From an optimization exercise on the open Yosys and OpenROAD flow, aimed at small area, a short achievable clock period and few clock cycles; shortcuts taken in it are not production practice. Where RTL was checked, it was by simulation tests only, not by an equivalence proof against the original. Some runs may be left out. An edit can pass the tests and still lose a function that they never use. Only the layout flow was run in runs 5 to 9; the RTL was not checked for function there. Power is estimated from default activity; no workload was simulated.

[flow/design.v]
`timescale 1ns / 1ps
module non_posted_pkt_slicer(
    input         clk,
    input         rst,
    input         transferstart,	 
    input         rd_dma_start,
    input [31:0]  dmarad,
    input [31:0]  dmarxs,
    input [63:0]  dmaras,
    input [2:0]   read_req_size, 
	 input         rd_TX_des_start_one,
	 input [63:0]  TX_des_addr,
	 output reg    isDes,
    input         ack,
    output reg    go,
    output reg [31:0] dmarad_reg,
    output reg [63:0] dmaras_reg,
    output [9:0]  length,
    output        idle
);
    localparam IDLE = 4'h0; 
    localparam IDLE_WAIT = 4'h1;
    localparam START = 4'h2; 
    localparam NORMAL = 4'h3; 
    localparam CROSS = 4'h4; 
    localparam LAST = 4'h5;
    localparam WAIT_FOR_ACK = 4'h6;
    localparam REGISTER_DMA_REG = 4'h7;
	 localparam START_TX_DES_REQ = 4'h8;
    (*EQUIVALENT_REGISTER_REMOVAL="NO"*)    reg [31:0]  dmarad_new,dmarad_reg2;
    (*EQUIVALENT_REGISTER_REMOVAL="NO"*)    reg [31:0]  dmarxs_new,dmarxs_reg,
                                                        dmarxs_reg2;
    (*EQUIVALENT_REGISTER_REMOVAL="NO"*)    reg [63:0]  dmaras_new,dmaras_reg2;
    wire [31:0] dmarad_add, dmarad_term;
    wire [31:0] dmarxs_sub, dmarxs_term;
    wire [63:0] dmaras_add, dmaras_term;
    reg [3:0]   state;
    reg         update_dma_reg;
    reg         stay_2x;  
    reg [12:0]   length_byte;
    wire [63:0] dmaras_temp;
    wire        four_kb_cross;  
    (*EQUIVALENT_REGISTER_REMOVAL="NO"*)    reg [12:0] four_kb_xfer, 
                                                       four_kb_xfer2;
    wire        less_than_rrs; 
    wire [12:0] read_req_size_bytes;
    reg         last_flag;
    reg   rst_reg;
    always@(posedge clk) rst_reg <= rst;
assign read_req_size_bytes =13'h0001<<(read_req_size+7);
assign dmaras_temp = dmaras_reg + read_req_size_bytes;
assign four_kb_cross = (dmaras_temp[12] == dmaras_reg2[12]) ? 1'b0 : 1'b1;
assign less_than_rrs = (dmarxs_reg <= read_req_size_bytes) ? 1'b1 : 1'b0; 
always@(posedge clk)begin
    four_kb_xfer[12:0] <= 13'h1000 - dmaras_reg[11:0]; 
    four_kb_xfer2[12:0] <= 13'h1000 - dmaras_reg2[11:0]; 
end
  always @ (posedge clk) begin
  if (rst_reg | (~transferstart)) begin
      state <= IDLE;
      update_dma_reg <= 0;
      stay_2x <= 1'b0;
      go <= 0;
      last_flag <= 1'b0;
  end else begin
      case (state)
        IDLE : begin
           update_dma_reg <= 0;
           stay_2x <= 1'b0;
           go <= 0;
           last_flag <= 1'b0;
           if(rd_dma_start) 
             state <= IDLE_WAIT;
           else if(rd_TX_des_start_one)     
			    state <= START_TX_DES_REQ;     
			  else                            
             state <= IDLE;
           end
         IDLE_WAIT: begin  
             state <= START;
         end
			START_TX_DES_REQ: begin
			  go <= 1;   
           if(stay_2x == 1'b0)begin
              state <= START_TX_DES_REQ;
              stay_2x <= 1'b1;
           end else begin
			     last_flag <= 1;
              stay_2x <= 1'b0; 
              state <= WAIT_FOR_ACK;
           end
			end
         START : begin         
           update_dma_reg <= 0;
           stay_2x <= 1'b0;
           go <= 0;
            case ({four_kb_cross, less_than_rrs})
               2'b00:
                  state <= NORMAL;
               2'b01:
                  state <= LAST;
               2'b10:
                  state <= CROSS;
               2'b11: 
                 if(dmarxs_reg > four_kb_xfer)
                  state <= CROSS;
                 else
                  state <= LAST;
            endcase      
         end
         NORMAL : begin  
           go <= 1;   
           if(stay_2x == 1'b0)begin
              state <= NORMAL;
              stay_2x <= 1'b1;
           end else begin
              stay_2x <= 1'b0; 
              state <= WAIT_FOR_ACK;
           end
          end
         CROSS : begin  
           go <= 1;           
           if(stay_2x == 1'b0)begin
              state <= CROSS;
              stay_2x <= 1'b1;
           end else begin
              stay_2x <= 1'b0; 
              state <= WAIT_FOR_ACK;
           end
         end
         LAST : begin  
           go <= 1;          
           last_flag <= 1'b1;           
           if(stay_2x == 1'b0)begin
              state <= LAST;
              stay_2x <= 1'b1;
           end else begin
              stay_2x <= 1'b0; 
              state <= WAIT_FOR_ACK;
           end
          end
         WAIT_FOR_ACK : begin
           if(ack)begin
             update_dma_reg <= 1'b1;
             go <= 1'b0;
             if(last_flag)begin
               state <= IDLE;
             end else begin
               state <= REGISTER_DMA_REG;
             end
           end else begin 
             update_dma_reg <= 1'b0;
             go <= 1'b1;
             state <= WAIT_FOR_ACK;
           end
         end
         REGISTER_DMA_REG: begin
           update_dma_reg <= 1'b0;
           state <= IDLE_WAIT;
         end
         default : begin
           update_dma_reg <= 0;
           go <= 0;
           state <= IDLE;
         end
      endcase   
     end
    end
assign dmarad_term = (state == NORMAL) ? read_req_size_bytes : 
                     (state == CROSS)  ? four_kb_xfer : 
                     (state == LAST)   ? dmarxs_reg : 
                                         read_req_size_bytes;
assign dmarad_add = dmarad_reg2 + dmarad_term;
assign dmaras_term = (state == NORMAL) ? read_req_size_bytes : 
                     (state == CROSS)  ? four_kb_xfer2 : 
                     (state == LAST)   ? dmarxs_reg : 
                                         read_req_size_bytes;
assign dmaras_add = dmaras_reg2 + dmaras_term;
assign dmarxs_term = (state == NORMAL) ? read_req_size_bytes : 
                     (state == CROSS)  ? four_kb_xfer2 : 
                     (state == LAST)   ? dmarxs_reg : 
                                         read_req_size_bytes;
assign dmarxs_sub = dmarxs_reg2 - dmarxs_term;
always@(posedge clk)begin
   if(stay_2x)begin
           dmarad_new <= dmarad_add;
           dmaras_new <= dmaras_add;
           dmarxs_new <= dmarxs_sub;
   end
end
always@(posedge clk)begin
   if(rst_reg)begin
      dmarad_reg <= 32'h0000_0000;
      dmarxs_reg <= 32'h0000_0000;
      dmaras_reg <= 64'h0000_0000_0000_0000;
      dmarad_reg2 <= 32'h0000_0000;
      dmarxs_reg2 <= 32'h0000_0000;
      dmaras_reg2 <= 64'h0000_0000_0000_0000;      
   end else if(rd_dma_start)begin
      dmarad_reg <= dmarad;
      dmarxs_reg <= dmarxs;
      dmaras_reg <= dmaras;
      dmarad_reg2 <= dmarad;
      dmarxs_reg2 <= dmarxs;
      dmaras_reg2 <= dmaras;      
   end else if(update_dma_reg)begin
      dmarad_reg <= dmarad_new; 
      dmarxs_reg <= dmarxs_new;
      dmaras_reg <= dmaras_new;   
      dmarad_reg2 <= dmarad_new; 
      dmarxs_reg2 <= dmarxs_new;
      dmaras_reg2 <= dmaras_new;      
   end else if(rd_TX_des_start_one)begin     
	   dmaras_reg <= TX_des_addr;             
	end
end   
always@(posedge clk)begin
   if(rst_reg)
      length_byte[12:0] <= 0;
   else if(state == NORMAL)
      length_byte[12:0] <= read_req_size_bytes[12:0];
   else if (state == LAST)
      length_byte[12:0] <= dmarxs_reg2[12:0];
   else if (state == CROSS)
      length_byte[12:0] <= four_kb_xfer2[12:0];
   else if (state == START_TX_DES_REQ)       
	   length_byte[12:0] <= 13'h0020;         
	else
      length_byte <= length_byte;
end
assign length[9:0] = length_byte[11:2];  
assign idle = (state == IDLE) & ~update_dma_reg & ~rst_reg;
always@ (posedge clk)begin
   if(rst_reg)
	   isDes <= 0;
	else if ((state == NORMAL) | (state == LAST) | (state == CROSS))
	   isDes <= 0;
	else if (state == START_TX_DES_REQ)
	   isDes <= 1;
	else
	   isDes <= isDes;
end 
endmodule
`timescale 1ns / 1ps
module non_posted_pkt_builder(
    input clk,
    input rst,
    input [15:0] req_id,  
    input go,
    output reg ack,
    input [63:0] dmaras,
    input [31:0] dmarad,
    input [9:0] length,
	 input isDes,
    input [7:0] tag_value,
    input tag_gnt,
    output reg tag_inc,
    output reg [63:0] header_data_out,
    output reg header_data_wren,
    output reg [4:0] tx_waddr,
    output reg [31:0] tx_wdata,
    output reg tx_we,
    output idle
);
localparam IDLE = 4'h0; 
localparam HEAD1 = 4'h1; 
localparam HEAD2 = 4'h2;    
localparam WAIT_FOR_GO_DEASSERT = 4'h3;
localparam rsvd = 1'b0;  
localparam MRd = 5'b00000;  
localparam TC = 3'b000;     
localparam TD = 1'b0;       
localparam EP = 1'b0;       
localparam ATTR = 2'b00;      
localparam LastBE = 4'b1111;  
localparam FirstBE = 4'b1111; 
wire [1:0] fmt;
reg [3:0] state;
reg [63:0] dmaras_reg;
reg [31:0] dmarad_reg;
reg   rst_reg;
always@(posedge clk) rst_reg <= rst;
assign idle = (state == IDLE);
assign fmt[1:0] = (dmaras_reg[63:32] == 0) ? 2'b00 : 2'b01;
always@(posedge clk)begin
  if(rst_reg)begin
    dmaras_reg[63:0] <= 0;
  end else if(go)begin
    dmaras_reg <= dmaras;
  end
end
always@(posedge clk)begin
  if(rst_reg)begin
    dmarad_reg[31:0] <= 0;
  end else if(go)begin
    dmarad_reg <= dmarad;
  end
end
always @ (posedge clk) begin
  if (rst_reg) begin
      header_data_out <= 0;
      header_data_wren <= 1'b0;
      ack <= 1'b0;
      tag_inc <=1'b0;   
      tx_waddr[4:0] <= 0;
      tx_wdata[31:0] <= 0;
      tx_we <= 1'b0;
      state <= IDLE;
  end else begin
      case (state)
        IDLE : begin
           header_data_out <= 0;
           header_data_wren <= 1'b0;
           ack <= 1'b0;
           tag_inc <=1'b0;   
           tx_waddr[4:0] <= 0;
           tx_wdata[31:0] <= 0;
           tx_we <= 1'b0;
           if(go)
             state<= HEAD1;
           else
             state<= IDLE;
         end
         HEAD1 : begin
           header_data_out <= {rsvd,fmt[1:0],MRd,rsvd,TC,rsvd,rsvd,rsvd,rsvd,
                               TD,EP,ATTR,rsvd,rsvd,length[9:0],req_id[15:0],
                               tag_value[7:0],LastBE,FirstBE};
           ack <= 0;
           tag_inc <=1'b0;   
           tx_waddr[4:0] <= 0;
           tx_wdata[31:0] <= 0;
           tx_we <= 1'b0;
           if(tag_gnt == 1'b0)begin
             state <= HEAD1;
             header_data_wren <= 1'b0;
           end else begin
             header_data_wren <= 1'b1;
             state <= HEAD2;
           end
         end
         HEAD2 : begin
             header_data_out <= (fmt[0]==1'b1) 
                                ? {dmaras_reg[63:2],2'b00} 
                                : {dmaras_reg[31:2], 2'b00, dmaras_reg[63:32]};
             header_data_wren <= 1'b1;
             tx_waddr[4:0] <= tag_value[4:0];
             tx_wdata[31:0] <= {isDes,9'b0_0000_0000,dmarad_reg[27:6]};
             tx_we <= 1'b1;
             ack <= 1'b1;  
             tag_inc <=1'b1; 
             state <= WAIT_FOR_GO_DEASSERT;
         end
         WAIT_FOR_GO_DEASSERT : begin
             header_data_wren <= 1'b0;
             tx_we <= 1'b0;
             tag_inc <=1'b0; 
             ack <= 1'b0;                
             state <= IDLE;
         end
         default : begin
             header_data_out <= 0;
             header_data_wren <= 1'b0;
             ack <= 1'b0;
             tag_inc <=1'b0;  
             tx_waddr[4:0] <= 0;
             tx_wdata[31:0] <= 0;
             tx_we <= 1'b0;
             state <= IDLE;
         end
      endcase
   end
 end
endmodule
`timescale 1ns / 1ps
module non_posted_pkt_gen(
    input         clk,
    input         rst,
	 input         transferstart,
    input [63:0]  dmaras,
    input [31:0]  dmarad,
    input [31:0]  dmarxs,
    input         rd_dma_start_one,
	 input         rd_TX_des_start_one,
	 input [63:0]  TX_des_addr,
    input [2:0]   read_req_size,
    input [15:0]  req_id,
    output        non_posted_fifo_wren,
    output [63:0] non_posted_fifo_data,
    output        tag_inc,
    input         tag_gnt,
    input [7:0]   tag_value,
    output [4:0] tx_waddr,
    output [31:0] tx_wdata,
    output tx_we,
    output ready
    );
wire [31:0] dmarad_reg;
wire [63:0] dmaras_reg;
wire [9:0]  length;
wire ack,go;  
wire isDes;
wire slicer_idle, builder_idle;
assign ready = slicer_idle & builder_idle;
non_posted_pkt_slicer non_posted_pkt_slicer_inst(
                .clk(clk), 
                .rst(rst), 
					 .transferstart(transferstart),
					 .rd_TX_des_start_one(rd_TX_des_start_one), 
                .TX_des_addr(TX_des_addr),                 
					 .isDes(isDes),                             
					 .rd_dma_start(rd_dma_start_one), 
                .dmarad(dmarad), 
                .dmarxs(dmarxs), 
                .dmaras(dmaras), 
                .read_req_size(read_req_size),  
                .ack(ack), 
                .go(go), 
                .dmarad_reg(dmarad_reg[31:0]), 
                .dmaras_reg(dmaras_reg[63:0]), 
                .length(length[9:0]),
                .idle(slicer_idle)
                );
non_posted_pkt_builder non_posted_pkt_builder_inst(    
                .clk(clk),
                .rst(rst),
                .req_id(req_id[15:0]),  
                .go(go),
                .ack(ack),
                .dmaras(dmaras_reg[63:0]),
                .dmarad(dmarad_reg[31:0]),
                .length(length[9:0]),
					 .isDes(isDes),                             
                .tag_value(tag_value[7:0]),
                .tag_gnt(tag_gnt),
                .tag_inc(tag_inc),
                .header_data_out(non_posted_fifo_data[63:0]),
                .header_data_wren(non_posted_fifo_wren),
                .tx_waddr(tx_waddr[4:0]),
                .tx_wdata(tx_wdata[31:0]),
                .tx_we(tx_we),
                .idle(builder_idle)
                );
endmodule
`timescale 1ns / 1ps
module tag_generator(
    input clk,
    input rst,
    output reg np_tag_gnt,
    input np_tag_inc,
    output [7:0] tag_value,
    input [31:0] completion_pending);
reg   rst_reg;
reg [4:0] tag_value_i;
always@(posedge clk) rst_reg <= rst;
always@(posedge clk)begin
  if(completion_pending[tag_value_i[4:0]])
     np_tag_gnt <= 1'b0;
  else
     np_tag_gnt <= 1'b1;
end
assign tag_value[7:0] = {3'b000,tag_value_i[4:0]};
  always@(posedge clk)begin   
    if(rst_reg)begin
       tag_value_i[4:0] <= 5'b00000;
    end else if(np_tag_inc)begin
       tag_value_i <= tag_value_i + 1;
    end
  end
endmodule
`timescale 1ns / 1ps
module np_read_req_gen(
    input         clk,
    input         rst,
    input         transferstart,
    input         rd_dma_start_one,
    input  [63:0] dmaras,
    input  [31:0] dmarad,
    input  [31:0] dmarxs,
    input         rd_TX_des_start_one,
    input  [63:0] TX_des_addr,
    input  [2:0]  read_req_size,
    input  [15:0] req_id,
    input  [31:0] completion_pending,
    output        ready,
    output        non_posted_fifo_wren,
    output [63:0] non_posted_fifo_data,
    output [4:0]  tx_waddr,
    output [31:0] tx_wdata,
    output        tx_we
    );
wire       tag_inc, tag_gnt;
wire [7:0] tag_value;
non_posted_pkt_gen non_posted_pkt_gen_inst(
    .clk(clk),
    .rst(rst),
    .transferstart(transferstart),
    .dmaras(dmaras),
    .dmarad(dmarad),
    .dmarxs(dmarxs),
    .rd_dma_start_one(rd_dma_start_one),
    .rd_TX_des_start_one(rd_TX_des_start_one),
    .TX_des_addr(TX_des_addr),
    .read_req_size(read_req_size),
    .req_id(req_id),
    .non_posted_fifo_wren(non_posted_fifo_wren),
    .non_posted_fifo_data(non_posted_fifo_data),
    .tag_inc(tag_inc),
    .tag_gnt(tag_gnt),
    .tag_value(tag_value),
    .tx_waddr(tx_waddr),
    .tx_wdata(tx_wdata),
    .tx_we(tx_we),
    .ready(ready)
    );
tag_generator tag_generator_inst(
    .clk(clk),
    .rst(rst),
    .np_tag_gnt(tag_gnt),
    .np_tag_inc(tag_inc),
    .tag_value(tag_value),
    .completion_pending(completion_pending)
    );
endmodule
[flow/run.sh]
#!/bin/bash
# synth_recipe.tcl (not shown) runs the flow's synth.tcl, then flattens the netlist and writes it again
# the make line also repeats each setting of config.mk as NAME=value (left out here)
make -C /OpenROAD-flow-scripts/flow DESIGN_CONFIG=/design/flow/config.mk WORK_HOME=/design/flow/orfs CLKGATE_MAP_FILE= SYNTH_SCRIPT=/design/flow/synth_recipe.tcl finish
[flow/config.mk]
export PLATFORM = sky130hd
export DESIGN_NAME = np_read_req_gen
export DESIGN_NICKNAME = np_read_req_gen
export VERILOG_FILES = /design/flow/design.v
export SDC_FILE = /design/flow/constraint.sdc
export NUM_CORES = 4
export LEC_CHECK = 0
export CAP_MARGIN = 20
export CORE_MARGIN = 2
export CORE_UTILIZATION = 40
export PLACE_DENSITY = 0.6
export SLEW_MARGIN = 20
[flow/constraint.sdc]
create_clock -name core_clock -period 4.5 [get_ports {clk}]
set_input_delay 0.9000 -clock core_clock [delete_from_list [all_inputs] [get_ports {clk}]]
set_output_delay 0.9000 -clock core_clock [all_outputs]
set_load 0.01 [all_outputs]
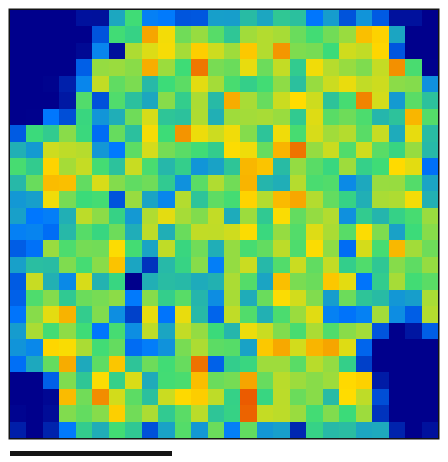
Fig. 1. Placement density heat map (run 1).
The bar under the picture is 100 um long. 26 x 26 tiles, from dark blue (low) to red (high), 0 to 100% covered.
emptiest ninth of the die: north-west
tiles over 75% full: 7.5%
nearly empty tiles: 8.9%
mean over tiles: 47%
fullest tile: 90%

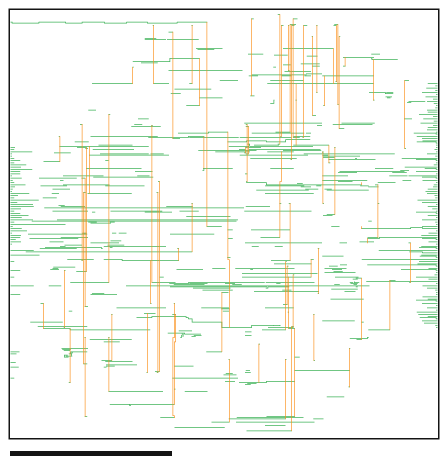
Fig. 2. Metal layers overlaid (run 1).
The bar under the picture is 100 um long. Only two layers are drawn.
[metal 4] orange | wire length: 3430 um
[metal 3] green | wire length: 6990 um

==> flow_metrics.env, run 1 <==
export IMPL_status="finished clean"
export IMPL_synth_flop_cell="dfxtp_1"
export IMPL_clkSinkCount=544
export IMPL_yosys_area_share_simple=0.156
export IMPL_power_switching_share=0.256
export IMPL_slowest_stage="a2111oi_0"
export IMPL_worst_ep_required_time_ns=4.88
export IMPL_detail_route_antenna_nets=0
export IMPL_synthesis_area_um2=27200
export IMPL_grt_pass1_vias=23400
export IMPL_io_pins=352
export IMPL_hold_depth=0
export IMPL_area_growth_pct=26.2
export IMPL_synth_fa_ha_area_frac=0.0642
export IMPL_synth_distinct_cells=77
export IMPL_synth_top_family_by_area="compound AO/OA/AOI/OAI gates"
export IMPL_relSlewSlack=0.274
export IMPL_grt_overflow_total=0
export IMPL_fmax_mhz=236
export IMPL_die_w_um=265
export IMPL_fp_row_count=95
export IMPL_critPathTopFamily="compound AO/OA/AOI/OAI gates"
export IMPL_htree_levels=2
export IMPL_maxSlewViolCount=0
export IMPL_drive_above_1_share=0.0793
export IMPL_cts_made_buffers=61
export IMPL_synth_edf_count=124
export IMPL_cp_end_kind="register"
export IMPL_ys_top_cells_by_area="dfxtp_1 (31%), edfxtp_1 (14%), nor2_1 (7.5%)"
export IMPL_ir_worst_vdd_mv=0.269
export IMPL_p_comb_frac=0.118
export IMPL_io_buffers=338
export IMPL_clockRootBuffer="clkbuf_16"
export IMPL_report_power_total_mw=12.0
export IMPL_wirelength_um=93600
export IMPL_worstPathCellList="nand2b_1, nor2_1, buf_4, nand2_1, ha_1, nand4_1, a2111oi_0, buf_4, nor2_1, a21boi_0, o21a_1, o21ai_0, a22oi_1, mux2i_1, o2111ai_1"
export IMPL_dr_total_vias=24300
export IMPL_finClkSkew_ns=0.0241
export IMPL_drcViolationCount=0
export IMPL_synth_top_cell_area_share=0.309
export IMPL_rsz0062_at_grt="no"
export IMPL_worstPathMaxFanout=13
export IMPL_synth_cells=3077
export IMPL_cp_slowest_stage_delay_ns=0.63
export IMPL_tightest_slew_ns=1.09
export IMPL_start_util=0.405
export IMPL_track_usage=0.259
export IMPL_clkTransAtPathRegs_ns=0.06
export IMPL_yosys_warnings=3
export IMPL_cts_hold_buf=0
export IMPL_vias_per_cell=5.56
export IMPL_syn_avg_cell_area_um2=8.85
export IMPL_synth_seq_cells=544
export IMPL_drtIter0Drc=2058
export IMPL_synth_compound_area_frac=0.189
export IMPL_design_area_um2=34400
export IMPL_grt_pass1_wl_um=140000
export IMPL_die_h_um=265
export IMPL_synthTopCellsByCount="nor2_1 (546), dfxtp_1 (420), a21oi_1 (341)"
export IMPL_synthXorXnorAreaFrac=0.0425
export IMPL_ys_seq_area_frac=0.446
export IMPL_gp_congestion=0.950
export IMPL_clock_power_share=0.434
export IMPL_clk_latency_ns=0.65
export IMPL_grt_start_max_net_pins=206
export IMPL_ff2ff_setup_slack_ns=0.27
export IMPL_setup_viol=0
export IMPL_p_switching_mw=3.07
export IMPL_dp_cells=4261
export IMPL_cp_arrival_ns=4.61
export IMPL_p_leak_nw=13.6
export IMPL_min_period_over_period=0.941
export IMPL_grt_antenna_before_repair=5
export IMPL_fin_crit_ns=4.23
export IMPL_fin_nets=3837
export IMPL_powerDensity_nw_per_um2=349
export IMPL_post_synth_top_count_cell="nor2_1"
export IMPL_final_cell_count_no_fill=4377
export IMPL_cts_resized=0
export IMPL_synth_largest_area_cell="dfxtp_1"
export IMPL_antenna_cells=0
export IMPL_post_cts_repair_setup_buffers=0
export IMPL_synthArstFlopShare=0
export IMPL_worstSetupStartpointType="register"
export IMPL_worstRegToRegCells=15
export IMPL_synthMuxAreaShare=0.0627
export IMPL_design_die_area_um2=70200
export IMPL_pwr_share_seq=0.447
export IMPL_cap_violations=0
export IMPL_critPathKind="reg -> reg"
export IMPL_hold_class="reg -> reg"
export IMPL_firstDrtPassIters=5
export IMPL_hold_viol_final=0
export IMPL_dp_hpwl_um=69700
export IMPL_power_internal_mw=8.91
export IMPL_clk_path_buf_depth=3
export IMPL_dpl_cell_area_um2=32200
export IMPL_critical_path_buf_inv_count=2
export IMPL_core_area_um2=67300
export IMPL_cts_tree="done"
Testbench counts for the RTL of run 1, summed over its fixed seeds: cycles 200,680.
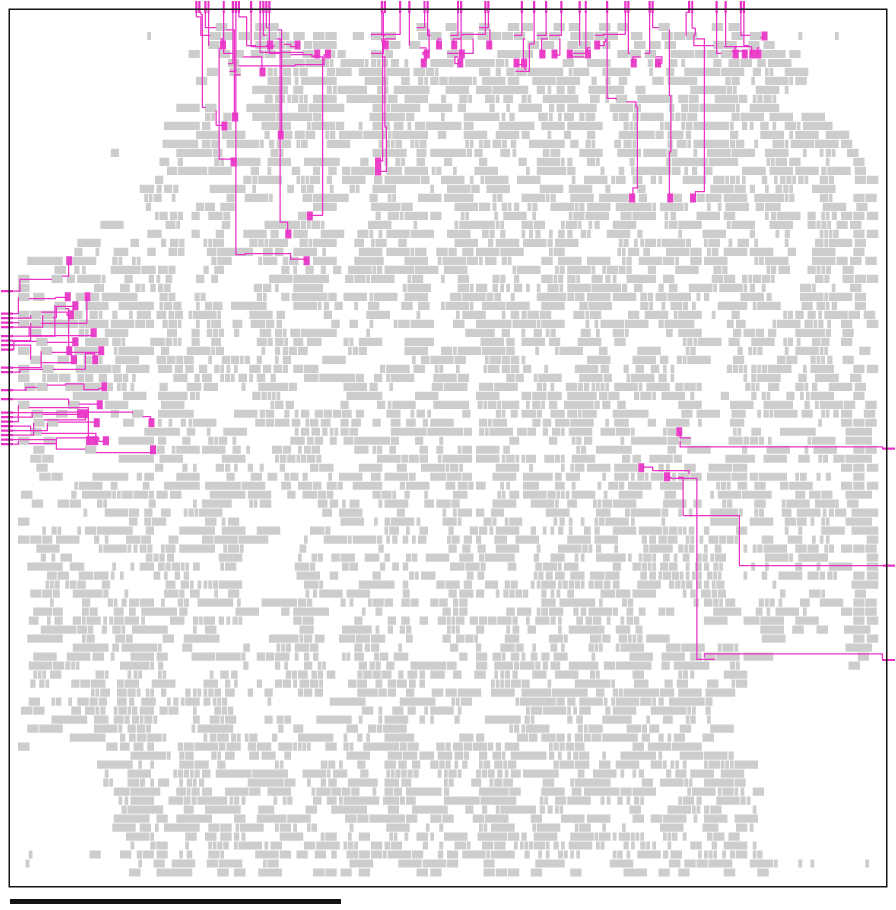
Fig. 3. I/O nets highlighted (run 1).
The bar under the picture is 100 um long.
[TX_des_addr] magenta | bits: 64 | direction: input | edge: 40 north, 21 west, 3 east | end cells: 64 | buffers: 64 | wire: 2120 um

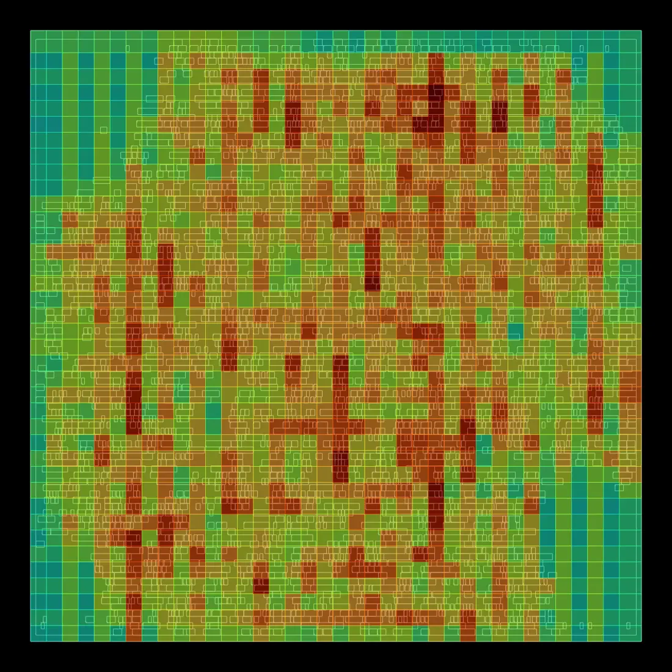
Fig. 4. Congestion heat map (run 1).
routed len/inst: 21.4 um
gr busiest metal: met2

[run 1: kinds of logic (layout without fill, tap and decap cells)]
group,Yosys count,in the layout
other,2,22
buffers and inverters,280,687
AOI/OAI and AO/OA,831,831
xor gates and xnor gates,132,132
muxes,158,158
DFF,544,544
adders and majority gates,138,138
and+or+nand+nor,992,992
[run 1: power by group through the flow]
stage,logic [mW],clock network (mW),registers [mW]
after global routing,1.56,5.50,5.37
final,1.42,5.21,5.36
after global placement,1.38,0,5.46
after detailed placement,1.40,0,5.46
after CTS,1.41,5.28,5.36
after floorplan,0.827,0,5.38
[run 1: layer usage]
layer,global-route usage,up-vias,wire (um)
li1,-,11600,-
met1,0.362,11700,42300
met2,0.398,862,40800
met3,0.0479,176,6990
met4,0.0959,8,3430
met5,0,-,49
[run 1: placed cells by master, fill, tap and decap left out, types with 30 or more instances in the layout]
| cell | n |
|---|---|
| buf_4 | 136 |
| edfxtp_1 | 124 |
| dfxtp_1 | 416 |
| a21oi_1 | 341 |
| nand2_1 | 230 |
| clkbuf_16 | 63 |
| a22oi_1 | 97 |
| inv_1 | 89 |
| xor2_1 | 52 |
| o21ai_0 | 137 |
| ha_1 | 134 |
| nor3_1 | 30 |
| a21o_1 | 63 |
| nor2_1 | 544 |
| clkdlybuf4s50_1 | 337 |
| xnor2_1 | 80 |
| mux2i_1 | 148 |
| a211oi_1 | 75 |
[run 1: metrics by stage]
| step | hold WS [ns] | setup slack [ns] | TNS (ns) | utilization |
|---|---|---|---|---|
| floorplan | 0.377 | 0.572 | 0 | - |
| global placement | 0.414 | -0.147 | -1.04 | 0.479 |
| detailed placement | 0.409 | -0.229 | -1.36 | 0.479 |
| CTS | 0.442 | 0.281 | 0 | 0.511 |
| global route | 0.455 | 0.0267 | 0 | 0.511 |
| finish | 0.444 | 0.266 | 0 | 0.511 |
[run 1: final cells by class]
type                       instances  area [um2]
inverter                          90         338
sequential                       544       12100
clock inverter                    21         273
tap                              873        1090
clock buffer                      95        1850
fill                            6187       32900
timing repair buffer             481        4550
multi-input combinational       2273       14100
[run 1: worst max path at each step]
stage	slack [ns]	cells after the start	endpoint	from
after global placement	-0.15	17	register	read_req_size[1]
after detailed placement	-0.23	17	register	read_req_size[0]
after floorplan	0.57	17	register	register
after global routing	0.03	20	register	register
final	0.27	15	register	register
after CTS	0.28	15	register	register
## Run 2: files that changed since run 1, shown whole
removed: flow/run.sh
==> flow/design.v <==
`timescale 1ns / 1ps
module np_read_req_gen(
    input         clk,
    input         rst,
    input         transferstart,
    input         rd_dma_start_one,
    input  [63:0] dmaras,
    input  [31:0] dmarad,
    input  [31:0] dmarxs,
    input         rd_TX_des_start_one,
    input  [63:0] TX_des_addr,
    input  [2:0]  read_req_size,
    input  [15:0] req_id,
    input  [31:0] completion_pending,
    output        ready,
    output        non_posted_fifo_wren,
    output [63:0] non_posted_fifo_data,
    output [4:0]  tx_waddr,
    output [31:0] tx_wdata,
    output        tx_we
    );
reg        rdy, s_calc, s_w1, s_w2;
reg        des;           
reg        last;          
reg        ok;            
reg        fmt;           
reg [63:2] a;             
reg [27:2] d;             
reg [31:2] n;             
reg [12:2] fkb;           
reg [12:2] L;             
reg [4:0]  T;             
wire start_dma = rdy & rd_dma_start_one;
wire start_des = rdy & rd_TX_des_start_one;
wire fire1 = s_w1 & ok;   
wire [12:2] R = 11'd1 << ({1'b0, read_req_size} + 4'd5);
wire nR = (n <= {19'd0, R});
wire nF = (n[31:13] == 19'd0) & (n[12:2] <= fkb);
wire FR = (fkb <= R);
wire lst = nR & nF;
wire [12:2] Lnx = lst ? n[12:2] : (FR ? fkb : R);
wire [12:2] lo_sum = {1'b0, a[11:2]} + {1'b0, L[11:2]};
wire        inc = lo_sum[12] | L[12];
wire [63:12] hi_sum = a[63:12] + {51'd0, inc};
wire        c32 = inc & (&a[31:12]);
wire [63:0] ld_addr = rd_dma_start_one ? dmaras : TX_des_addr;
always @(posedge clk) begin
    if (rst) begin
        rdy <= 1'b1;
        s_calc <= 1'b0;
        s_w1 <= 1'b0;
        s_w2 <= 1'b0;
    end else begin
        if (start_dma) begin
            rdy <= 1'b0;
            s_calc <= 1'b1;
        end else if (start_des) begin
            rdy <= 1'b0;
            s_w1 <= 1'b1;
        end
        if (s_calc) begin
            s_calc <= 1'b0;
            if (transferstart) s_w1 <= 1'b1;
            else rdy <= 1'b1;
        end
        if (s_w1) begin
            if (ok) begin
                s_w1 <= 1'b0;
                s_w2 <= 1'b1;
            end else if (!transferstart) begin
                s_w1 <= 1'b0;
                rdy <= 1'b1;
            end
        end
        if (s_w2) begin
            s_w2 <= 1'b0;
            if (last | ~transferstart) rdy <= 1'b1;
            else s_w1 <= 1'b1;
        end
    end
end
always @(posedge clk) begin
    if (s_w2) T <= T + 5'd1;
    ok <= ~completion_pending[s_w2 ? T + 5'd1 : T];
    if (start_dma | start_des) begin
        a <= ld_addr[63:2];
        fmt <= |ld_addr[63:32];
    end else if (s_w2) begin
        a <= {hi_sum, lo_sum[11:2]};
        if (c32) fmt <= ~(&a[63:32]);
    end
    if (start_dma) d <= dmarad[27:2];
    else if (s_w2) d <= d + {15'd0, L};
    if (start_dma | start_des) des <= start_des;
    if (start_dma) begin
        n <= dmarxs[31:2];
        fkb <= 11'd1024 - {1'b0, dmaras[11:2]};
    end else if (fire1) begin
        n <= n - {19'd0, L};
        fkb <= (fkb == L) ? 11'd1024 : fkb - L;
    end
    if (start_des) begin
        L <= 11'd8;
        last <= 1'b1;
    end else if (s_calc | s_w2) begin
        L <= Lnx;
        last <= lst;
    end else if (s_w1 & ~transferstart) begin
        last <= 1'b1;
    end
end
wire [63:0] word1 = {1'b0, 1'b0, fmt, 5'b0, 1'b0, 3'b0, 4'b0, 1'b0, 1'b0, 2'b00, 2'b00,
                     L[11:2], req_id, 3'b000, T, 4'hF, 4'hF};
wire [63:0] word2 = fmt ? {a[63:2], 2'b00} : {a[31:2], 2'b00, 32'h0};
assign ready = rdy;
assign non_posted_fifo_wren = fire1 | s_w2;
assign non_posted_fifo_data = s_w2 ? word2 : word1;
assign tx_we = s_w2;
assign tx_waddr = T;
assign tx_wdata = {des, 9'b0, d[27:6]};
endmodule
==> flow/flow/run.sh <==
#!/bin/bash
# Standard layout, with small drive-2 buffers on the ports instead of the default delay buffers.
set -euo pipefail
export BUFFER_PORTS_ARGS="-buffer_cell sky130_fd_sc_hd__buf_2"
bash standard.sh > standard_flow.log 2>&1
==> flow/standard.sh <==
#!/bin/bash
# synth_recipe.tcl (not shown) runs the flow's synth.tcl, then flattens the netlist and writes it again
# the make line also repeats each setting of config.mk as NAME=value (left out here)
make -C /OpenROAD-flow-scripts/flow DESIGN_CONFIG=/design/flow/config.mk WORK_HOME=/design/flow/orfs CLKGATE_MAP_FILE= SYNTH_SCRIPT=/design/flow/synth_recipe.tcl "${@:-finish}"
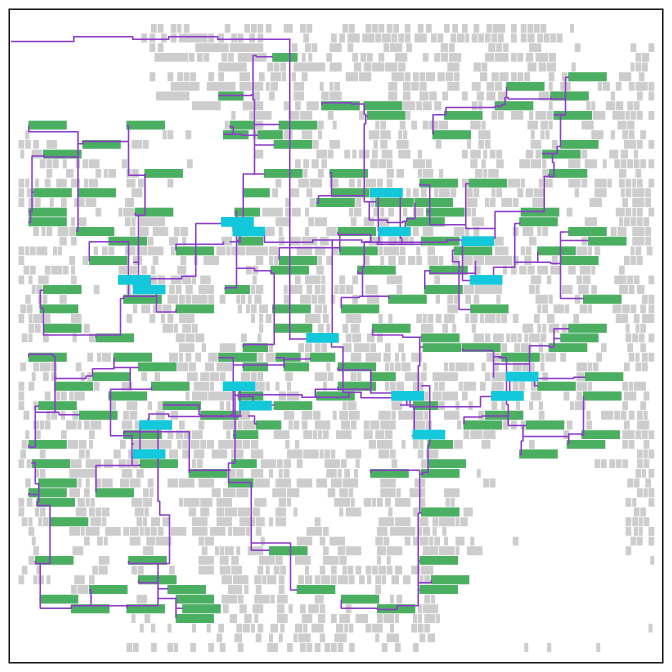
Fig. 5. Clock network drawn from the DEF (run 2).
[flip-flops] green | count: 153
[clock drivers] cyan | count: 17
[clock wires] purple | length: 2390 um
flops lie: widely spread
routed clock nets: 18

==> flow_metrics.env, run 2 <==
export IMPL_fmax_mhz=246
export IMPL_grt_antenna_before_repair=4
export IMPL_cts_tree="done"
export IMPL_p_leak_nw=6.73
export IMPL_met1Wirelength_um=18100
export IMPL_worstRegToRegCells=16
export IMPL_core_area_um2=31600
export IMPL_io_buffers=330
export IMPL_layout_commonest_cell="buf_2"
export IMPL_area_growth_pct=19.4
export IMPL_tightest_slew_ns=1.08
export IMPL_top_regs="a: 62 flops, n: 30 flops, d: 26 flops"
export IMPL_grt_pass1_wl_um=63000
export IMPL_cap_violations=0
export IMPL_synth_edf_count=131
export IMPL_design_die_area_um2=33600
export IMPL_die_h_um=183
export IMPL_drcViolationCount=0
export IMPL_wl_per_cell_um=19.2
export IMPL_grt_overflow_total=0
export IMPL_syn_avg_cell_area_um2=8.78
export IMPL_layout_common_cells="buf_2 (329), nand2_1 (149), edfxtp_1 (131)"
export IMPL_wl_met3_um=2620
export IMPL_relSlewSlack=0.279
export IMPL_post_cts_repair_setup_buffers=0
export IMPL_synth_cells=1464
export IMPL_detail_route_antenna_nets=0
export IMPL_status="finished clean"
export IMPL_synthesis_area_um2=12900
export IMPL_highest_layer="met5"
export IMPL_gp_congestion=0.875
export IMPL_grt_start_max_net_pins=70
export IMPL_hold_class="reg -> reg"
export IMPL_wirelength_um=41500
export IMPL_finClkSkew_ns=0.0152
export IMPL_fin_nets=2080
export IMPL_maxSlewViolCount=0
export IMPL_worstSetupStartpointType="register"
export IMPL_clk_path_buf_depth=2
export IMPL_die_w_um=183
export IMPL_synth_distinct_cells=70
export IMPL_clkSinkCount=153
export IMPL_dr_total_vias=11900
export IMPL_cpMostUsedCell="ha_1"
export IMPL_critPathKind="reg -> reg"
export IMPL_ir_worst_vdd_mv=0.250
export IMPL_synth_top_cell_area_share=0.306
export IMPL_hold_viol_final=0
export IMPL_largest_reg_flops=62
export IMPL_synth_flop_cell="edfxtp_1"
export IMPL_yosys_warnings=1
export IMPL_ys_seq_area_frac=0.340
export IMPL_synth_seq_cells=153
export IMPL_wl_met2_um=19800
export IMPL_track_usage=0.242
export IMPL_post_synth_top_count_cell="nand2_1"
export IMPL_dp_hpwl_um=32200
export IMPL_cp_arrival_ns=4.24
export IMPL_firstDrtPassIters=5
export IMPL_cp_end_kind="register"
export IMPL_setup_viol=0
export IMPL_ys_top_cells_by_area="edfxtp_1 (31%), ha_1 (7.7%), mux2i_1 (6.5%)"
export IMPL_cts_resized=0
export IMPL_clkTransAtPathRegs_ns=0.08
export IMPL_vias_per_cell=5.52
export IMPL_start_util=0.407
export IMPL_synth_largest_area_cell="edfxtp_1"
export IMPL_rsz0062_at_grt="no"
export IMPL_synthTopCellsByCount="nand2_1 (150), edfxtp_1 (131), nor2_1 (116)"
export IMPL_drtIter0Drc=836
export IMPL_fin_hold_ws_ns=0.528
export IMPL_fp_row_count=65
export IMPL_clk_latency_ns=0.44
export IMPL_fin_tns_setup_ns=0
export IMPL_worst_ep_required_time_ns=4.68
export IMPL_drive_above_1_share=0.232
export IMPL_fin_crit_ns=4.06
export IMPL_grt_pass1_vias=11300
export IMPL_powerDensity_nw_per_um2=415
export IMPL_cts_hold_buf=0
export IMPL_synthArstFlopShare=0
export IMPL_worstPathCellList="ha_1, fa_1, a21o_1, a21oi_1, o21ai_0, nand2_1, o21ai_0, ha_1, ha_1, and4_1, nand2_1, or4_4, nor3_2, nand4_1, xor2_1, a21oi_1"
export IMPL_cts_made_buffers=17
export IMPL_htree_levels=4
export IMPL_clockRootBuffer="clkbuf_16"
export IMPL_cp_slowest_stage_delay_ns=0.57
export IMPL_hold_depth=1
export IMPL_io_pins=352
export IMPL_regMostFlops="a"
export IMPL_worstPathMaxFanout=6
export IMPL_slowest_stage="or4_4"
export IMPL_min_period_over_period=0.902
Testbench counts for the RTL of run 2, summed over its fixed seeds: cycles 52,910.
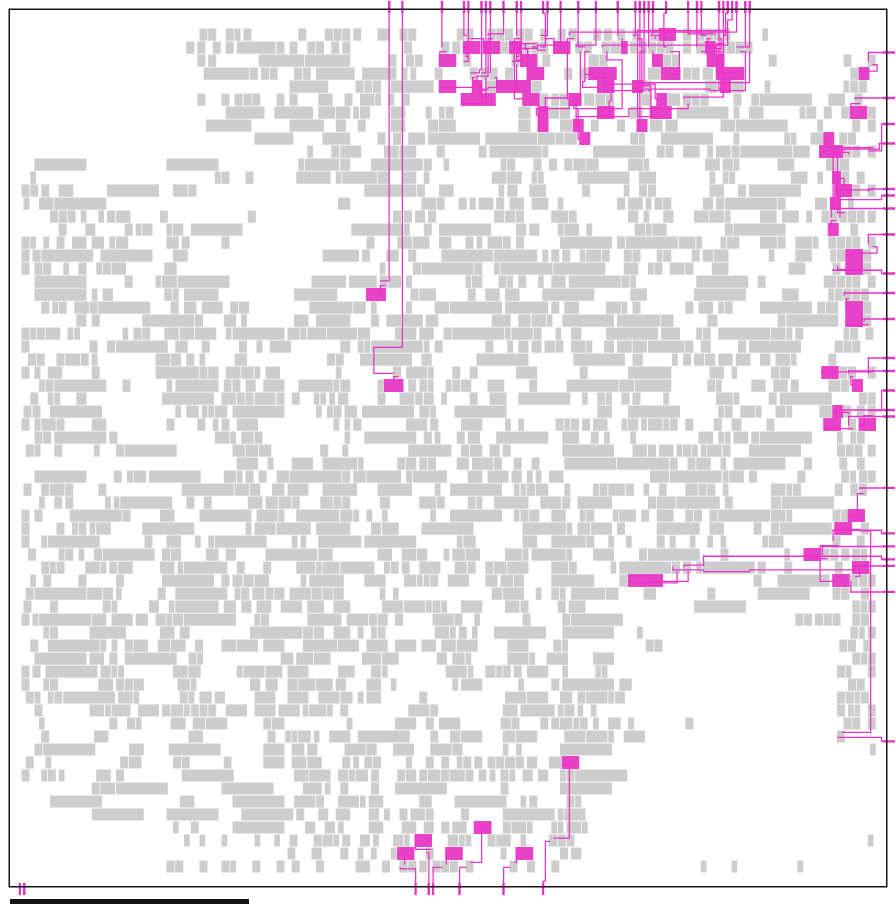
Fig. 6. I/O nets highlighted (run 2).
The bar under the picture is 50 um long.
[TX_des_addr] magenta | bits: 64 | direction: input | edge: 33 north, 23 east, 8 south | end cells: 70 | buffers: 62 | wire: 1550 um

run 2: critical path: cells and delay by family (launching register included):
family | cells | cell delay (ns)
and+or+nand+nor | 6 | 1.50
DFF | 1 | 0.39
AOI/OAI and AO/OA | 5 | 0.84
xor gates and xnor gates | 1 | 0.15
adders and majority gates | 4 | 0.92
run 2: final timing paths:
check | from | endpoint | slack, ns
worst max register to register | a[2] | a[60] | 0.44
worst min register to register | s_calc | s_calc | 0.53
worst max-delay path | a[2] | a[60] | 0.44
worst min-delay path | s_calc | s_calc | 0.53
run 2: cells by family (layout without fill, tap and decap cells):
| group | Yosys count | after routing | share of synthesized area |
|---|---|---|---|
| flops | 153 | 153 | 0.340 |
| buf+inv | 164 | 445 | 0.0591 |
| mux | 98 | 98 | 0.0876 |
| compound gates | 334 | 334 | 0.154 |
| other cells | 2 | 20 | 0.000584 |
| simple gates | 518 | 518 | 0.200 |
| fa+ha+maj | 83 | 83 | 0.0831 |
| xor+xnor | 112 | 112 | 0.0763 |
run 2: layout make-up:
| class | instances | area, um2 |
|---|---|---|
| multi-input cells | 1164 | 7830 |
| inverters | 65 | 244 |
| clock inverters | 15 | 159 |
| diodes | 1 | 2.50 |
| well taps | 402 | 503 |
| clock buffers | 17 | 425 |
| fillers | 3120 | 16300 |
| repair buffers | 348 | 1820 |
| flip-flops and latches | 153 | 4380 |
run 2: routing by layer:
layer  GRT usage  up-vias
li1            -     5866
met1       0.316     5622
met2       0.403      398
met3      0.0492       56
met4      0.0739        6
met5           0        -
run 2: through the flow:
stage	worst slack, ns	util	area [um2]	power (mW)	instances
after floorplan	0.253	-	12900	4.08	1481
after global placement	0.551	0.466	14700	4.84	2131
after detailed placement	0.488	0.466	14700	4.90	2131
after CTS	0.476	0.484	15300	6.38	2163
after global routing	0.0720	0.485	15400	6.80	2164
final	0.439	0.485	15400	6.37	2165
run 2: power by group:
| part | leakage [nW] | switching [mW] | total (mW) | internal [mW] |
|---|---|---|---|---|
| registers | 1.45 | 0.359 | 2.29 | 1.93 |
| logic | 5.00 | 1.46 | 2.60 | 1.14 |
| clock network | 0.286 | 0.690 | 1.48 | 0.788 |
--- run 3 (diff from run 2) ---
--- a/flow/config.mk
+++ b/flow/config.mk
@@ -7,2 +7,3 @@
 export LEC_CHECK = 0
+export ABC_CLOCK_PERIOD_IN_PS = 2000
 export CAP_MARGIN = 20
@@ -11,2 +12,3 @@
 export PLACE_DENSITY = 0.6
+export SETUP_SLACK_MARGIN = 2.0
 export SLEW_MARGIN = 20
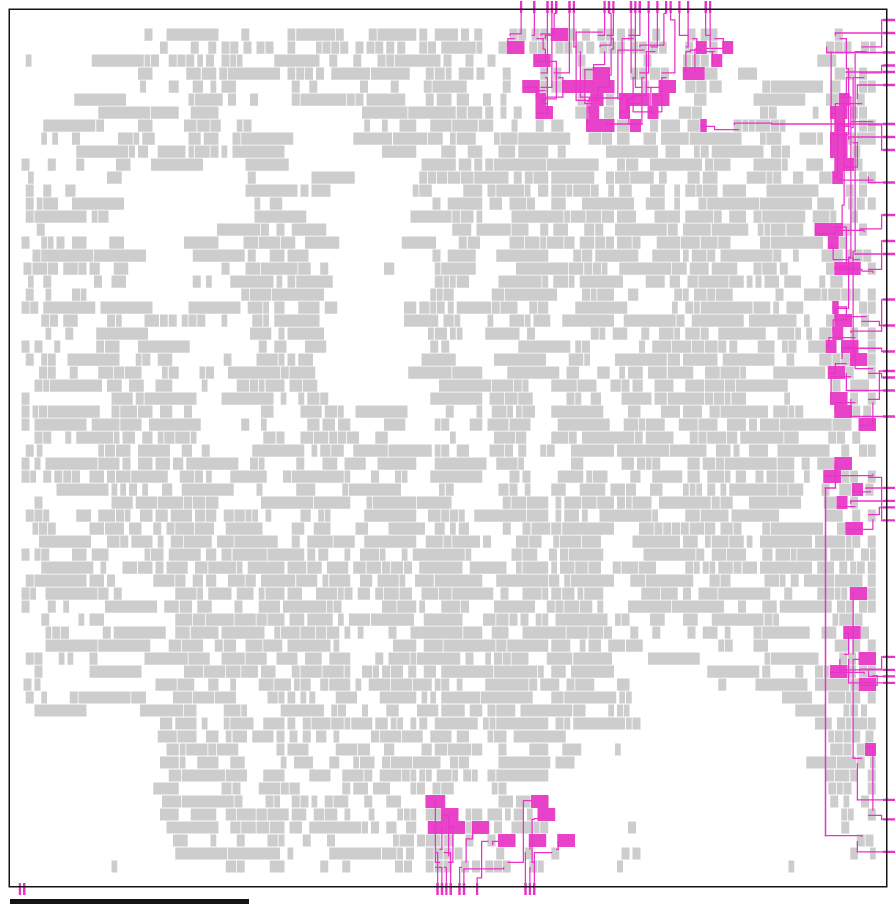
Fig. 7. I/O nets highlighted (run 3).
The bar under the picture is 50 um long.
[TX_des_addr] magenta | bits: 64 | direction: input | edge: 31 east, 21 north, 12 south | end cells: 70 | buffers: 62 | wire: 1500 um

==> flow_metrics.env, run 3 <==
export IMPL_ys_top_cells_by_area="edfxtp_1 (31%), ha_1 (7.7%), mux2i_1 (6.5%)"
export IMPL_clk_latency_ns=0.45
export IMPL_synth_flop_cell="edfxtp_1"
export IMPL_cts_made_buffers=17
export IMPL_die_w_um=183
export IMPL_ir_worst_vdd_mv=0.245
export IMPL_cp_end_kind="register"
export IMPL_grt_antenna_before_repair=5
export IMPL_vias_per_cell=5.65
export IMPL_die_h_um=183
export IMPL_firstDrtPassIters=5
export IMPL_synth_edf_count=131
export IMPL_worstSetupStartpointType="register"
export IMPL_clk_path_buf_depth=2
export IMPL_area_growth_pct=40.2
export IMPL_synthArstFlopShare=0
export IMPL_cp_depth=18
export IMPL_worst_ep_required_time_ns=4.68
export IMPL_detail_route_antenna_nets=0
export IMPL_htree_levels=4
export IMPL_tightest_slew_ns=0.964
export IMPL_fmax_mhz=295
export IMPL_critPathTopFamily="adder cells"
export IMPL_dpl_worst_slack_ns=0.883
export IMPL_cap_violations=0
export IMPL_yosys_warnings=1
export IMPL_status="finished clean"
export IMPL_fin_nets=2189
export IMPL_p_comb_frac=0.469
export IMPL_critPathKind="reg -> reg"
export IMPL_fin_crit_ns=3.39
export IMPL_setup_viol=0
export IMPL_synth_largest_area_cell="edfxtp_1"
export IMPL_synth_distinct_cells=70
export IMPL_drcViolationCount=0
export IMPL_synthesis_area_um2=12900
export IMPL_core_area_um2=31600
export IMPL_largest_reg_flops=62
export IMPL_grt_pass1_vias=12100
export IMPL_power_switching_share=0.398
export IMPL_clock_power_share=0.210
export IMPL_regMostFlops="a"
export IMPL_drtIter0Drc=919
export IMPL_hold_class="reg -> reg"
export IMPL_fin_tns_setup_ns=0
export IMPL_grt_start_max_net_pins=66
export IMPL_layout_commonest_cell="buf_2"
export IMPL_relSlewSlack=0.355
export IMPL_p_leak_nw=7.75
export IMPL_track_usage=0.262
export IMPL_wirelength_um=46900
export IMPL_gp_congestion=0.861
export IMPL_synth_top_cell_area_share=0.306
export IMPL_cp_slowest_stage_delay_ns=0.40
export IMPL_cts_hold_buf=0
export IMPL_cp_arrival_ns=3.58
export IMPL_hold_depth=1
export IMPL_rsz0062_at_grt="yes"
export IMPL_maxSlewViolCount=0
export IMPL_min_period_over_period=0.754
export IMPL_ys_seq_area_frac=0.340
export IMPL_layout_common_cells="buf_2 (314), nand2_1 (139), edfxtp_1 (131)"
export IMPL_slowest_stage="edfxtp_1"
export IMPL_clkTransAtPathRegs_ns=0.07
export IMPL_worstPathMaxFanout=4
export IMPL_dpl_cell_area_um2=14800
export IMPL_post_synth_top_count_cell="nand2_1"
export IMPL_p_switching_mw=2.90
export IMPL_setup_slack_ns=1.11
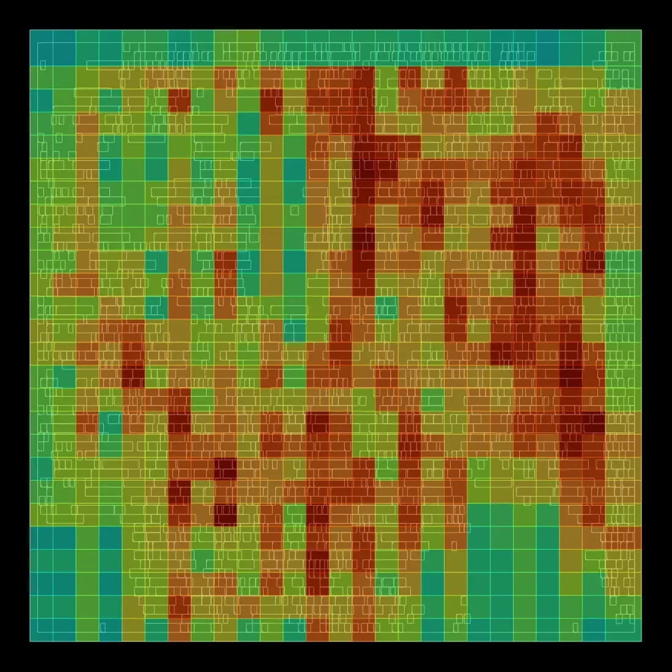
Fig. 8. Congestion heat map (run 3).
Finished Core Util: 0.570
routed len/inst: 20.6 um
GRT met3 Usage: 0.0441
met1 Use GR: 0.318

==> run 3: cell counts after synthesis <==
Identical to the previous run, type by type.
==> run 3: logic make-up (layout without fill, tap and decap cells) <==
group | Yosys count | in the layout | share of synthesized area
xor gates and xnor gates | 112 | 112 | 0.0763
AOI/OAI and AO/OA | 334 | 336 | 0.154
muxes | 98 | 98 | 0.0876
and+or+nand+nor | 518 | 518 | 0.200
other | 2 | 21 | 0.000584
adders and majority gates | 83 | 83 | 0.0831
buffers and inverters | 164 | 552 | 0.0591
DFF | 153 | 153 | 0.340
==> run 3: area by class of cell <==
class,instances,area (um2)
diodes,2,5.00
clock buffers,17,425
clock inverters,15,165
fillers,2801,13600
inverters,65,251
multi-input cells,1166,9020
flip-flops and latches,153,4400
well taps,402,503
repair buffers,454,3260
repair inverters,1,7.51
==> run 3: worst paths after layout <==
path / start / endpoint / slack [ns]
max: a[2] / a[26] / 1.11
min: s_calc / s_calc / 0.57
max reg2reg: a[2] / a[26] / 1.11
min reg2reg: s_calc / s_calc / 0.57
==> run 3: stage by stage <==
step                hold WS (ns)  power [mW]
global route               0.584        7.70
detailed placement         0.522        4.93
floorplan                  0.467        4.11
CTS                        0.556        6.89
global placement           0.518        4.87
finish                     0.565        7.28
==> run 3: repair_timing <==
action | in CTS | in global routing
setup buffers | 61 | 39
pin swaps | 67 | 100
gates resized for setup | 182 | 185
hold endpoints to repair | 0 | 0
setup endpoints to repair | 224 | 219
gates cloned | 12 | 4
==> run 3: per-layer routing <==
metal,GRT usage,vias to the layer above,share of wire
li1,-,6103,-
met1,0.318,6115,0.40
met2,0.461,548,0.50
met3,0.0441,93,0.070
met4,0.107,6,0.036
met5,0,-,0.00085
==> run 3: power by group through the flow <==
stage                     Combinational, mW  Sequential [mW]  Clock [mW]
after detailed placement               2.58             2.34           0
after global routing                   3.73             2.38        1.59
final                                  3.41             2.34        1.52
after CTS                              3.03             2.32        1.54
after global placement                 2.53             2.34           0
after floorplan                        1.93             2.19           0
--- run 4 (diff from run 3) ---
==> flow/run.sh (new file) <==
#!/bin/bash
# synth_recipe.tcl (not shown) runs the flow's synth.tcl, then flattens the netlist and writes it again
# the make line also repeats each setting of config.mk as NAME=value (left out here)
make -C /OpenROAD-flow-scripts/flow DESIGN_CONFIG=/design/flow/config.mk WORK_HOME=/design/flow/orfs CLKGATE_MAP_FILE= SYNTH_SCRIPT=/design/flow/synth_recipe.tcl finish
--- a/flow/config.mk
+++ b/flow/config.mk
@@ -7,3 +7,2 @@
 export LEC_CHECK = 0
-export ABC_CLOCK_PERIOD_IN_PS = 2000
 export CAP_MARGIN = 20
@@ -12,3 +11,2 @@
 export PLACE_DENSITY = 0.6
-export SETUP_SLACK_MARGIN = 2.0
 export SLEW_MARGIN = 20
removed: flow/flow/run.sh
removed: flow/standard.sh
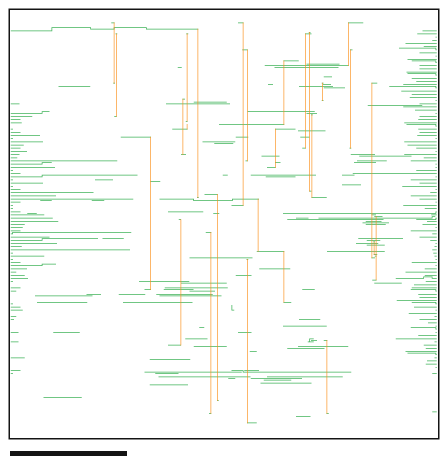
Fig. 9. Metal layers overlaid (run 4).
The bar under the picture is 50 um long. Only two layers are drawn.
[metal 3] green | wire length: 3160 um
[metal 4] orange | wire length: 1120 um

==> flow_metrics.env, run 4 <==
export IMPL_status="finished clean"
export IMPL_maxSlewViolCount=0
export IMPL_synth_edf_count=131
export IMPL_drtIter0Drc=853
export IMPL_crit_end="a[60]"
export IMPL_largest_reg_flops=62
export IMPL_cp_arrival_ns=4.21
export IMPL_critPathKind="reg -> reg"
export IMPL_layout_common_cells="clkdlybuf4s50_1 (329), nand2_1 (149), edfxtp_1 (131)"
export IMPL_post_cts_repair_setup_buffers=0
export IMPL_dp_hpwl_um=34500
export IMPL_hold_class="reg -> reg"
export IMPL_ys_top_cells_by_area="edfxtp_1 (31%), ha_1 (7.7%), mux2i_1 (6.5%)"
export IMPL_synth_seq_cells=153
export IMPL_ys_seq_area_frac=0.340
export IMPL_regMostFlops="a"
export IMPL_grt_start_max_net_pins=63
export IMPL_layout_commonest_cell="clkdlybuf4s50_1"
export IMPL_setup_viol=0
export IMPL_clkTransAtPathRegs_ns=0.07
export IMPL_design_area_um2=17000
export IMPL_synth_top_cell_area_share=0.306
export IMPL_r2r_start="a[2]"
export IMPL_wirelength_um=44000
export IMPL_post_synth_top_count_cell="nand2_1"
export IMPL_ir_worst_vdd_mv=0.179
export IMPL_met1Wirelength_um=19000
export IMPL_track_usage=0.255
export IMPL_relSlewSlack=0.304
export IMPL_postLayoutCoreUtil=0.538
export IMPL_wl_met3_um=3160
export IMPL_ff2ff_setup_slack_ns=0.45
export IMPL_tightest_slew_ns=1.04
export IMPL_worstSetupStartpointType="register"
export IMPL_area_growth_pct=32.5
export IMPL_min_period_over_period=0.899
export IMPL_rsz0062_at_grt="no"
export IMPL_cts_hold_buf=0
export IMPL_grt_overflow_total=0
export IMPL_cts_made_buffers=17
export IMPL_cap_violations=0
export IMPL_clockRootBuffer="clkbuf_16"
export IMPL_die_h_um=183
export IMPL_synthTopCellsByCount="nand2_1 (150), edfxtp_1 (131), nor2_1 (116)"
export IMPL_worstPathMaxFanout=6
export IMPL_p_leak_nw=6.69
export IMPL_cts_resized=0
export IMPL_io_pins=352
export IMPL_firstDrtPassIters=5
export IMPL_core_area_um2=31600
export IMPL_finClkSkew_ns=0.0190
export IMPL_design_die_area_um2=33600
export IMPL_fin_tns_setup_ns=0
export IMPL_fp_row_count=65
export IMPL_crit_path_start="a[2]"
export IMPL_vias_per_cell=5.56
export IMPL_powerDensity_nw_per_um2=392
export IMPL_gp_congestion=0.885
export IMPL_start_util=0.407
export IMPL_detail_route_antenna_nets=0
export IMPL_grt_pass1_wl_um=66000
export IMPL_synth_distinct_cells=70
export IMPL_hold_viol_final=0
export IMPL_yosys_warnings=1
export IMPL_n_fill_cell=2964
export IMPL_wl_met2_um=20700
export IMPL_synth_flop_cell="edfxtp_1"
export IMPL_drcViolationCount=0
export IMPL_grt_pass1_vias=11600
export IMPL_grt_antenna_before_repair=1
export IMPL_syn_avg_cell_area_um2=8.78
export IMPL_top_regs="a: 62 flops, n: 30 flops, d: 26 flops"
export IMPL_highest_layer="met5"
export IMPL_synthesis_area_um2=12900
export IMPL_clk_latency_ns=0.43
export IMPL_synthArstFlopShare=0
export IMPL_clkSinkCount=153
export IMPL_htree_levels=4
export IMPL_wl_per_cell_um=20.3
export IMPL_worstRegToRegCells=16
export IMPL_dr_total_vias=12100
export IMPL_worst_ep_required_time_ns=4.66
export IMPL_dpl_cell_area_um2=16400
export IMPL_cts_tree="done"
export IMPL_clk_path_buf_depth=2
export IMPL_drive_above_1_share=0.0469
export IMPL_fin_crit_ns=4.05
export IMPL_fmax_mhz=247
export IMPL_cp_end_kind="register"
export IMPL_io_buffers=330
export IMPL_synth_largest_area_cell="edfxtp_1"
export IMPL_synth_cells=1464
export IMPL_r2r_end="a[60]"
export IMPL_fin_nets=2086
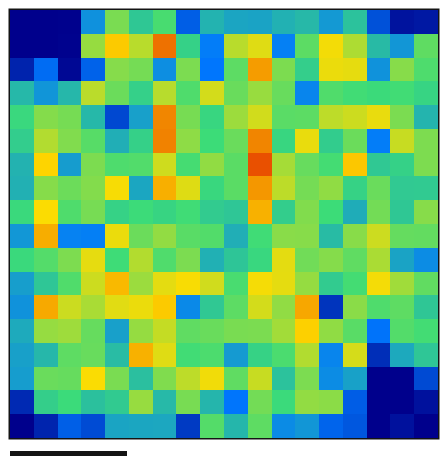
Fig. 10. Placement density heat map (run 4).
The bar under the picture is 50 um long. 18 x 18 tiles, from dark blue (low) to red (high), 0 to 100% covered.
tiles over 75% full: 5.9%
mean over tiles: 49%
densest ninth of the die: centre
fullest tile: 91%
nearly empty tiles: 4.3%

[run 4: power by group]
part / switching, mW / internal, mW
clock network: 0.614 / 0.930
registers: 0.367 / 1.94
logic: 1.48 / 1.35
[run 4: logic make-up after synthesis]
| family | count (synthesis) | synth area share |
|---|---|---|
| and+or+nand+nor | 518 | 0.200 |
| other | 2 | 0.000584 |
| buffers and inverters | 164 | 0.0591 |
| muxes | 98 | 0.0876 |
| DFF | 153 | 0.340 |
| AOI/OAI and AO/OA | 334 | 0.154 |
| xor gates and xnor gates | 112 | 0.0763 |
| adders and majority gates | 83 | 0.0831 |
[run 4: area by class of cell]
type,count,area (um2),area share
Clock buffer,20,437,0.0256
Antenna cell,1,2.50,0.000147
Inverter,65,244,0.0143
Timing Repair Buffer,354,3480,0.204
Tap cell,402,503,0.0295
Sequential cell,153,4380,0.257
Multi-Input combinational cell,1164,7820,0.459
Clock inverter,12,174,0.0102
[run 4: worst max-delay path: stages, from the launching register on]
cell	delay [ns]
edfxtp_1	0.39
ha_1	0.21
fa_1	0.22
a21o_1	0.16
a21oi_1	0.09
o21ai_0	0.20
nand2_1	0.11
o21ai_0	0.30
ha_1	0.25
ha_1	0.19
and4_1	0.35
nand2_1	0.15
or4_4	0.57
nor3_2	0.23
nand4_1	0.14
xor2_1	0.16
a21oi_1	0.08
[run 4: layer usage]
metal	vias to the layer above	GRT usage
met4	2	0.0822
met5	-	0
met1	5720	0.339
met2	426	0.422
met3	58	0.0463
li1	5872	-
[run 4: worst min path at each step]
stage	start	end	slack, ns	cells after the start
floorplan	s_calc	s_calc	0.47	1
global placement	s_calc	s_calc	0.50	1
detailed placement	s_calc	s_calc	0.51	1
CTS	s_calc	s_calc	0.52	1
global route	s_calc	s_calc	0.55	1
finish	s_calc	s_calc	0.52	1
[run 4: metrics by stage]
| stage | power [mW] | std cells | setup slack [ns] | hold WS (ns) |
|---|---|---|---|---|
| floorplan | 4.08 | 1481 | 0.253 | 0.467 |
| global placement | 5.09 | 2138 | 0.532 | 0.503 |
| detailed placement | 5.14 | 2138 | 0.488 | 0.508 |
| CTS | 6.69 | 2170 | 0.465 | 0.517 |
| global route | 7.11 | 2170 | 0.228 | 0.549 |
| finish | 6.68 | 2171 | 0.453 | 0.517 |
## Run 5: files that changed since run 4, shown whole
removed: flow/run.sh
==> flow/design.v <==
`timescale 1ns / 1ps
module np_read_req_gen(
    input         clk,
    input         rst,
    input         transferstart,
    input         rd_dma_start_one,
    input  [63:0] dmaras,
    input  [31:0] dmarad,
    input  [31:0] dmarxs,
    input         rd_TX_des_start_one,
    input  [63:0] TX_des_addr,
    input  [2:0]  read_req_size,
    input  [15:0] req_id,
    input  [31:0] completion_pending,
    output        ready,
    output        non_posted_fifo_wren,
    output [63:0] non_posted_fifo_data,
    output [4:0]  tx_waddr,
    output [31:0] tx_wdata,
    output        tx_we
    );
function [11:0] add11(input [10:0] x, input [10:0] y, input cin);
    reg [10:0] g, p, G, P;
    integer l, i, j;
    begin
        g = x & y;
        p = x ^ y;
        G = g;
        P = p;
        G[0] = g[0] | (p[0] & cin);
        for (l = 0; l < 4; l = l + 1)
            for (i = 0; i < 11; i = i + 1)
                if (i & (1 << l)) begin
                    j = ((i >> l) << l) - 1;
                    G[i] = G[i] | (P[i] & G[j]);
                    P[i] = P[i] & P[j];
                end
        add11 = {G[10], p ^ {G[9:0], cin}};
    end
endfunction
function [51:0] pand52(input [51:0] x);
    reg [51:0] s;
    integer l, i, j;
    begin
        s = x;
        for (l = 0; l < 6; l = l + 1)
            for (i = 0; i < 52; i = i + 1)
                if (i & (1 << l)) begin
                    j = ((i >> l) << l) - 1;
                    s[i] = s[i] & s[j];
                end
        pand52 = s;
    end
endfunction
function le11(input [10:0] x, input [10:0] y);
    reg [11:0] r;
    begin
        r = add11(y, ~x, 1'b1);    
        le11 = r[11];
    end
endfunction
reg        rdy, s_calc, s_w1, s_w2;
reg        des;           
reg        last;          
reg        ok;            
reg        fmt;           
reg        inc;           
reg [63:2] a;             
reg [27:2] d;             
reg [31:2] n;             
reg [12:2] fkb;           
reg [12:2] L;             
reg [4:0]  T;             
reg        wren;
reg [63:0] data;
wire start_dma = rdy & rd_dma_start_one;
wire start_des = rdy & rd_TX_des_start_one;
wire fire1 = s_w1 & ok;   
wire [12:2] R = 11'd1 << ({1'b0, read_req_size} + 4'd5);
reg nR, FR;
integer k;
always @(*) begin
    nR = 1'b0;
    FR = 1'b0;
    for (k = 0; k < 6; k = k + 1)
        if (read_req_size == k) begin
            nR = ((n & ~((30'd2 << (k + 5)) - 30'd1)) == 30'd0)
               & (((n & (30'd1 << (k + 5))) == 30'd0) | ((n & ((30'd1 << (k + 5)) - 30'd1)) == 30'd0));
            FR = ((fkb & ~((11'd2 << (k + 5)) - 11'd1)) == 11'd0)
               & (((fkb & (11'd1 << (k + 5))) == 11'd0) | ((fkb & ((11'd1 << (k + 5)) - 11'd1)) == 11'd0));
        end
end
wire nF = (n[31:13] == 19'd0) & le11(n[12:2], fkb);
wire lst = nR & nF;
wire [12:2] Lnx = lst ? n[12:2] : (FR ? fkb : R);
wire s_calc_d = ~rst & start_dma;
wire s_w1_d = ~rst & (start_des | (transferstart & (s_calc | (s_w1 & ~ok) | (s_w2 & ~last))));
wire s_w2_d = ~rst & fire1;
wire rdy_d = rst | (rdy & ~rd_dma_start_one & ~rd_TX_des_start_one)
           | (~transferstart & (s_calc | (s_w1 & ~ok))) | (s_w2 & (last | ~transferstart));
wire [12:2] L_d = start_des ? 11'd8 : (s_calc | s_w2) ? Lnx : L;
wire [4:0] T_d = s_w2 ? T + 5'd1 : T;
wire ok_d = ~completion_pending[T_d];
wire [11:0] lo_sum = add11({1'b0, a[11:2]}, {1'b0, L[11:2]}, 1'b0);
wire [51:0] hi_all = pand52(a[63:12]);
wire [63:12] hi_sum = a[63:12] ^ ({hi_all[50:0], 1'b1} & {52{inc}});
wire c32 = inc & hi_all[19];
wire [63:0] ld_addr = rd_dma_start_one ? dmaras : TX_des_addr;
wire ld_fmt = |ld_addr[63:32];
wire fmt_d = start_dma | start_des ? ld_fmt
           : (s_w2 & c32) ? ~hi_all[51] : fmt;
wire [11:0] d_lo = add11(d[12:2], L, 1'b0);
wire [14:0] d_hiall = pand52({37'd0, d[27:13]});
wire [27:13] d_hi = d[27:13] ^ ({d_hiall[13:0], 1'b1} & {15{d_lo[11]}});
wire [11:0] n_lo = add11(n[12:2], ~L, 1'b1);            
wire [18:0] n_hiz = pand52({33'd0, ~n[31:13]});
wire [31:13] n_hi = n[31:13] ^ ({n_hiz[17:0], 1'b1} & {19{~n_lo[11]}});
wire [11:0] f_lo = add11(fkb, ~L, 1'b1);
wire [11:0] f0 = add11(11'd0, {1'b0, ~dmaras[11:2]}, 1'b1);  
wire [63:0] word1_d = {1'b0, 1'b0, fmt_d, 5'b0, 1'b0, 3'b0, 4'b0, 1'b0, 1'b0, 2'b00, 2'b00,
                       L_d[11:2], req_id, 3'b000, T_d, 4'hF, 4'hF};
wire [63:0] word2_d = fmt ? {a[63:2], 2'b00} : {a[31:2], 2'b00, 32'h0};
always @(posedge clk) begin
    rdy <= rdy_d;
    s_calc <= s_calc_d;
    s_w1 <= s_w1_d;
    s_w2 <= s_w2_d;
    wren <= s_w2_d | (s_w1_d & ok_d);
    data <= fire1 ? word2_d : word1_d;
    T <= T_d;
    ok <= ok_d;
    L <= L_d;
    fmt <= fmt_d;
    if (start_dma | start_des) a <= ld_addr[63:2];
    else if (s_w2) a <= {hi_sum, lo_sum[9:0]};
    if (fire1) inc <= lo_sum[10] | L[12];
    if (start_dma) d <= dmarad[27:2];
    else if (s_w2) d <= {d_hi, d_lo[10:0]};
    if (start_dma | start_des) des <= start_des;
    if (start_dma) begin
        n <= dmarxs[31:2];
        fkb <= f0[10:0];
    end else if (fire1) begin
        n <= {n_hi, n_lo[10:0]};
        fkb <= (f_lo[10:0] == 11'd0) ? 11'd1024 : f_lo[10:0];
    end
    if (start_des) last <= 1'b1;
    else if (s_calc | s_w2) last <= lst;
    else if (s_w1 & ~transferstart) last <= 1'b1;
end
assign ready = rdy;
assign non_posted_fifo_wren = wren;
assign non_posted_fifo_data = data;
assign tx_we = s_w2;
assign tx_waddr = T;
assign tx_wdata = {des, 9'b0, d[27:6]};
endmodule
==> flow/flow/run.sh <==
#!/bin/bash
# Standard layout, with small drive-2 buffers on the ports instead of the default delay buffers.
set -euo pipefail
export BUFFER_PORTS_ARGS="-buffer_cell sky130_fd_sc_hd__buf_2"
bash standard.sh > standard_flow.log 2>&1
==> flow/standard.sh <==
#!/bin/bash
# synth_recipe.tcl (not shown) runs the flow's synth.tcl, then flattens the netlist and writes it again
# the make line also repeats each setting of config.mk as NAME=value (left out here)
make -C /OpenROAD-flow-scripts/flow DESIGN_CONFIG=/design/flow/config.mk WORK_HOME=/design/flow/orfs CLKGATE_MAP_FILE= SYNTH_SCRIPT=/design/flow/synth_recipe.tcl "${@:-finish}"
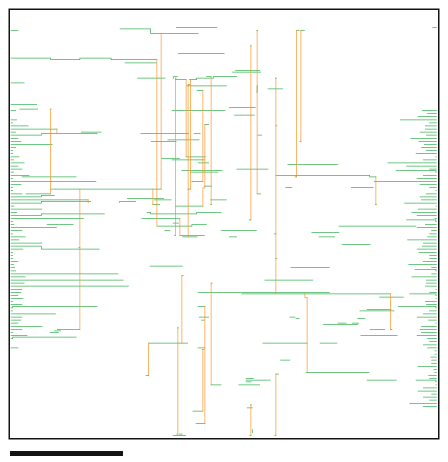
Fig. 11. Metal layers overlaid (run 5).
The bar under the picture is 50 um long. Only two layers are drawn.
[metal 4] orange | wire length: 1290 um
[metal 3] green | wire length: 2700 um

==> flow_metrics.env, run 5 <==
export IMPL_cp_slowest_stage_delay_ns=0.55
export IMPL_wl_met2_um=19400
export IMPL_largest_reg_flops=63
export IMPL_grt_antenna_before_repair=6
export IMPL_worstPathMaxFanout=5
export IMPL_cts_made_buffers=27
export IMPL_met1Wirelength_um=17700
export IMPL_fin_tns_setup_ns=0
export IMPL_worst_ep_required_time_ns=4.79
export IMPL_regMostFlops="data"
export IMPL_synth_compound_area_frac=0.122
export IMPL_slowest_stage="a2111oi_0"
export IMPL_pwr_share_seq=0.389
export IMPL_grt_start_max_net_pins=73
export IMPL_p_leak_nw=7.28
export IMPL_layout_common_cells="buf_2 (329), nand2_1 (191), edfxtp_1 (131)"
export IMPL_synthXorXnorAreaFrac=0.0659
export IMPL_critical_path_buf_inv_count=1
export IMPL_track_usage=0.226
export IMPL_highest_layer="met5"
export IMPL_power_internal_mw=5.40
export IMPL_rsz0062_at_grt="no"
export IMPL_synth_cells=1451
export IMPL_clkTransAtPathRegs_ns=0.06
export IMPL_area_growth_pct=20.6
export IMPL_drcViolationCount=0
export IMPL_setup_viol=0
export IMPL_hold_class="reg -> reg"
export IMPL_cts_hold_buf=0
export IMPL_wl_met3_um=2700
export IMPL_synth_seq_cells=218
export IMPL_finClkSkew_ns=0.0111
export IMPL_htree_levels=1
export IMPL_critPathTopFamily="compound AO/OA/AOI/OAI gates"
export IMPL_status="finished clean"
export IMPL_worstPathCellList="ha_1, fa_1, inv_1, a21o_1, a21o_1, a2111oi_0, nor4b_1, nor2_1, fa_1, nand3_1, nor3_1, nand3_1, nor3_1, a221o_1"
export IMPL_dp_hpwl_um=31600
export IMPL_fin_nets=2060
export IMPL_synth_top_family_by_area="simple AND/OR/NAND/NOR gates"
export IMPL_die_h_um=189
export IMPL_maxSlewViolCount=0
export IMPL_die_w_um=189
export IMPL_io_pins=352
export IMPL_yosys_area_share_simple=0.186
export IMPL_clkSinkCount=218
export IMPL_firstDrtPassIters=5
export IMPL_cp_arrival_ns=3.72
export IMPL_synth_edf_count=131
export IMPL_detail_route_antenna_nets=0
export IMPL_vias_per_cell=5.27
export IMPL_wl_per_cell_um=18.6
export IMPL_wirelength_um=41100
export IMPL_p_comb_frac=0.365
export IMPL_cp_end_kind="register"
export IMPL_synth_fa_ha_area_frac=0.0756
export IMPL_ys_top_cells_by_area="edfxtp_1 (29%), dfxtp_1 (13%), mux2i_1 (6.9%)"
export IMPL_power_switching_share=0.367
export IMPL_synth_top_cell_area_share=0.288
export IMPL_synth_distinct_cells=71
export IMPL_grt_pass1_vias=11200
export IMPL_synth_largest_area_cell="edfxtp_1"
export IMPL_grt_overflow_total=0
export IMPL_fmax_mhz=291
export IMPL_synth_flop_cell="edfxtp_1"
export IMPL_grt_pass1_wl_um=63100
export IMPL_layout_commonest_cell="buf_2"
export IMPL_yosys_warnings=1
export IMPL_ys_seq_area_frac=0.415
export IMPL_cts_tree="done"
export IMPL_hold_viol_final=0
export IMPL_report_power_total_mw=8.52
export IMPL_io_buffers=330
export IMPL_ir_worst_vdd_mv=0.311
export IMPL_relSlewSlack=0.424
export IMPL_post_cts_repair_setup_buffers=0
export IMPL_drtIter0Drc=760
export IMPL_post_synth_top_count_cell="nand2_1"
export IMPL_fp_row_count=67
export IMPL_dr_total_vias=11700
export IMPL_synthTopCellsByCount="nand2_1 (193), edfxtp_1 (131), nor2_1 (108)"
export IMPL_clk_latency_ns=0.54
export IMPL_core_area_um2=33600
export IMPL_syn_avg_cell_area_um2=9.42
export IMPL_cts_resized=0
export IMPL_design_die_area_um2=35700
export IMPL_drive_above_1_share=0.248
export IMPL_clock_power_share=0.246
export IMPL_min_period_over_period=0.763
export IMPL_tightest_slew_ns=0.856
export IMPL_p_switching_mw=3.13
export IMPL_top_regs="data: 63 flops, a: 62 flops, n: 30 flops"
export IMPL_powerDensity_nw_per_um2=517
export IMPL_cap_violations=0
export IMPL_gp_congestion=0.909
export IMPL_worstSetupStartpointType="register"
export IMPL_synthArstFlopShare=0
export IMPL_clockRootBuffer="clkbuf_16"
export IMPL_clk_path_buf_depth=3
export IMPL_synthMuxAreaShare=0.0812
export IMPL_critPathKind="reg -> reg"
export IMPL_synthesis_area_um2=13700
export IMPL_start_util=0.407
export IMPL_fin_crit_ns=3.43
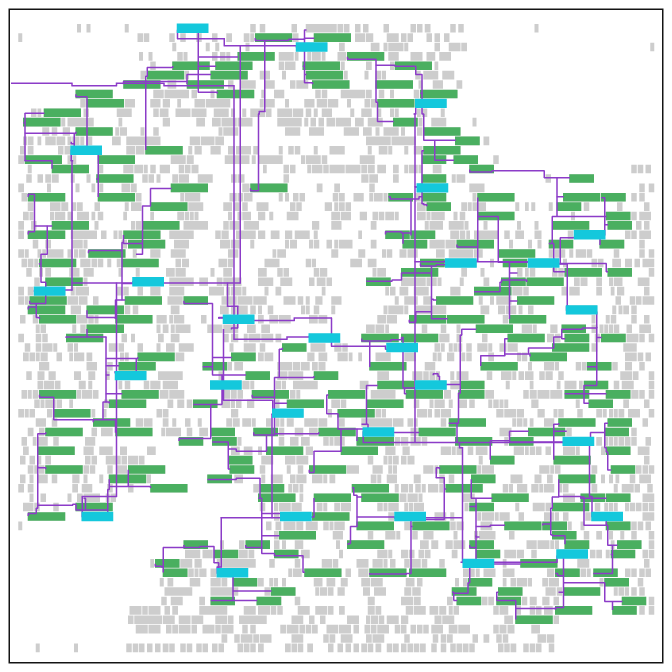
Fig. 12. Clock network drawn from the DEF (run 5).
[clock wires] purple | length: 3080 um
[flip-flops] green | count: 218
[clock drivers] cyan | count: 27
routed clock nets: 28
flops lie: widely spread

==> run 5: cell families (layout without fill, tap and decap cells) <==
family	Yosys count	in the layout
and+or+nand+nor	525	525
AOI/OAI and AO/OA	270	270
DFF	218	218
buffers and inverters	158	459
muxes	104	104
xor gates and xnor gates	102	102
adders and majority gates	73	73
other	1	12
==> run 5: path summary, 6_finish.rpt <==
path                   to  start  slack, ns  cells past startpoint
setup / recovery  fkb[12]   L[2]       1.07                     14
hold reg to reg   data[3]   a[3]       0.48                      2
hold / removal    data[3]   a[3]       0.48                      2
setup reg to reg  fkb[12]   L[2]       1.07                     14
==> run 5: routing by layer <==
| layer | up-vias | track usage |
|---|---|---|
| met5 | - | 0 |
| met4 | 4 | 0.0715 |
| met3 | 71 | 0.0415 |
| met2 | 394 | 0.382 |
| met1 | 5455 | 0.293 |
| li1 | 5729 | - |
==> run 5: power groups by stage <==
stage / Combinational [mW] / Sequential, mW / Clock (mW)
final: 3.11 / 3.31 / 2.10
after global routing: 3.51 / 3.38 / 2.23
after CTS: 3.13 / 3.31 / 2.15
after detailed placement: 3.10 / 3.35 / 0
after global placement: 3.04 / 3.34 / 0
after floorplan: 2.20 / 3.20 / 0
==> run 5: layout make-up <==
| cell class | instances | area [um2] |
|---|---|---|
| clock inverters | 10 | 52.6 |
| well taps | 448 | 561 |
| fillers | 3217 | 17100 |
| diodes | 3 | 7.51 |
| flip-flops and latches | 218 | 5680 |
| inverters | 57 | 214 |
| multi-input cells | 1083 | 7320 |
| repair buffers | 352 | 1830 |
| clock buffers | 40 | 818 |
==> run 5: tightest hold or removal path: cells and delay by family, from the launching register on <==
kind,cells,cell delay [ns]
flip-flops,1,0.34
AND/OR/NAND/NOR,2,0.10
==> run 5: metrics by stage <==
stage	std cells	setup WS [ns]	area [um2]	hold slack (ns)	util
floorplan	1459	1.17	13700	0.443	-
global placement	2158	0.916	15600	0.459	0.464
detailed placement	2158	0.910	15600	0.467	0.464
CTS	2208	1.08	16500	0.478	0.490
global route	2209	0.679	16500	0.512	0.490
finish	2211	1.07	16500	0.476	0.490
--- run 6 (diff from run 5) ---
--- a/flow/design.v
+++ b/flow/design.v
@@ -100,20 +100,24 @@
            | (~transferstart & (s_calc | (s_w1 & ~ok))) | (s_w2 & (last | ~transferstart));
-wire [12:2] L_d = start_des ? 11'd8 : (s_calc | s_w2) ? Lnx : L;
-wire [4:0] T_d = s_w2 ? T + 5'd1 : T;
+wire [12:2] L_d = (start_des | des) ? 11'd8 : Lnx;    
+wire [4:0] T_d = T + {4'd0, s_w2};
 wire ok_d = ~completion_pending[T_d];
-wire [11:0] lo_sum = add11({1'b0, a[11:2]}, {1'b0, L[11:2]}, 1'b0);
+wire [12:2] Lw2 = L & {11{s_w2}};
+wire [11:0] lo_sum = add11({1'b0, a[11:2]}, {1'b0, Lw2[11:2]}, 1'b0);
+wire [11:0] lo_cy = add11({1'b0, a[11:2]}, {1'b0, L[11:2]}, 1'b0);
+wire inc_w2 = inc & s_w2;
 wire [51:0] hi_all = pand52(a[63:12]);
-wire [63:12] hi_sum = a[63:12] ^ ({hi_all[50:0], 1'b1} & {52{inc}});
-wire c32 = inc & hi_all[19];
+wire [63:12] hi_sum = a[63:12] ^ ({hi_all[50:0], 1'b1} & {52{inc_w2}});
+wire c32 = inc_w2 & hi_all[19];
 wire [63:0] ld_addr = rd_dma_start_one ? dmaras : TX_des_addr;
 wire ld_fmt = |ld_addr[63:32];
-wire fmt_d = start_dma | start_des ? ld_fmt
-           : (s_w2 & c32) ? ~hi_all[51] : fmt;
-wire [11:0] d_lo = add11(d[12:2], L, 1'b0);
+wire start = start_dma | start_des;
+wire fmt_d = start ? ld_fmt : c32 ? ~hi_all[51] : fmt;
+wire [11:0] d_lo = add11(d[12:2], Lw2, 1'b0);
 wire [14:0] d_hiall = pand52({37'd0, d[27:13]});
 wire [27:13] d_hi = d[27:13] ^ ({d_hiall[13:0], 1'b1} & {15{d_lo[11]}});
-wire [11:0] n_lo = add11(n[12:2], ~L, 1'b1);            
+wire [12:2] Lw1 = L & {11{fire1}};
+wire [11:0] n_lo = add11(n[12:2], ~Lw1, 1'b1);            
 wire [18:0] n_hiz = pand52({33'd0, ~n[31:13]});
 wire [31:13] n_hi = n[31:13] ^ ({n_hiz[17:0], 1'b1} & {19{~n_lo[11]}});
-wire [11:0] f_lo = add11(fkb, ~L, 1'b1);
+wire [11:0] f_lo = add11(fkb, ~Lw1, 1'b1);
 wire [11:0] f0 = add11(11'd0, {1'b0, ~dmaras[11:2]}, 1'b1);  
@@ -132,19 +136,10 @@
     L <= L_d;
+    last <= lst | start_des | des | (s_w1 & ~transferstart);
     fmt <= fmt_d;
-    if (start_dma | start_des) a <= ld_addr[63:2];
-    else if (s_w2) a <= {hi_sum, lo_sum[9:0]};
-    if (fire1) inc <= lo_sum[10] | L[12];
-    if (start_dma) d <= dmarad[27:2];
-    else if (s_w2) d <= {d_hi, d_lo[10:0]};
-    if (start_dma | start_des) des <= start_des;
-    if (start_dma) begin
-        n <= dmarxs[31:2];
-        fkb <= f0[10:0];
-    end else if (fire1) begin
-        n <= {n_hi, n_lo[10:0]};
-        fkb <= (f_lo[10:0] == 11'd0) ? 11'd1024 : f_lo[10:0];
-    end
-    if (start_des) last <= 1'b1;
-    else if (s_calc | s_w2) last <= lst;
-    else if (s_w1 & ~transferstart) last <= 1'b1;
+    inc <= lo_cy[10] | L[12];
+    des <= start_des | (des & ~start_dma);
+    a <= start ? ld_addr[63:2] : {hi_sum, lo_sum[9:0]};
+    d <= start_dma ? dmarad[27:2] : {d_hi, d_lo[10:0]};
+    n <= start_dma ? dmarxs[31:2] : {n_hi, n_lo[10:0]};
+    fkb <= start_dma ? f0[10:0] : (f_lo[10:0] == 11'd0) ? 11'd1024 : f_lo[10:0];
 end
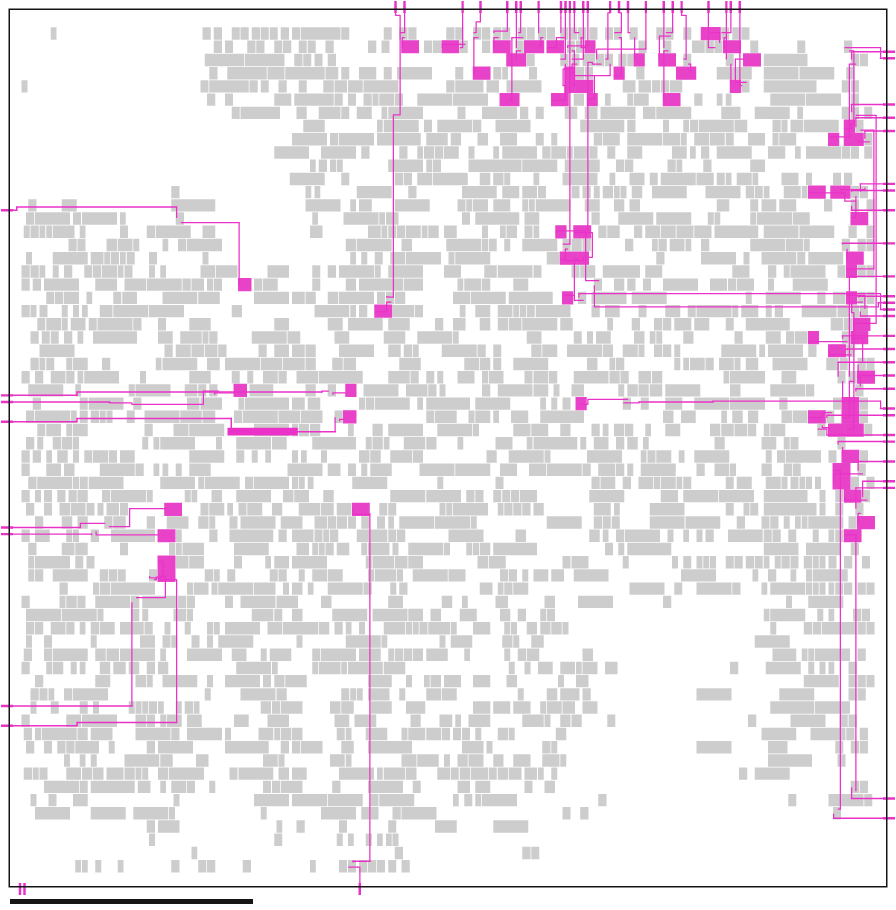
Fig. 13. I/O nets highlighted (run 6).
The bar under the picture is 50 um long.
[TX_des_addr] magenta | bits: 64 | direction: input | edge: 28 east, 25 north, 8 west, 3 south | end cells: 64 | buffers: 62 | wire: 1890 um

==> flow_metrics.env, run 6 <==
export IMPL_status="finished clean"
export IMPL_io_pins=352
export IMPL_track_usage=0.234
export IMPL_largest_reg_flops=63
export IMPL_grt_pass1_vias=11200
export IMPL_drtIter0Drc=683
export IMPL_post_cts_repair_setup_buffers=0
export IMPL_grt_pass1_wl_um=61400
export IMPL_area_growth_pct=21.7
export IMPL_grt_start_max_net_pins=96
export IMPL_grt_antenna_before_repair=5
export IMPL_worstPathCellList="and2_1, nand2_1, ha_1, nor2b_1, o21ai_0, a21oi_1, o21ai_0, fa_1, xnor2_1, or3b_2, or3_1, nor3_1, nor3_1, a21oi_1"
export IMPL_drive_above_1_share=0.237
export IMPL_cp_slowest_stage_delay_ns=0.50
export IMPL_synth_cells=1472
export IMPL_fin_tns_setup_ns=0
export IMPL_cts_tree="done"
export IMPL_htree_levels=1
export IMPL_drcViolationCount=0
export IMPL_regMostFlops="data"
export IMPL_cp_arrival_ns=4.15
export IMPL_synthesis_area_um2=12400
export IMPL_synth_edf_count=0
export IMPL_p_switching_mw=2.74
export IMPL_cp_end_kind="register"
export IMPL_top_regs="data: 63 flops, a: 62 flops, n: 30 flops"
export IMPL_ir_worst_vdd_mv=0.281
export IMPL_report_power_total_mw=7.57
export IMPL_fin_hold_ws_ns=0.483
export IMPL_pwr_share_seq=0.384
export IMPL_io_buffers=330
export IMPL_synth_top_cell_area_share=0.351
export IMPL_synth_seq_cells=218
export IMPL_vias_per_cell=5.31
export IMPL_syn_avg_cell_area_um2=8.44
export IMPL_start_util=0.406
export IMPL_n_fill_cell=2984
export IMPL_synthArstFlopShare=0
export IMPL_worst_ep_required_time_ns=4.96
export IMPL_hold_depth=2
export IMPL_gp_congestion=0.918
export IMPL_synth_flop_cell="dfxtp_1"
export IMPL_layout_common_cells="buf_2 (329), dfxtp_1 (217), nand2_1 (215)"
export IMPL_clkSinkCount=218
export IMPL_yosys_warnings=1
export IMPL_clock_power_share=0.294
export IMPL_setup_viol=0
export IMPL_rsz0062_at_grt="no"
export IMPL_final_cell_count_no_fill=2168
export IMPL_die_w_um=180
export IMPL_synth_distinct_cells=71
export IMPL_min_period_over_period=0.819
export IMPL_clk_path_buf_depth=3
export IMPL_worstPathMaxFanout=7
export IMPL_grt_overflow_total=0
export IMPL_regArea_um2=4370
export IMPL_tightest_slew_ns=0.938
export IMPL_p_leak_nw=7.19
export IMPL_dr_total_vias=11500
export IMPL_die_h_um=180
export IMPL_slowest_stage="or3b_2"
export IMPL_ys_top_cells_by_area="dfxtp_1 (35%), mux2i_1 (6.7%), ha_1 (6.5%)"
export IMPL_maxSlewViolCount=0
export IMPL_post_synth_top_count_cell="dfxtp_1"
export IMPL_design_die_area_um2=32500
export IMPL_powerDensity_nw_per_um2=501
export IMPL_relSlewSlack=0.375
export IMPL_clockRootBuffer="clkbuf_16"
export IMPL_power_internal_mw=4.83
export IMPL_wirelength_um=39400
export IMPL_clkTransAtPathRegs_ns=0.06
export IMPL_detail_route_antenna_nets=0
export IMPL_fp_row_count=64
export IMPL_clk_latency_ns=0.54
export IMPL_power_switching_share=0.362
export IMPL_synthTopCellsByCount="dfxtp_1 (218), nand2_1 (216), nor2_1 (101)"
export IMPL_dp_cells=2117
export IMPL_hold_class="reg -> reg"
export IMPL_cts_made_buffers=26
export IMPL_finClkSkew_ns=0.0244
export IMPL_cts_resized=0
export IMPL_layout_commonest_cell="buf_2"
export IMPL_multiInputGateArea_um2=7410
export IMPL_fin_crit_ns=3.69
export IMPL_synth_largest_area_cell="dfxtp_1"
export IMPL_ys_seq_area_frac=0.351
export IMPL_fin_nets=2078
export IMPL_fmax_mhz=271
export IMPL_cap_violations=0
export IMPL_cts_hold_buf=0
export IMPL_worstRegToRegCells=14
export IMPL_p_comb_frac=0.322
export IMPL_dp_hpwl_um=30900
export IMPL_hold_viol_final=0
export IMPL_ff2ff_setup_slack_ns=0.81
export IMPL_core_area_um2=30600
export IMPL_firstDrtPassIters=5
export IMPL_worstSetupStartpointType="register"
export IMPL_critPathKind="reg -> reg"
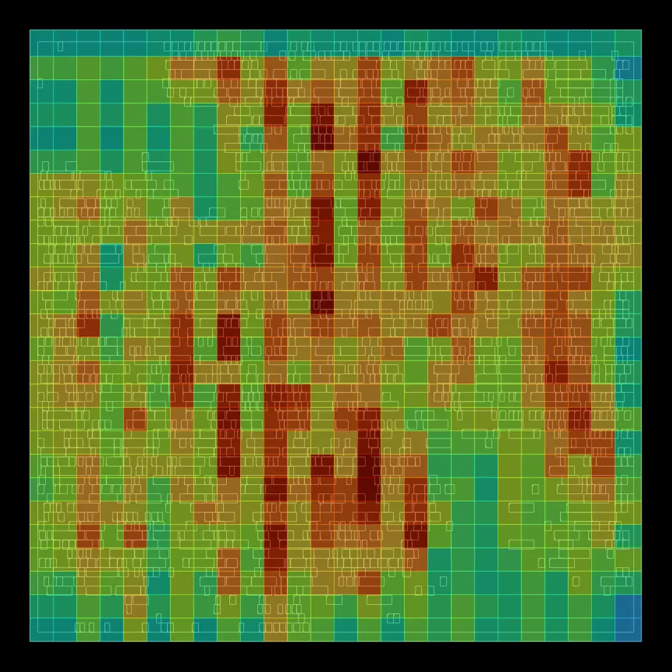
Fig. 14. Congestion heat map (run 6).
routed len/inst: 18.2 um
GRT met3 Usage: 0.0501

## run 6: power groups by stage
stage | sequential, mW | clock [mW] | combinational, mW
after floorplan | 2.78 | 0 | 1.74
after global placement | 2.94 | 0 | 2.37
after detailed placement | 2.94 | 0 | 2.42
after CTS | 2.90 | 2.27 | 2.44
after global routing | 2.97 | 2.34 | 2.76
final | 2.91 | 2.22 | 2.44
## run 6: final cells by class
type,count,share of cell area
Sequential cell,218,0.289
Inverter,50,0.0125
Antenna cell,3,0.000496
Multi-Input combinational cell,1111,0.490
Timing Repair Buffer,342,0.115
Clock inverter,12,0.0103
Clock buffer,36,0.0502
Tap cell,396,0.0328
## run 6: path summary, 6_finish.rpt
check         from       to
max reg2reg   s_w1  fkb[12]
max           s_w1  fkb[12]
min          n[15]    n[15]
min reg2reg  n[15]    n[15]
## run 6: metal layers
layer	track usage	routed length (um)
met5	0	37
met4	0.0832	1400
met3	0.0501	2850
met2	0.390	18300
met1	0.300	16800
## run 6: cells by family after synthesis
group | count (synthesis) | synth area share
other cells | 1 | 0.000302
compound gates | 272 | 0.133
flops | 218 | 0.351
simple gates | 551 | 0.210
buf+inv | 151 | 0.0564
mux | 98 | 0.0877
fa+ha+maj | 81 | 0.0912
xor+xnor | 100 | 0.0705
## run 6: per-stage QoR
stage               instance area, um2   util  setup WS [ns]
floorplan                        12500      -          0.645
global placement                 14200  0.464          0.921
detailed placement               14200  0.464          0.841
CTS                              15100  0.494          0.819
global route                     15100  0.494          0.450
finish                           15100  0.495          0.813
## run 6: worst max-delay path: cells and delay by family (launching register included)
| family | cells | cell delay, ns |
|---|---|---|
| AO/OA/AOI/OAI | 4 | 0.60 |
| XOR/XNOR | 1 | 0.16 |
| adder cells (fa/ha/maj) | 2 | 0.73 |
| flip-flops | 1 | 0.41 |
| AND/OR/NAND/NOR | 7 | 1.73 |
--- run 7 (diff from run 6) ---
--- a/flow/config.mk
+++ b/flow/config.mk
@@ -7,2 +7,3 @@
 export LEC_CHECK = 0
+export ABC_CLOCK_PERIOD_IN_PS = 2000
 export CAP_MARGIN = 20
@@ -11,2 +12,3 @@
 export PLACE_DENSITY = 0.6
+export SETUP_SLACK_MARGIN = 2.0
 export SLEW_MARGIN = 20
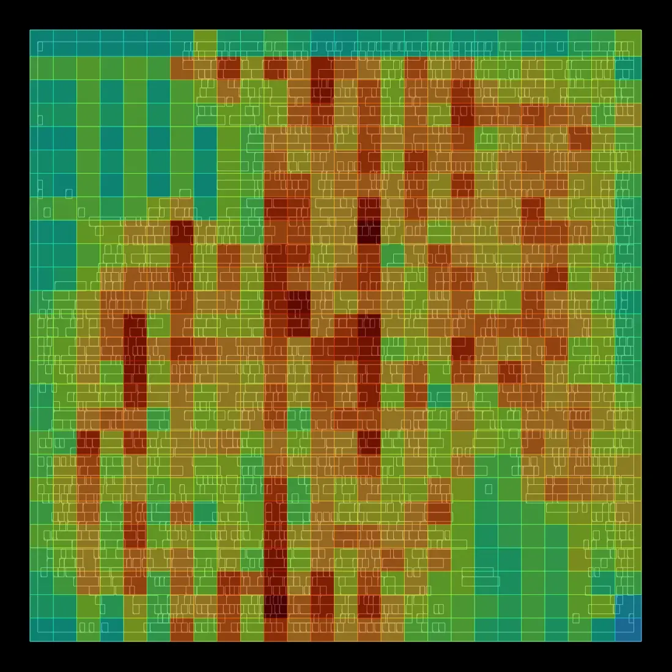
Fig. 15. Congestion heat map (run 7).
met1 Use GR: 0.291
Finished Core Util: 0.549
met2 Resource Use GR: 0.446
GRT met3 Usage: 0.0400
routed len/inst: 18.7 um

==> flow_metrics.env, run 7 <==
export IMPL_critPathKind="reg -> reg"
export IMPL_drive_above_1_share=0.347
export IMPL_worstSetupStartpointType="register"
export IMPL_die_h_um=180
export IMPL_status="finished clean"
export IMPL_grt_pass1_wl_um=63800
export IMPL_ys_seq_area_frac=0.351
export IMPL_final_cell_count_no_fill=2228
export IMPL_synthesis_area_um2=12400
export IMPL_synth_flop_cell="dfxtp_1"
export IMPL_n_fill_cell=2914
export IMPL_layout_common_cells="buf_2 (329), nand2_1 (200), dfxtp_1 (195)"
export IMPL_tightest_slew_ns=0.948
export IMPL_cp_arrival_ns=3.71
export IMPL_grt_start_max_net_pins=96
export IMPL_area_growth_pct=35.0
export IMPL_clk_path_buf_depth=3
export IMPL_cp_slowest_stage_delay_ns=0.40
export IMPL_cts_tree="done"
export IMPL_grt_antenna_before_repair=6
export IMPL_synthArstFlopShare=0
export IMPL_die_w_um=180
export IMPL_yosys_warnings=1
export IMPL_power_internal_mw=5.18
export IMPL_r2r_end="fkb[12]"
export IMPL_cap_violations=0
export IMPL_io_pins=352
export IMPL_hold_class="reg -> reg"
export IMPL_clk_latency_ns=0.54
export IMPL_synth_top_cell_area_share=0.351
export IMPL_synth_cells=1472
export IMPL_relSlewSlack=0.368
export IMPL_hp_start="n[23]"
export IMPL_gp_congestion=0.854
export IMPL_core_area_um2=30600
export IMPL_track_usage=0.246
export IMPL_p_switching_mw=3.04
export IMPL_cpMostUsedCell="fa_2"
export IMPL_dp_hpwl_um=30600
export IMPL_worstPathCellList="and3_4, ha_1, fa_2, nor2b_1, o21ai_1, a21oi_2, o21ai_2, fa_2, xnor2_2, or3b_4, or3_1, nor3_2, nor3_1, a21oi_1"
export IMPL_cts_made_buffers=26
export IMPL_vias_per_cell=5.37
export IMPL_synth_edf_count=0
export IMPL_io_buffers=330
export IMPL_hold_viol_final=0
export IMPL_dr_total_vias=12000
export IMPL_fin_nets=2135
export IMPL_synth_largest_area_cell="dfxtp_1"
export IMPL_p_comb_frac=0.371
export IMPL_pwr_share_seq=0.360
export IMPL_drcViolationCount=0
export IMPL_clock_power_share=0.269
export IMPL_r2r_start="ok"
export IMPL_cp_end_kind="register"
export IMPL_synthTopCellsByCount="dfxtp_1 (218), nand2_1 (216), nor2_1 (101)"
export IMPL_worstRegToRegCells=14
export IMPL_largest_reg_flops=63
export IMPL_syn_avg_cell_area_um2=8.44
export IMPL_worst_ep_required_time_ns=4.95
export IMPL_fin_tns_setup_ns=0
export IMPL_drtIter0Drc=673
export IMPL_ff2ff_setup_slack_ns=1.24
export IMPL_synth_seq_cells=218
export IMPL_power_switching_share=0.370
export IMPL_worstPathMaxFanout=4
export IMPL_post_synth_top_count_cell="dfxtp_1"
export IMPL_p_leak_nw=7.79
export IMPL_slowest_stage="or3b_4"
export IMPL_ir_worst_vdd_mv=0.413
export IMPL_hold_depth=2
export IMPL_setup_viol=0
export IMPL_clkTransAtPathRegs_ns=0.06
export IMPL_rsz0062_at_grt="yes"
export IMPL_dp_cells=2117
export IMPL_design_die_area_um2=32500
export IMPL_holdPathEnd="n[23]"
export IMPL_powerDensity_nw_per_um2=490
export IMPL_firstDrtPassIters=7
export IMPL_detail_route_antenna_nets=0
export IMPL_layout_commonest_cell="buf_2"
export IMPL_maxSlewViolCount=0
export IMPL_grt_overflow_total=0
export IMPL_synth_distinct_cells=71
export IMPL_top_regs="data: 63 flops, a: 62 flops, n: 30 flops"
export IMPL_htree_levels=1
export IMPL_multiInputGateArea_um2=8370
export IMPL_min_period_over_period=0.724
export IMPL_clkSinkCount=218
export IMPL_regMostFlops="data"
export IMPL_fmax_mhz=307
export IMPL_start_util=0.406
export IMPL_regArea_um2=4410
export IMPL_grt_pass1_vias=11600
export IMPL_ys_top_cells_by_area="dfxtp_1 (35%), mux2i_1 (6.7%), ha_1 (6.5%)"
export IMPL_wirelength_um=41700
export IMPL_clockRootBuffer="clkbuf_16"
export IMPL_finClkSkew_ns=0.0268
export IMPL_fp_row_count=64
export IMPL_fin_crit_ns=3.26
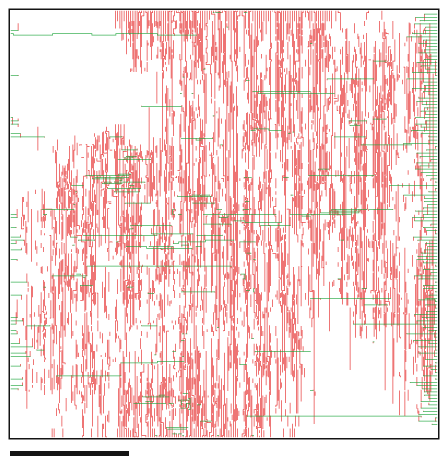
Fig. 16. Metal layers overlaid (run 7).
The bar under the picture is 50 um long. Only two layers are drawn.
[metal 3] green | wire length: 2170 um
[metal 2] red | wire length: 21.1 mm

-- run 7: worst max path at each step --
stage / startpoint / end / slack [ns] / cells after the start
floorplan: s_w1 / fkb[12] / 1.29 / 16
global placement: s_w1 / fkb[12] / 1.00 / 14
detailed placement: fkb[2] / fkb[12] / 0.97 / 13
CTS: ok / fkb[12] / 1.26 / 14
global route: ok / fkb[12] / 1.12 / 14
finish: ok / fkb[12] / 1.24 / 14
-- run 7: cell type report --
type | count | area share
multi-input cells | 1112 | 0.499
repair buffers | 398 | 0.143
diodes | 6 | 0.000895
well taps | 396 | 0.0295
clock inverters | 12 | 0.00917
inverters | 50 | 0.0112
clock buffers | 36 | 0.0446
flip-flops and latches | 218 | 0.263
-- run 7: cell families (layout without fill, tap and decap cells) --
group,after synthesis,in the layout,share of synthesized area
simple gates,551,551,0.210
fa+ha+maj,81,81,0.0912
flops,218,218,0.351
xor+xnor,100,100,0.0705
other cells,1,15,0.000302
buf+inv,151,496,0.0564
mux,98,98,0.0877
compound gates,272,273,0.133
-- run 7: worst max-delay path: cells and delay by family (launching register included) --
family / cells / cell delay [ns]
AND/OR/NAND/NOR: 6 / 1.27
AO/OA/AOI/OAI: 4 / 0.51
flip-flops: 1 / 0.36
adder cells (fa/ha/maj): 3 / 0.89
XOR/XNOR: 1 / 0.15
-- run 7: power groups by stage --
stage               Sequential [mW]  Clock [mW]  Combinational, mW
floorplan                      2.79           0               1.87
global placement               2.95           0               2.48
detailed placement             2.95           0               2.53
CTS                            2.93        2.24               2.89
global route                   3.01        2.32               3.36
finish                         2.96        2.21               3.05
-- run 7: routing by layer --
layer  wire (um)  GRT usage  vias to the layer above
met5           0          0                        -
met4        1570     0.0871                        0
met3        2170     0.0400                       88
met2       21100      0.446                      394
met1       16900      0.291                     5660
li1            -          -                     5817
-- run 7: stage by stage --
stage | instance area [um2] | power (mW) | hold WS [ns] | worst slack [ns]
3_3_place_gp | 14500 | 5.42 | 0.469 | 1.00
3_5_place_dp | 14500 | 5.48 | 0.468 | 0.975
2_1_floorplan | 12800 | 4.66 | 0.425 | 1.29
5_1_grt | 16800 | 8.69 | 0.517 | 1.12
6_report | 16800 | 8.22 | 0.487 | 1.24
4_1_cts | 16300 | 8.06 | 0.490 | 1.26
-- run 7: repair_timing --
action,in CTS,in global routing
pin swaps,34,51
setup buffers,37,16
endpoints found under the setup margin,88,84
cloned,3,1
resized for setup,133,80
hold buffers,0,0
--- run 8 (changed files replaced; the others as in run 7) ---
==> flow/design.v <==
`timescale 1ns / 1ps
module np_read_req_gen(
    input         clk,
    input         rst,
    input         transferstart,
    input         rd_dma_start_one,
    input  [63:0] dmaras,
    input  [31:0] dmarad,
    input  [31:0] dmarxs,
    input         rd_TX_des_start_one,
    input  [63:0] TX_des_addr,
    input  [2:0]  read_req_size,
    input  [15:0] req_id,
    input  [31:0] completion_pending,
    output        ready,
    output        non_posted_fifo_wren,
    output [63:0] non_posted_fifo_data,
    output [4:0]  tx_waddr,
    output [31:0] tx_wdata,
    output        tx_we
    );
function [11:0] add11(input [10:0] x, input [10:0] y, input cin);
    reg [10:0] g, p, G, P;
    integer l, i, j;
    begin
        g = x & y;
        p = x ^ y;
        G = g;
        P = p;
        G[0] = g[0] | (p[0] & cin);
        for (l = 0; l < 4; l = l + 1)
            for (i = 0; i < 11; i = i + 1)
                if (i & (1 << l)) begin
                    j = ((i >> l) << l) - 1;
                    G[i] = G[i] | (P[i] & G[j]);
                    P[i] = P[i] & P[j];
                end
        add11 = {G[10], p ^ {G[9:0], cin}};
    end
endfunction
function [51:0] pand52(input [51:0] x);
    reg [51:0] s;
    integer l, i, j;
    begin
        s = x;
        for (l = 0; l < 6; l = l + 1)
            for (i = 0; i < 52; i = i + 1)
                if (i & (1 << l)) begin
                    j = ((i >> l) << l) - 1;
                    s[i] = s[i] & s[j];
                end
        pand52 = s;
    end
endfunction
function le11(input [10:0] x, input [10:0] y);
    reg [11:0] r;
    begin
        r = add11(y, ~x, 1'b1);    
        le11 = r[11];
    end
endfunction
reg        rdy, s_calc, s_w1, s_w2;
reg        des;           
reg        last;          
reg        ok;            
reg        fmt;           
reg        inc;           
reg [63:2] a;             
reg [27:2] d;             
reg [31:2] n;             
reg [12:2] fkb;           
reg [12:2] LA;            
reg [12:2] LB;            
reg [5:0]  rsh;           
reg [4:0]  T;             
reg        wren;
reg [63:0] data;
wire start_dma = rdy & rd_dma_start_one;
wire start_des = rdy & rd_TX_des_start_one;
wire start = start_dma | start_des;
wire fire1 = s_w1 & ok;   
wire [12:2] R = {rsh, 5'd0};
reg nR, FR;
integer k;
always @(*) begin
    nR = 1'b0;
    FR = 1'b0;
    for (k = 0; k < 6; k = k + 1) begin
        nR = nR | (rsh[k] & ((n & ~((30'd2 << (k + 5)) - 30'd1)) == 30'd0)
               & (((n & (30'd1 << (k + 5))) == 30'd0) | ((n & ((30'd1 << (k + 5)) - 30'd1)) == 30'd0)));
        FR = FR | (rsh[k] & ((fkb & ~((11'd2 << (k + 5)) - 11'd1)) == 11'd0)
               & (((fkb & (11'd1 << (k + 5))) == 11'd0) | ((fkb & ((11'd1 << (k + 5)) - 11'd1)) == 11'd0)));
    end
end
wire nF = (n[31:13] == 19'd0) & le11(n[12:2], fkb);
wire lst = nR & nF;
wire [12:2] Lnx = lst ? n[12:2] : (FR ? fkb : R);
wire s_calc_d = ~rst & start_dma;
wire s_w1_d = ~rst & (start_des | (transferstart & (s_calc | (s_w1 & ~ok) | (s_w2 & ~last))));
wire s_w2_d = ~rst & fire1;
wire rdy_d = rst | (rdy & ~rd_dma_start_one & ~rd_TX_des_start_one)
           | (~transferstart & (s_calc | (s_w1 & ~ok))) | (s_w2 & (last | ~transferstart));
wire [12:2] L_d = (start_des | des) ? 11'd8 : Lnx;
wire [4:0] T_d = T + {4'd0, s_w2};
wire ok_d = ~completion_pending[T_d];
wire fire1_d = s_w1_d & ok_d;
wire [11:0] lo_sum = add11({1'b0, a[11:2]}, {1'b0, LB[11:2]}, 1'b0);
wire [11:0] lo_cy = add11({1'b0, a[11:2]}, {1'b0, LA[11:2]}, 1'b0);
wire [51:0] hi_all = pand52(a[63:12]);
wire [63:12] hi_sum = a[63:12] ^ ({hi_all[50:0], 1'b1} & {52{inc}});
wire c32 = inc & hi_all[19];
wire [63:0] ld_addr = rd_dma_start_one ? dmaras : TX_des_addr;
wire ld_fmt = |ld_addr[63:32];
wire fmt_d = start ? ld_fmt : c32 ? ~hi_all[51] : fmt;
wire [11:0] d_lo = add11(d[12:2], LB, 1'b0);
wire [14:0] d_hiall = pand52({37'd0, d[27:13]});
wire [27:13] d_hi = d[27:13] ^ ({d_hiall[13:0], 1'b1} & {15{d_lo[11]}});
wire [11:0] n_lo = add11(n[12:2], ~LA, 1'b1);            
wire [18:0] n_hiz = pand52({33'd0, ~n[31:13]});
wire [31:13] n_hi = n[31:13] ^ ({n_hiz[17:0], 1'b1} & {19{~n_lo[11]}});
wire [11:0] f_lo = add11(fkb, ~LA, 1'b1);
wire [11:0] f0 = add11(11'd0, {1'b0, ~dmaras[11:2]}, 1'b1);  
wire [63:0] word1_d = {1'b0, 1'b0, fmt_d, 5'b0, 1'b0, 3'b0, 4'b0, 1'b0, 1'b0, 2'b00, 2'b00,
                       L_d[11:2], req_id, 3'b000, T_d, 4'hF, 4'hF};
wire [63:0] word2_d = fmt ? {a[63:2], 2'b00} : {a[31:2], 2'b00, 32'h0};
always @(posedge clk) begin
    rdy <= rdy_d;
    s_calc <= s_calc_d;
    s_w1 <= s_w1_d;
    s_w2 <= s_w2_d;
    wren <= s_w2_d | fire1_d;
    data <= fire1 ? word2_d : word1_d;
    T <= T_d;
    ok <= ok_d;
    LA <= fire1_d ? L_d : 11'd0;
    LB <= LA;
    last <= lst | start_des | des | (s_w1 & ~transferstart);
    fmt <= fmt_d;
    inc <= lo_cy[10] | LA[12];
    des <= start_des | (des & ~start_dma);
    rsh <= 6'd1 << read_req_size;
    a <= start ? ld_addr[63:2] : {hi_sum, lo_sum[9:0]};
    d <= start_dma ? dmarad[27:2] : {d_hi, d_lo[10:0]};
    n <= start_dma ? dmarxs[31:2] : {n_hi, n_lo[10:0]};
    fkb <= start_dma ? f0[10:0] : (fkb == LA) ? 11'd1024 : f_lo[10:0];
end
assign ready = rdy;
assign non_posted_fifo_wren = wren;
assign non_posted_fifo_data = data;
assign tx_we = s_w2;
assign tx_waddr = T;
assign tx_wdata = {des, 9'b0, d[27:6]};
endmodule
==> flow/config.mk <==
export PLATFORM = sky130hd
export DESIGN_NAME = np_read_req_gen
export DESIGN_NICKNAME = np_read_req_gen
export VERILOG_FILES = /design/flow/design.v
export SDC_FILE = /design/flow/constraint.sdc
export NUM_CORES = 4
export LEC_CHECK = 0
export CAP_MARGIN = 20
export CORE_MARGIN = 2
export CORE_UTILIZATION = 40
export PLACE_DENSITY = 0.6
export SLEW_MARGIN = 20
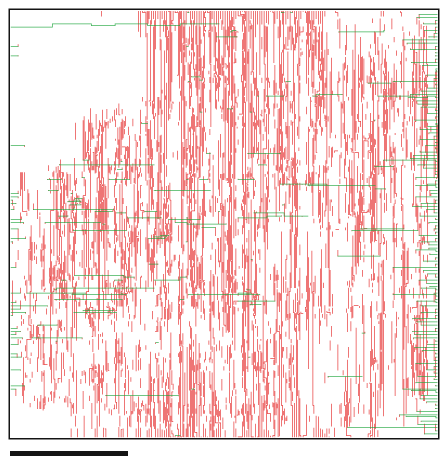
Fig. 17. Metal layers overlaid (run 8).
The bar under the picture is 50 um long. Only two layers are drawn.
[metal 2] red | wire length: 19600 um
[metal 3] green | wire length: 1880 um

==> flow_metrics.env, run 8 <==
export IMPL_hold_class="reg -> reg"
export IMPL_ys_top_cells_by_area="dfxtp_1 (37%), ha_1 (6.4%), mux2i_1 (5.5%)"
export IMPL_setup_slack_ns=0.758
export IMPL_worstPathCellList="or4_4, or4_4, or3_1, or4_4, or4_4, mux2_4, o22ai_2"
export IMPL_post_synth_top_count_cell="dfxtp_1"
export IMPL_start_util=0.403
export IMPL_worst_ep_required_time_ns=4.95
export IMPL_synthesis_area_um2=12600
export IMPL_worstPathMaxFanout=16
export IMPL_fin_tns_setup_ns=0
export IMPL_synthArstFlopShare=0
export IMPL_setup_viol=0
export IMPL_finClkSkew_ns=0.0135
export IMPL_rsz0062_at_grt="no"
export IMPL_clockRootBuffer="clkbuf_16"
export IMPL_die_w_um=182
export IMPL_grt_start_max_net_pins=49
export IMPL_synth_edf_count=0
export IMPL_n_fill_cell=3085
export IMPL_relSlewSlack=0.370
export IMPL_cp_slowest_stage_delay_ns=0.70
export IMPL_yosys_warnings=1
export IMPL_grt_overflow_total=0
export IMPL_firstDrtPassIters=7
export IMPL_grt_antenna_before_repair=1
export IMPL_cts_resized=0
export IMPL_clkTransAtPathRegs_ns=0.06
export IMPL_critPathTopFamily="simple AND/OR/NAND/NOR gates"
export IMPL_regMostFlops="data"
export IMPL_post_cts_repair_setup_buffers=0
export IMPL_fmax_mhz=267
export IMPL_layout_commonest_cell="buf_2"
export IMPL_critPathKind="reg -> reg"
export IMPL_critical_path_buf_inv_count=0
export IMPL_syn_avg_cell_area_um2=8.70
export IMPL_synth_distinct_cells=64
export IMPL_fin_crit_ns=3.74
export IMPL_cap_violations=0
export IMPL_drtIter0Drc=638
export IMPL_grt_pass1_vias=10900
export IMPL_cts_hold_buf=0
export IMPL_cts_made_buffers=27
export IMPL_clkSinkCount=235
export IMPL_largest_reg_flops=63
export IMPL_synth_largest_area_cell="dfxtp_1"
export IMPL_cts_tree="done"
export IMPL_p_leak_nw=7.04
export IMPL_worstSetupStartpointType="register"
export IMPL_clk_latency_ns=0.54
export IMPL_io_buffers=330
export IMPL_die_h_um=182
export IMPL_layout_common_cells="buf_2 (329), dfxtp_1 (234), nand2_1 (166)"
export IMPL_status="finished clean"
export IMPL_slowest_stage="or4_4"
export IMPL_cp_arrival_ns=4.20
export IMPL_top_regs="data: 63 flops, a: 62 flops, n: 30 flops"
export IMPL_fin_nets=2062
export IMPL_fin_hold_ws_ns=0.387
export IMPL_grt_pass1_wl_um=61100
export IMPL_area_growth_pct=21.4
export IMPL_ir_worst_vdd_mv=0.294
export IMPL_min_period_over_period=0.832
export IMPL_track_usage=0.236
export IMPL_powerDensity_nw_per_um2=501
export IMPL_cp_end_kind="register"
export IMPL_core_area_um2=31300
export IMPL_tightest_slew_ns=0.941
export IMPL_synth_seq_cells=235
export IMPL_gp_congestion=0.898
export IMPL_hold_viol_final=0
export IMPL_dr_total_vias=11400
export IMPL_synth_flop_cell="dfxtp_1"
export IMPL_synth_top_cell_area_share=0.372
export IMPL_clk_path_buf_depth=3
export IMPL_drcViolationCount=0
export IMPL_cpMostUsedCell="or4_4"
export IMPL_synth_cells=1451
export IMPL_drive_above_1_share=0.241
export IMPL_htree_levels=1
export IMPL_dpl_worst_slack_ns=0.766
export IMPL_wirelength_um=40300
export IMPL_dp_hpwl_um=31900
export IMPL_wl_per_cell_um=18.7
export IMPL_fp_row_count=65
export IMPL_design_die_area_um2=33000
export IMPL_maxSlewViolCount=0
export IMPL_synthTopCellsByCount="dfxtp_1 (235), nand2_1 (167), nor2_1 (100)"
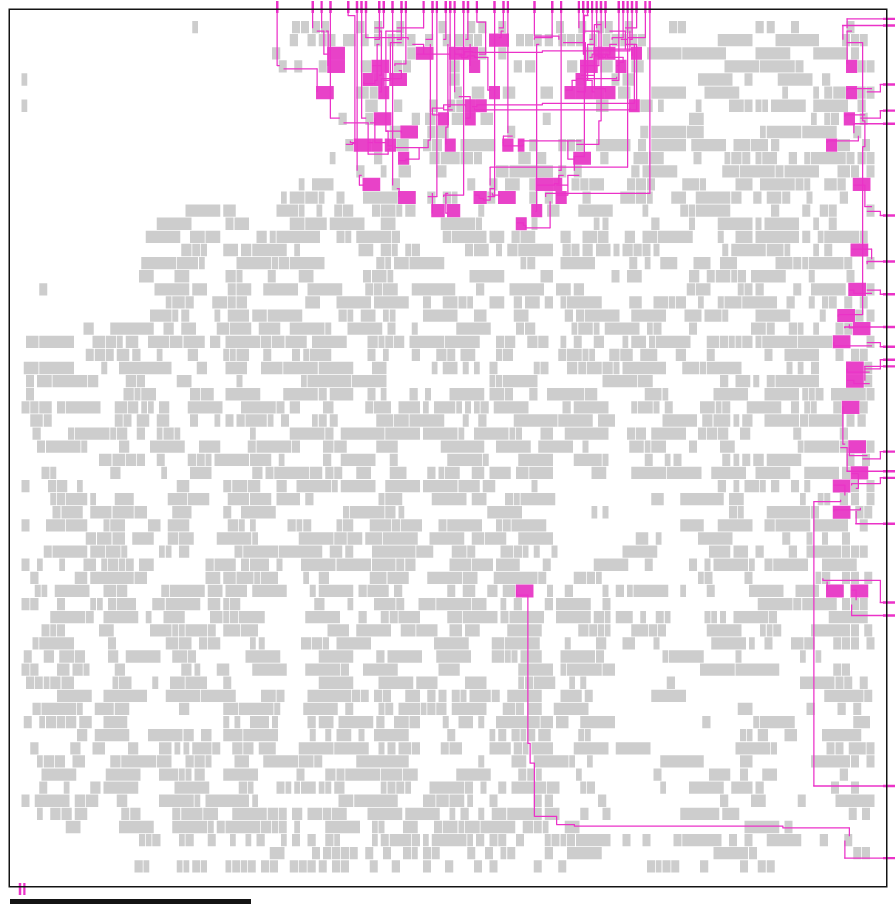
Fig. 18. I/O nets highlighted (run 8).
The bar under the picture is 50 um long.
[TX_des_addr] magenta | bits: 64 | direction: input | edge: 42 north, 20 east, 2 south | end cells: 70 | buffers: 62 | wire: 1890 um

run 8: cell count changes after synthesis, sizes merged, moves of 14 or more:
cell,previous run,this run
a21oi,67,82
o21ai,95,68
a211oi,19,37
mux2i,83,69
nand2,216,167
dfxtp,218,235
run 8: area by class of cell:
| class | count | area (um2) | share of cell area |
|---|---|---|---|
| Antenna cell | 1 | 2.50 | 0.000163 |
| Clock buffer | 40 | 805 | 0.0525 |
| Clock inverter | 6 | 86.3 | 0.00563 |
| Inverter | 55 | 206 | 0.0135 |
| Multi-Input combinational cell | 1068 | 7250 | 0.473 |
| Sequential cell | 235 | 4710 | 0.307 |
| Tap cell | 402 | 503 | 0.0328 |
| Timing Repair Buffer | 346 | 1770 | 0.116 |
run 8: logic make-up (layout without fill, tap and decap cells):
logic type,count (synthesis),after routing,share of synthesized area
mux,81,81,0.0728
compound gates,291,291,0.145
buf+inv,156,447,0.0576
xor+xnor,96,96,0.0666
fa+ha+maj,81,81,0.0897
other cells,1,10,0.000297
flops,235,235,0.372
simple gates,510,510,0.196
run 8: routing by layer:
layer | routed length, um | vias up | track usage
li1 | - | 5656 | -
met1 | 17600 | 5314 | 0.298
met2 | 19600 | 327 | 0.420
met3 | 1880 | 60 | 0.0311
met4 | 1180 | 0 | 0.0696
met5 | 0 | - | 0
run 8: where the power goes:
| group | total [mW] | internal, mW | switching, mW |
|---|---|---|---|
| combinational | 2.43 | 1.09 | 1.34 |
| clock | 2.20 | 1.34 | 0.865 |
| sequential | 3.05 | 2.53 | 0.523 |
run 8: path summary, 6_finish.rpt:
kind,from,end,slack (ns),cells past startpoint
worst min register to register,LA[5],LB[5],0.39,0
worst max register to register,n[17],data[41],0.76,7
worst min-delay path,LA[5],LB[5],0.39,0
worst max-delay path,n[17],data[41],0.76,7
run 8: worst reg2reg max path: cells and delay by family, from the launching register on:
family | cells | cell delay [ns]
AOI/OAI and AO/OA | 1 | 0.13
DFF | 1 | 0.32
muxes | 1 | 0.37
and+or+nand+nor | 5 | 2.85
run 8: through the flow:
| stage | std cells | util | total power, mW |
|---|---|---|---|
| floorplan | 1459 | - | 4.67 |
| global placement | 2106 | 0.461 | 5.47 |
| detailed placement | 2106 | 0.461 | 5.51 |
| CTS | 2152 | 0.490 | 7.74 |
| global route | 2152 | 0.490 | 8.18 |
| finish | 2153 | 0.490 | 7.68 |
--- run 9 (diff from run 8) ---
--- a/flow/design.v
+++ b/flow/design.v
@@ -82,15 +82,8 @@
 wire [12:2] R = {rsh, 5'd0};
-reg nR, FR;
-integer k;
-always @(*) begin
-    nR = 1'b0;
-    FR = 1'b0;
-    for (k = 0; k < 6; k = k + 1) begin
-        nR = nR | (rsh[k] & ((n & ~((30'd2 << (k + 5)) - 30'd1)) == 30'd0)
-               & (((n & (30'd1 << (k + 5))) == 30'd0) | ((n & ((30'd1 << (k + 5)) - 30'd1)) == 30'd0)));
-        FR = FR | (rsh[k] & ((fkb & ~((11'd2 << (k + 5)) - 11'd1)) == 11'd0)
-               & (((fkb & (11'd1 << (k + 5))) == 11'd0) | ((fkb & ((11'd1 << (k + 5)) - 11'd1)) == 11'd0)));
-    end
-end
-wire nF = (n[31:13] == 19'd0) & le11(n[12:2], fkb);
+wire [10:0] m_lo = {rsh, 5'd0} - 11'd1;
+wire [10:0] m_hi = ~(m_lo | {rsh, 5'd0});
+wire n_hz = ~|n[31:13];
+wire nR = n_hz & ~|(n[12:2] & m_hi) & (~|(n[12:2] & R) | ~|(n[12:2] & m_lo));
+wire FR = ~|(fkb & m_hi) & (~|(fkb & R) | ~|(fkb & m_lo));
+wire nF = n_hz & le11(n[12:2], fkb);
 wire lst = nR & nF;
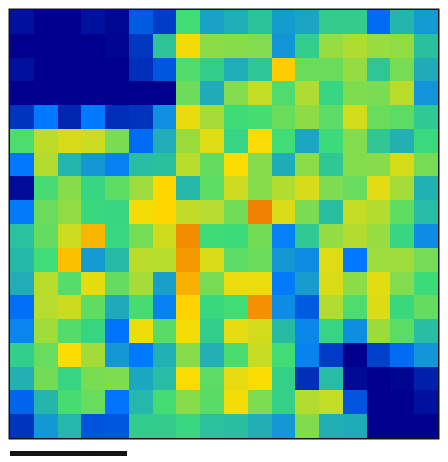
Fig. 19. Placement density heat map (run 9).
The bar under the picture is 50 um long. 18 x 18 tiles, from dark blue (low) to red (high), 0 to 100% covered.
emptiest ninth of the die: north-west
densest ninth of the die: centre
fullest tile: 86%
mean over tiles: 45%
nearly empty tiles: 8.6%
tiles over 75% full: 3.4%

==> flow_metrics.env, run 9 <==
export IMPL_status="finished clean"
export IMPL_start_util=0.406
export IMPL_fin_hold_ws_ns=0.392
export IMPL_fmax_mhz=294
export IMPL_firstDrtPassIters=7
export IMPL_min_period_over_period=0.756
export IMPL_die_w_um=183
export IMPL_syn_avg_cell_area_um2=8.73
export IMPL_gp_congestion=0.929
export IMPL_layout_commonest_cell="buf_2"
export IMPL_wl_per_cell_um=18.3
export IMPL_synth_edf_count=0
export IMPL_ys_top_cells_by_area="dfxtp_1 (37%), ha_1 (7.0%), mux2i_1 (4.5%)"
export IMPL_clk_path_buf_depth=3
export IMPL_regMostFlops="data"
export IMPL_largest_reg_flops=63
export IMPL_grt_overflow_total=0
export IMPL_layout_common_cells="buf_2 (329), dfxtp_1 (234), nand2_1 (151)"
export IMPL_grt_use_met3=0.0397
export IMPL_drive_above_1_share=0.244
export IMPL_clkTransAtPathRegs_ns=0.06
export IMPL_relSlewSlack=0.300
export IMPL_rsz0062_at_grt="no"
export IMPL_core_area_um2=31500
export IMPL_synthTopCellsByCount="dfxtp_1 (235), nand2_1 (152), nor2_1 (114)"
export IMPL_clk_latency_ns=0.55
export IMPL_yosys_warnings=1
export IMPL_cts_resized=0
export IMPL_synth_seq_cells=235
export IMPL_synthesis_area_um2=12800
export IMPL_htree_levels=1
export IMPL_ff2ff_setup_slack_ns=1.10
export IMPL_global_route_peak_usage_layer="met2"
export IMPL_worstPathMaxFanout=10
export IMPL_wirelength_um=39600
export IMPL_powerDensity_nw_per_um2=521
export IMPL_cp_arrival_ns=3.86
export IMPL_setup_viol=0
export IMPL_tightest_slew_ns=1.04
export IMPL_detail_route_antenna_nets=0
export IMPL_r2r_start="s_w2"
export IMPL_worst_ep_required_time_ns=4.96
export IMPL_worstRegToRegCells=6
export IMPL_grt_start_max_net_pins=65
export IMPL_drtIter0Drc=688
export IMPL_hold_viol_final=0
export IMPL_cp_end_kind="register"
export IMPL_dr_total_vias=11500
export IMPL_synth_cells=1464
export IMPL_hold_class="reg -> reg"
export IMPL_synth_top_cell_area_share=0.368
export IMPL_top_regs="data: 63 flops, a: 62 flops, n: 30 flops"
export IMPL_dpl_worst_slack_ns=1.04
export IMPL_cts_tree="done"
export IMPL_critPathKind="reg -> reg"
export IMPL_met1_usage=0.290
export IMPL_fin_nets=2076
export IMPL_r2r_end="LA[12]"
export IMPL_maxSlewViolCount=0
export IMPL_drcViolationCount=0
export IMPL_io_pins=352
export IMPL_fp_row_count=65
export IMPL_synth_largest_area_cell="dfxtp_1"
export IMPL_cap_violations=0
export IMPL_post_cts_repair_setup_buffers=0
export IMPL_grt_pass1_vias=11300
export IMPL_report_power_total_mw=8.12
export IMPL_die_h_um=183
export IMPL_vias_per_cell=5.32
export IMPL_fin_crit_ns=3.40
export IMPL_postLayoutCoreUtil=0.495
export IMPL_ir_worst_vdd_mv=0.352
export IMPL_finClkSkew_ns=0.0134
export IMPL_hold_depth=0
export IMPL_design_die_area_um2=33400
export IMPL_fin_tns_setup_ns=0
export IMPL_synth_flop_cell="dfxtp_1"
export IMPL_clkSinkCount=235
export IMPL_use_met2=0.401
export IMPL_cts_hold_buf=0
export IMPL_ys_seq_area_frac=0.368
export IMPL_holdPathEnd="LB[4]"
export IMPL_hp_start="LA[4]"
export IMPL_synth_distinct_cells=71
export IMPL_io_buffers=330
export IMPL_synthArstFlopShare=0
export IMPL_clockRootBuffer="clkbuf_16"
export IMPL_grt_pass1_wl_um=60900
export IMPL_grt_antenna_before_repair=5
export IMPL_post_synth_top_count_cell="dfxtp_1"
export IMPL_cts_made_buffers=28
export IMPL_p_leak_nw=7.12
export IMPL_worstSetupStartpointType="register"
export IMPL_track_usage=0.231
export IMPL_setup_slack_ns=1.10
export IMPL_area_growth_pct=21.9
export IMPL_dp_hpwl_um=30600
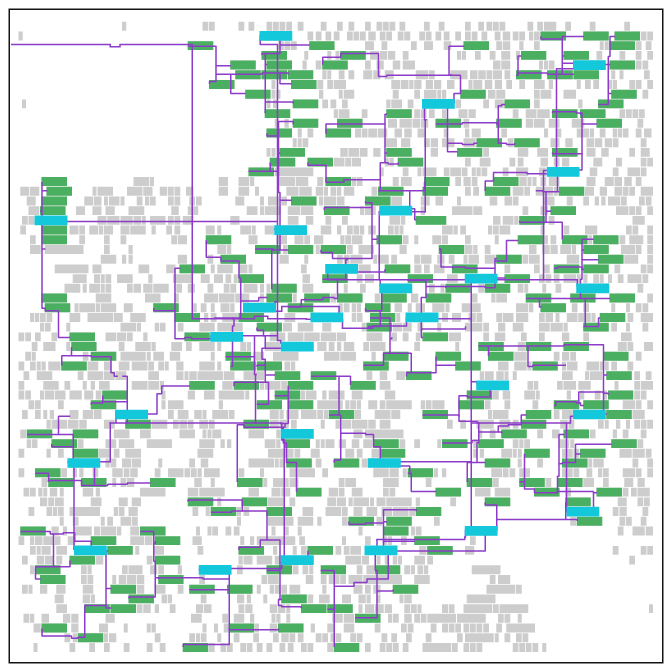
Fig. 20. Clock network drawn from the DEF (run 9).
[clock drivers] cyan | count: 28
[clock wires] purple | length: 3300 um
[flip-flops] green | count: 235
flops lie: widely spread
routed clock nets: 29

run 9: changes by cell type after synthesis, moves of 7 or more:
cell and delta:
nand2_1 -15, a22oi_1 +8, inv_1 +7, mux2i_1 -12
nor2_1 +14, xnor2_1 -10, nor2b_1 -7
run 9: stage by stage:
stage	cells	cell area [um2]
after floorplan	1472	12800
after global placement	2113	14600
after detailed placement	2113	14600
after CTS	2165	15600
after global routing	2168	15600
final	2169	15600
run 9: how the worst max path moves through the flow:
stage	start	cells after the start	slack, ns	end
after floorplan	rd_dma_start_one	6	1.80	a[5]
after global placement	s_w2	6	1.12	LA[12]
after detailed placement	s_w2	6	1.04	LA[12]
after CTS	s_w2	6	1.03	LA[12]
after global routing	s_w2	6	0.80	LA[12]
final	s_w2	6	1.10	LA[12]
run 9: report_power, final:
group | total [mW] | switching [mW] | internal [mW]
clock | 2.46 | 0.943 | 1.52
sequential | 3.06 | 0.525 | 2.54
combinational | 2.60 | 1.45 | 1.15
run 9: cell type report:
class | count | area, um2
Fill cell | 3073 | 15900
Clock inverter | 16 | 231
Multi-Input combinational cell | 1070 | 7350
Tap cell | 402 | 503
Antenna cell | 4 | 10.0
Clock buffer | 36 | 781
Timing Repair Buffer | 343 | 1750
Sequential cell | 235 | 4710
Inverter | 63 | 236
run 9: metal layers:
layer	share of wire	routed length (um)	vias up
met1	0.43	17200	5358
met3	0.058	2310	82
li1	-	-	5723
met2	0.47	18800	370
met4	0.034	1340	0
met5	0	0	-
run 9: cell families (layout without fill, tap and decap cells):
group,Yosys count,count (layout),share of synthesized area
AND/OR/NAND/NOR,492,492,0.186
AO/OA/AOI/OAI,317,317,0.159
flip-flops,235,235,0.368
buffers and inverters,167,458,0.0598
XOR/XNOR,89,89,0.0610
adder cells (fa/ha/maj),87,87,0.0946
multiplexers,76,76,0.0705
other,1,13,0.000294
run 9: critical path: stages (launching register included):
cell      delay, ns
dfxtp_1        0.37
ha_1           0.64
mux4_2         0.58
mux4_2         0.47
mux2i_1        0.50
nand3_1        0.44
a211oi_1       0.31

==> screenshots <==
Placement density heat map.
panel A
The bar under the picture is 50 um long. 18 x 18 tiles, from dark blue (low) to red (high), 0 to 100% covered.
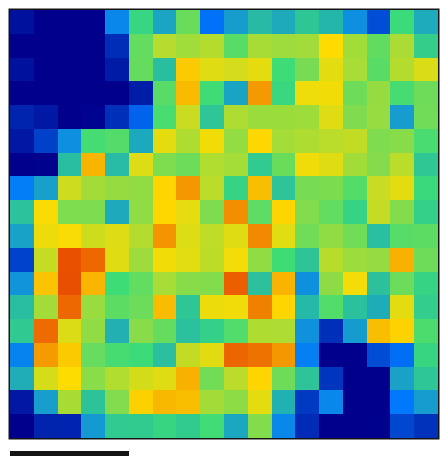
panel B
The bar under the picture is 50 um long. 19 x 19 tiles, from dark blue (low) to red (high), 0 to 100% covered.
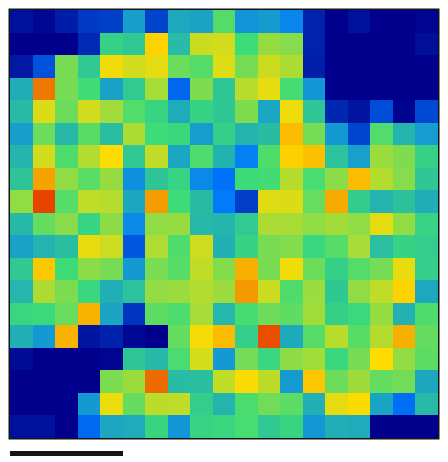
panel C
The bar under the picture is 50 um long. 18 x 18 tiles, from dark blue (low) to red (high), 0 to 100% covered.
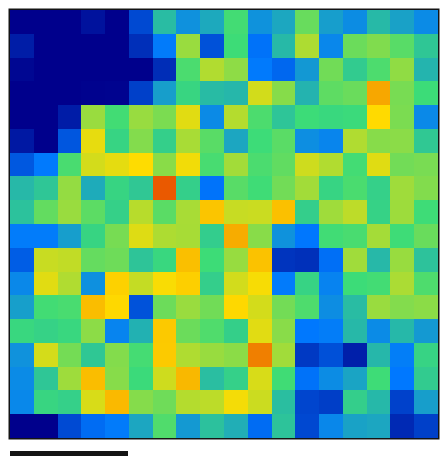
panel D
The bar under the picture is 50 um long. 18 x 18 tiles, from dark blue (low) to red (high), 0 to 100% covered.
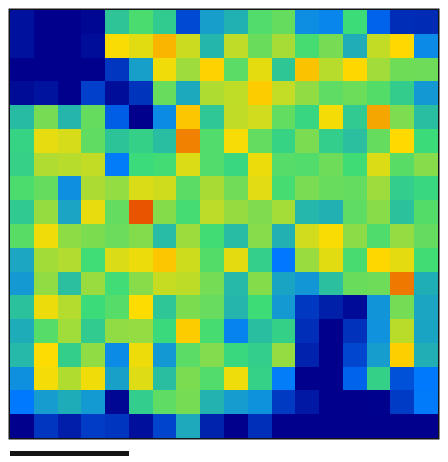
panel E
The bar under the picture is 50 um long. 18 x 18 tiles, from dark blue (low) to red (high), 0 to 100% covered.
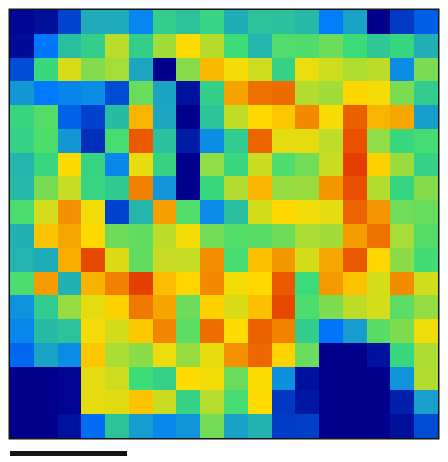
For run 8, see panel C.
For run 3, see panel E.
For run 5, see panel B.
For run 6, see panel D.
For run 7, see panel A.

## re-timing with driven ports
In the flow no input, the clock included, has a driving cell. The finished layouts below were timed again as built, in two steps.
Step 1 (the two cells are an assumption about what drives the block):
set clk [get_ports {clk}]
set_driving_cell -lib_cell sky130_fd_sc_hd__clkbuf_16 $clk
set_driving_cell -lib_cell sky130_fd_sc_hd__buf_2 [delete_from_list [all_inputs] $clk]
Step 2 adds t to the input delays and takes it off the output delays; t is the mean of the earliest and latest rising clock arrival at the registers after step 1. Input paths then give back, and output paths get back, about the clock's delay inside the block.
Slacks: no drivers / after step 1 / after step 2; pairs: no drivers / after step 1.
run	shift t [ns]	slack for setup (ns)	hold slack, ns	clock arrival spread, ns
run 1	0.700	0.266 / 0.266 / -0.398	0.444 / 0.444 / 0.444	0.026 / 0.025
run 2	0.480	0.439 / 0.439 / 0.439	0.528 / 0.528 / 0.528	0.015 / 0.016
run 3	0.484	1.105 / 1.105 / 1.105	0.565 / 0.565 / 0.565	0.018 / 0.019
run 4	0.466	0.453 / 0.453 / 0.389	0.517 / 0.517 / 0.517	0.019 / 0.019
run 5	0.585	1.067 / 1.067 / 0.829	0.476 / 0.476 / 0.476	0.011 / 0.011
run 6	0.578	0.813 / 0.813 / 0.813	0.483 / 0.483 / 0.483	0.025 / 0.024
run 7	0.581	1.240 / 1.240 / 1.240	0.487 / 0.487 / 0.487	0.027 / 0.027
run 8	0.582	0.758 / 0.758 / 0.758	0.387 / 0.387 / 0.387	0.014 / 0.014
run 9	0.592	1.097 / 1.097 / 1.097	0.392 / 0.392 / 0.392	0.017 / 0.016
With both steps, setup timing fails in run 1, where it was met with ideal ports. The setup slack of run 1, which loses most, moves by 0.000 ns with the drivers and by -0.664 ns with both steps.
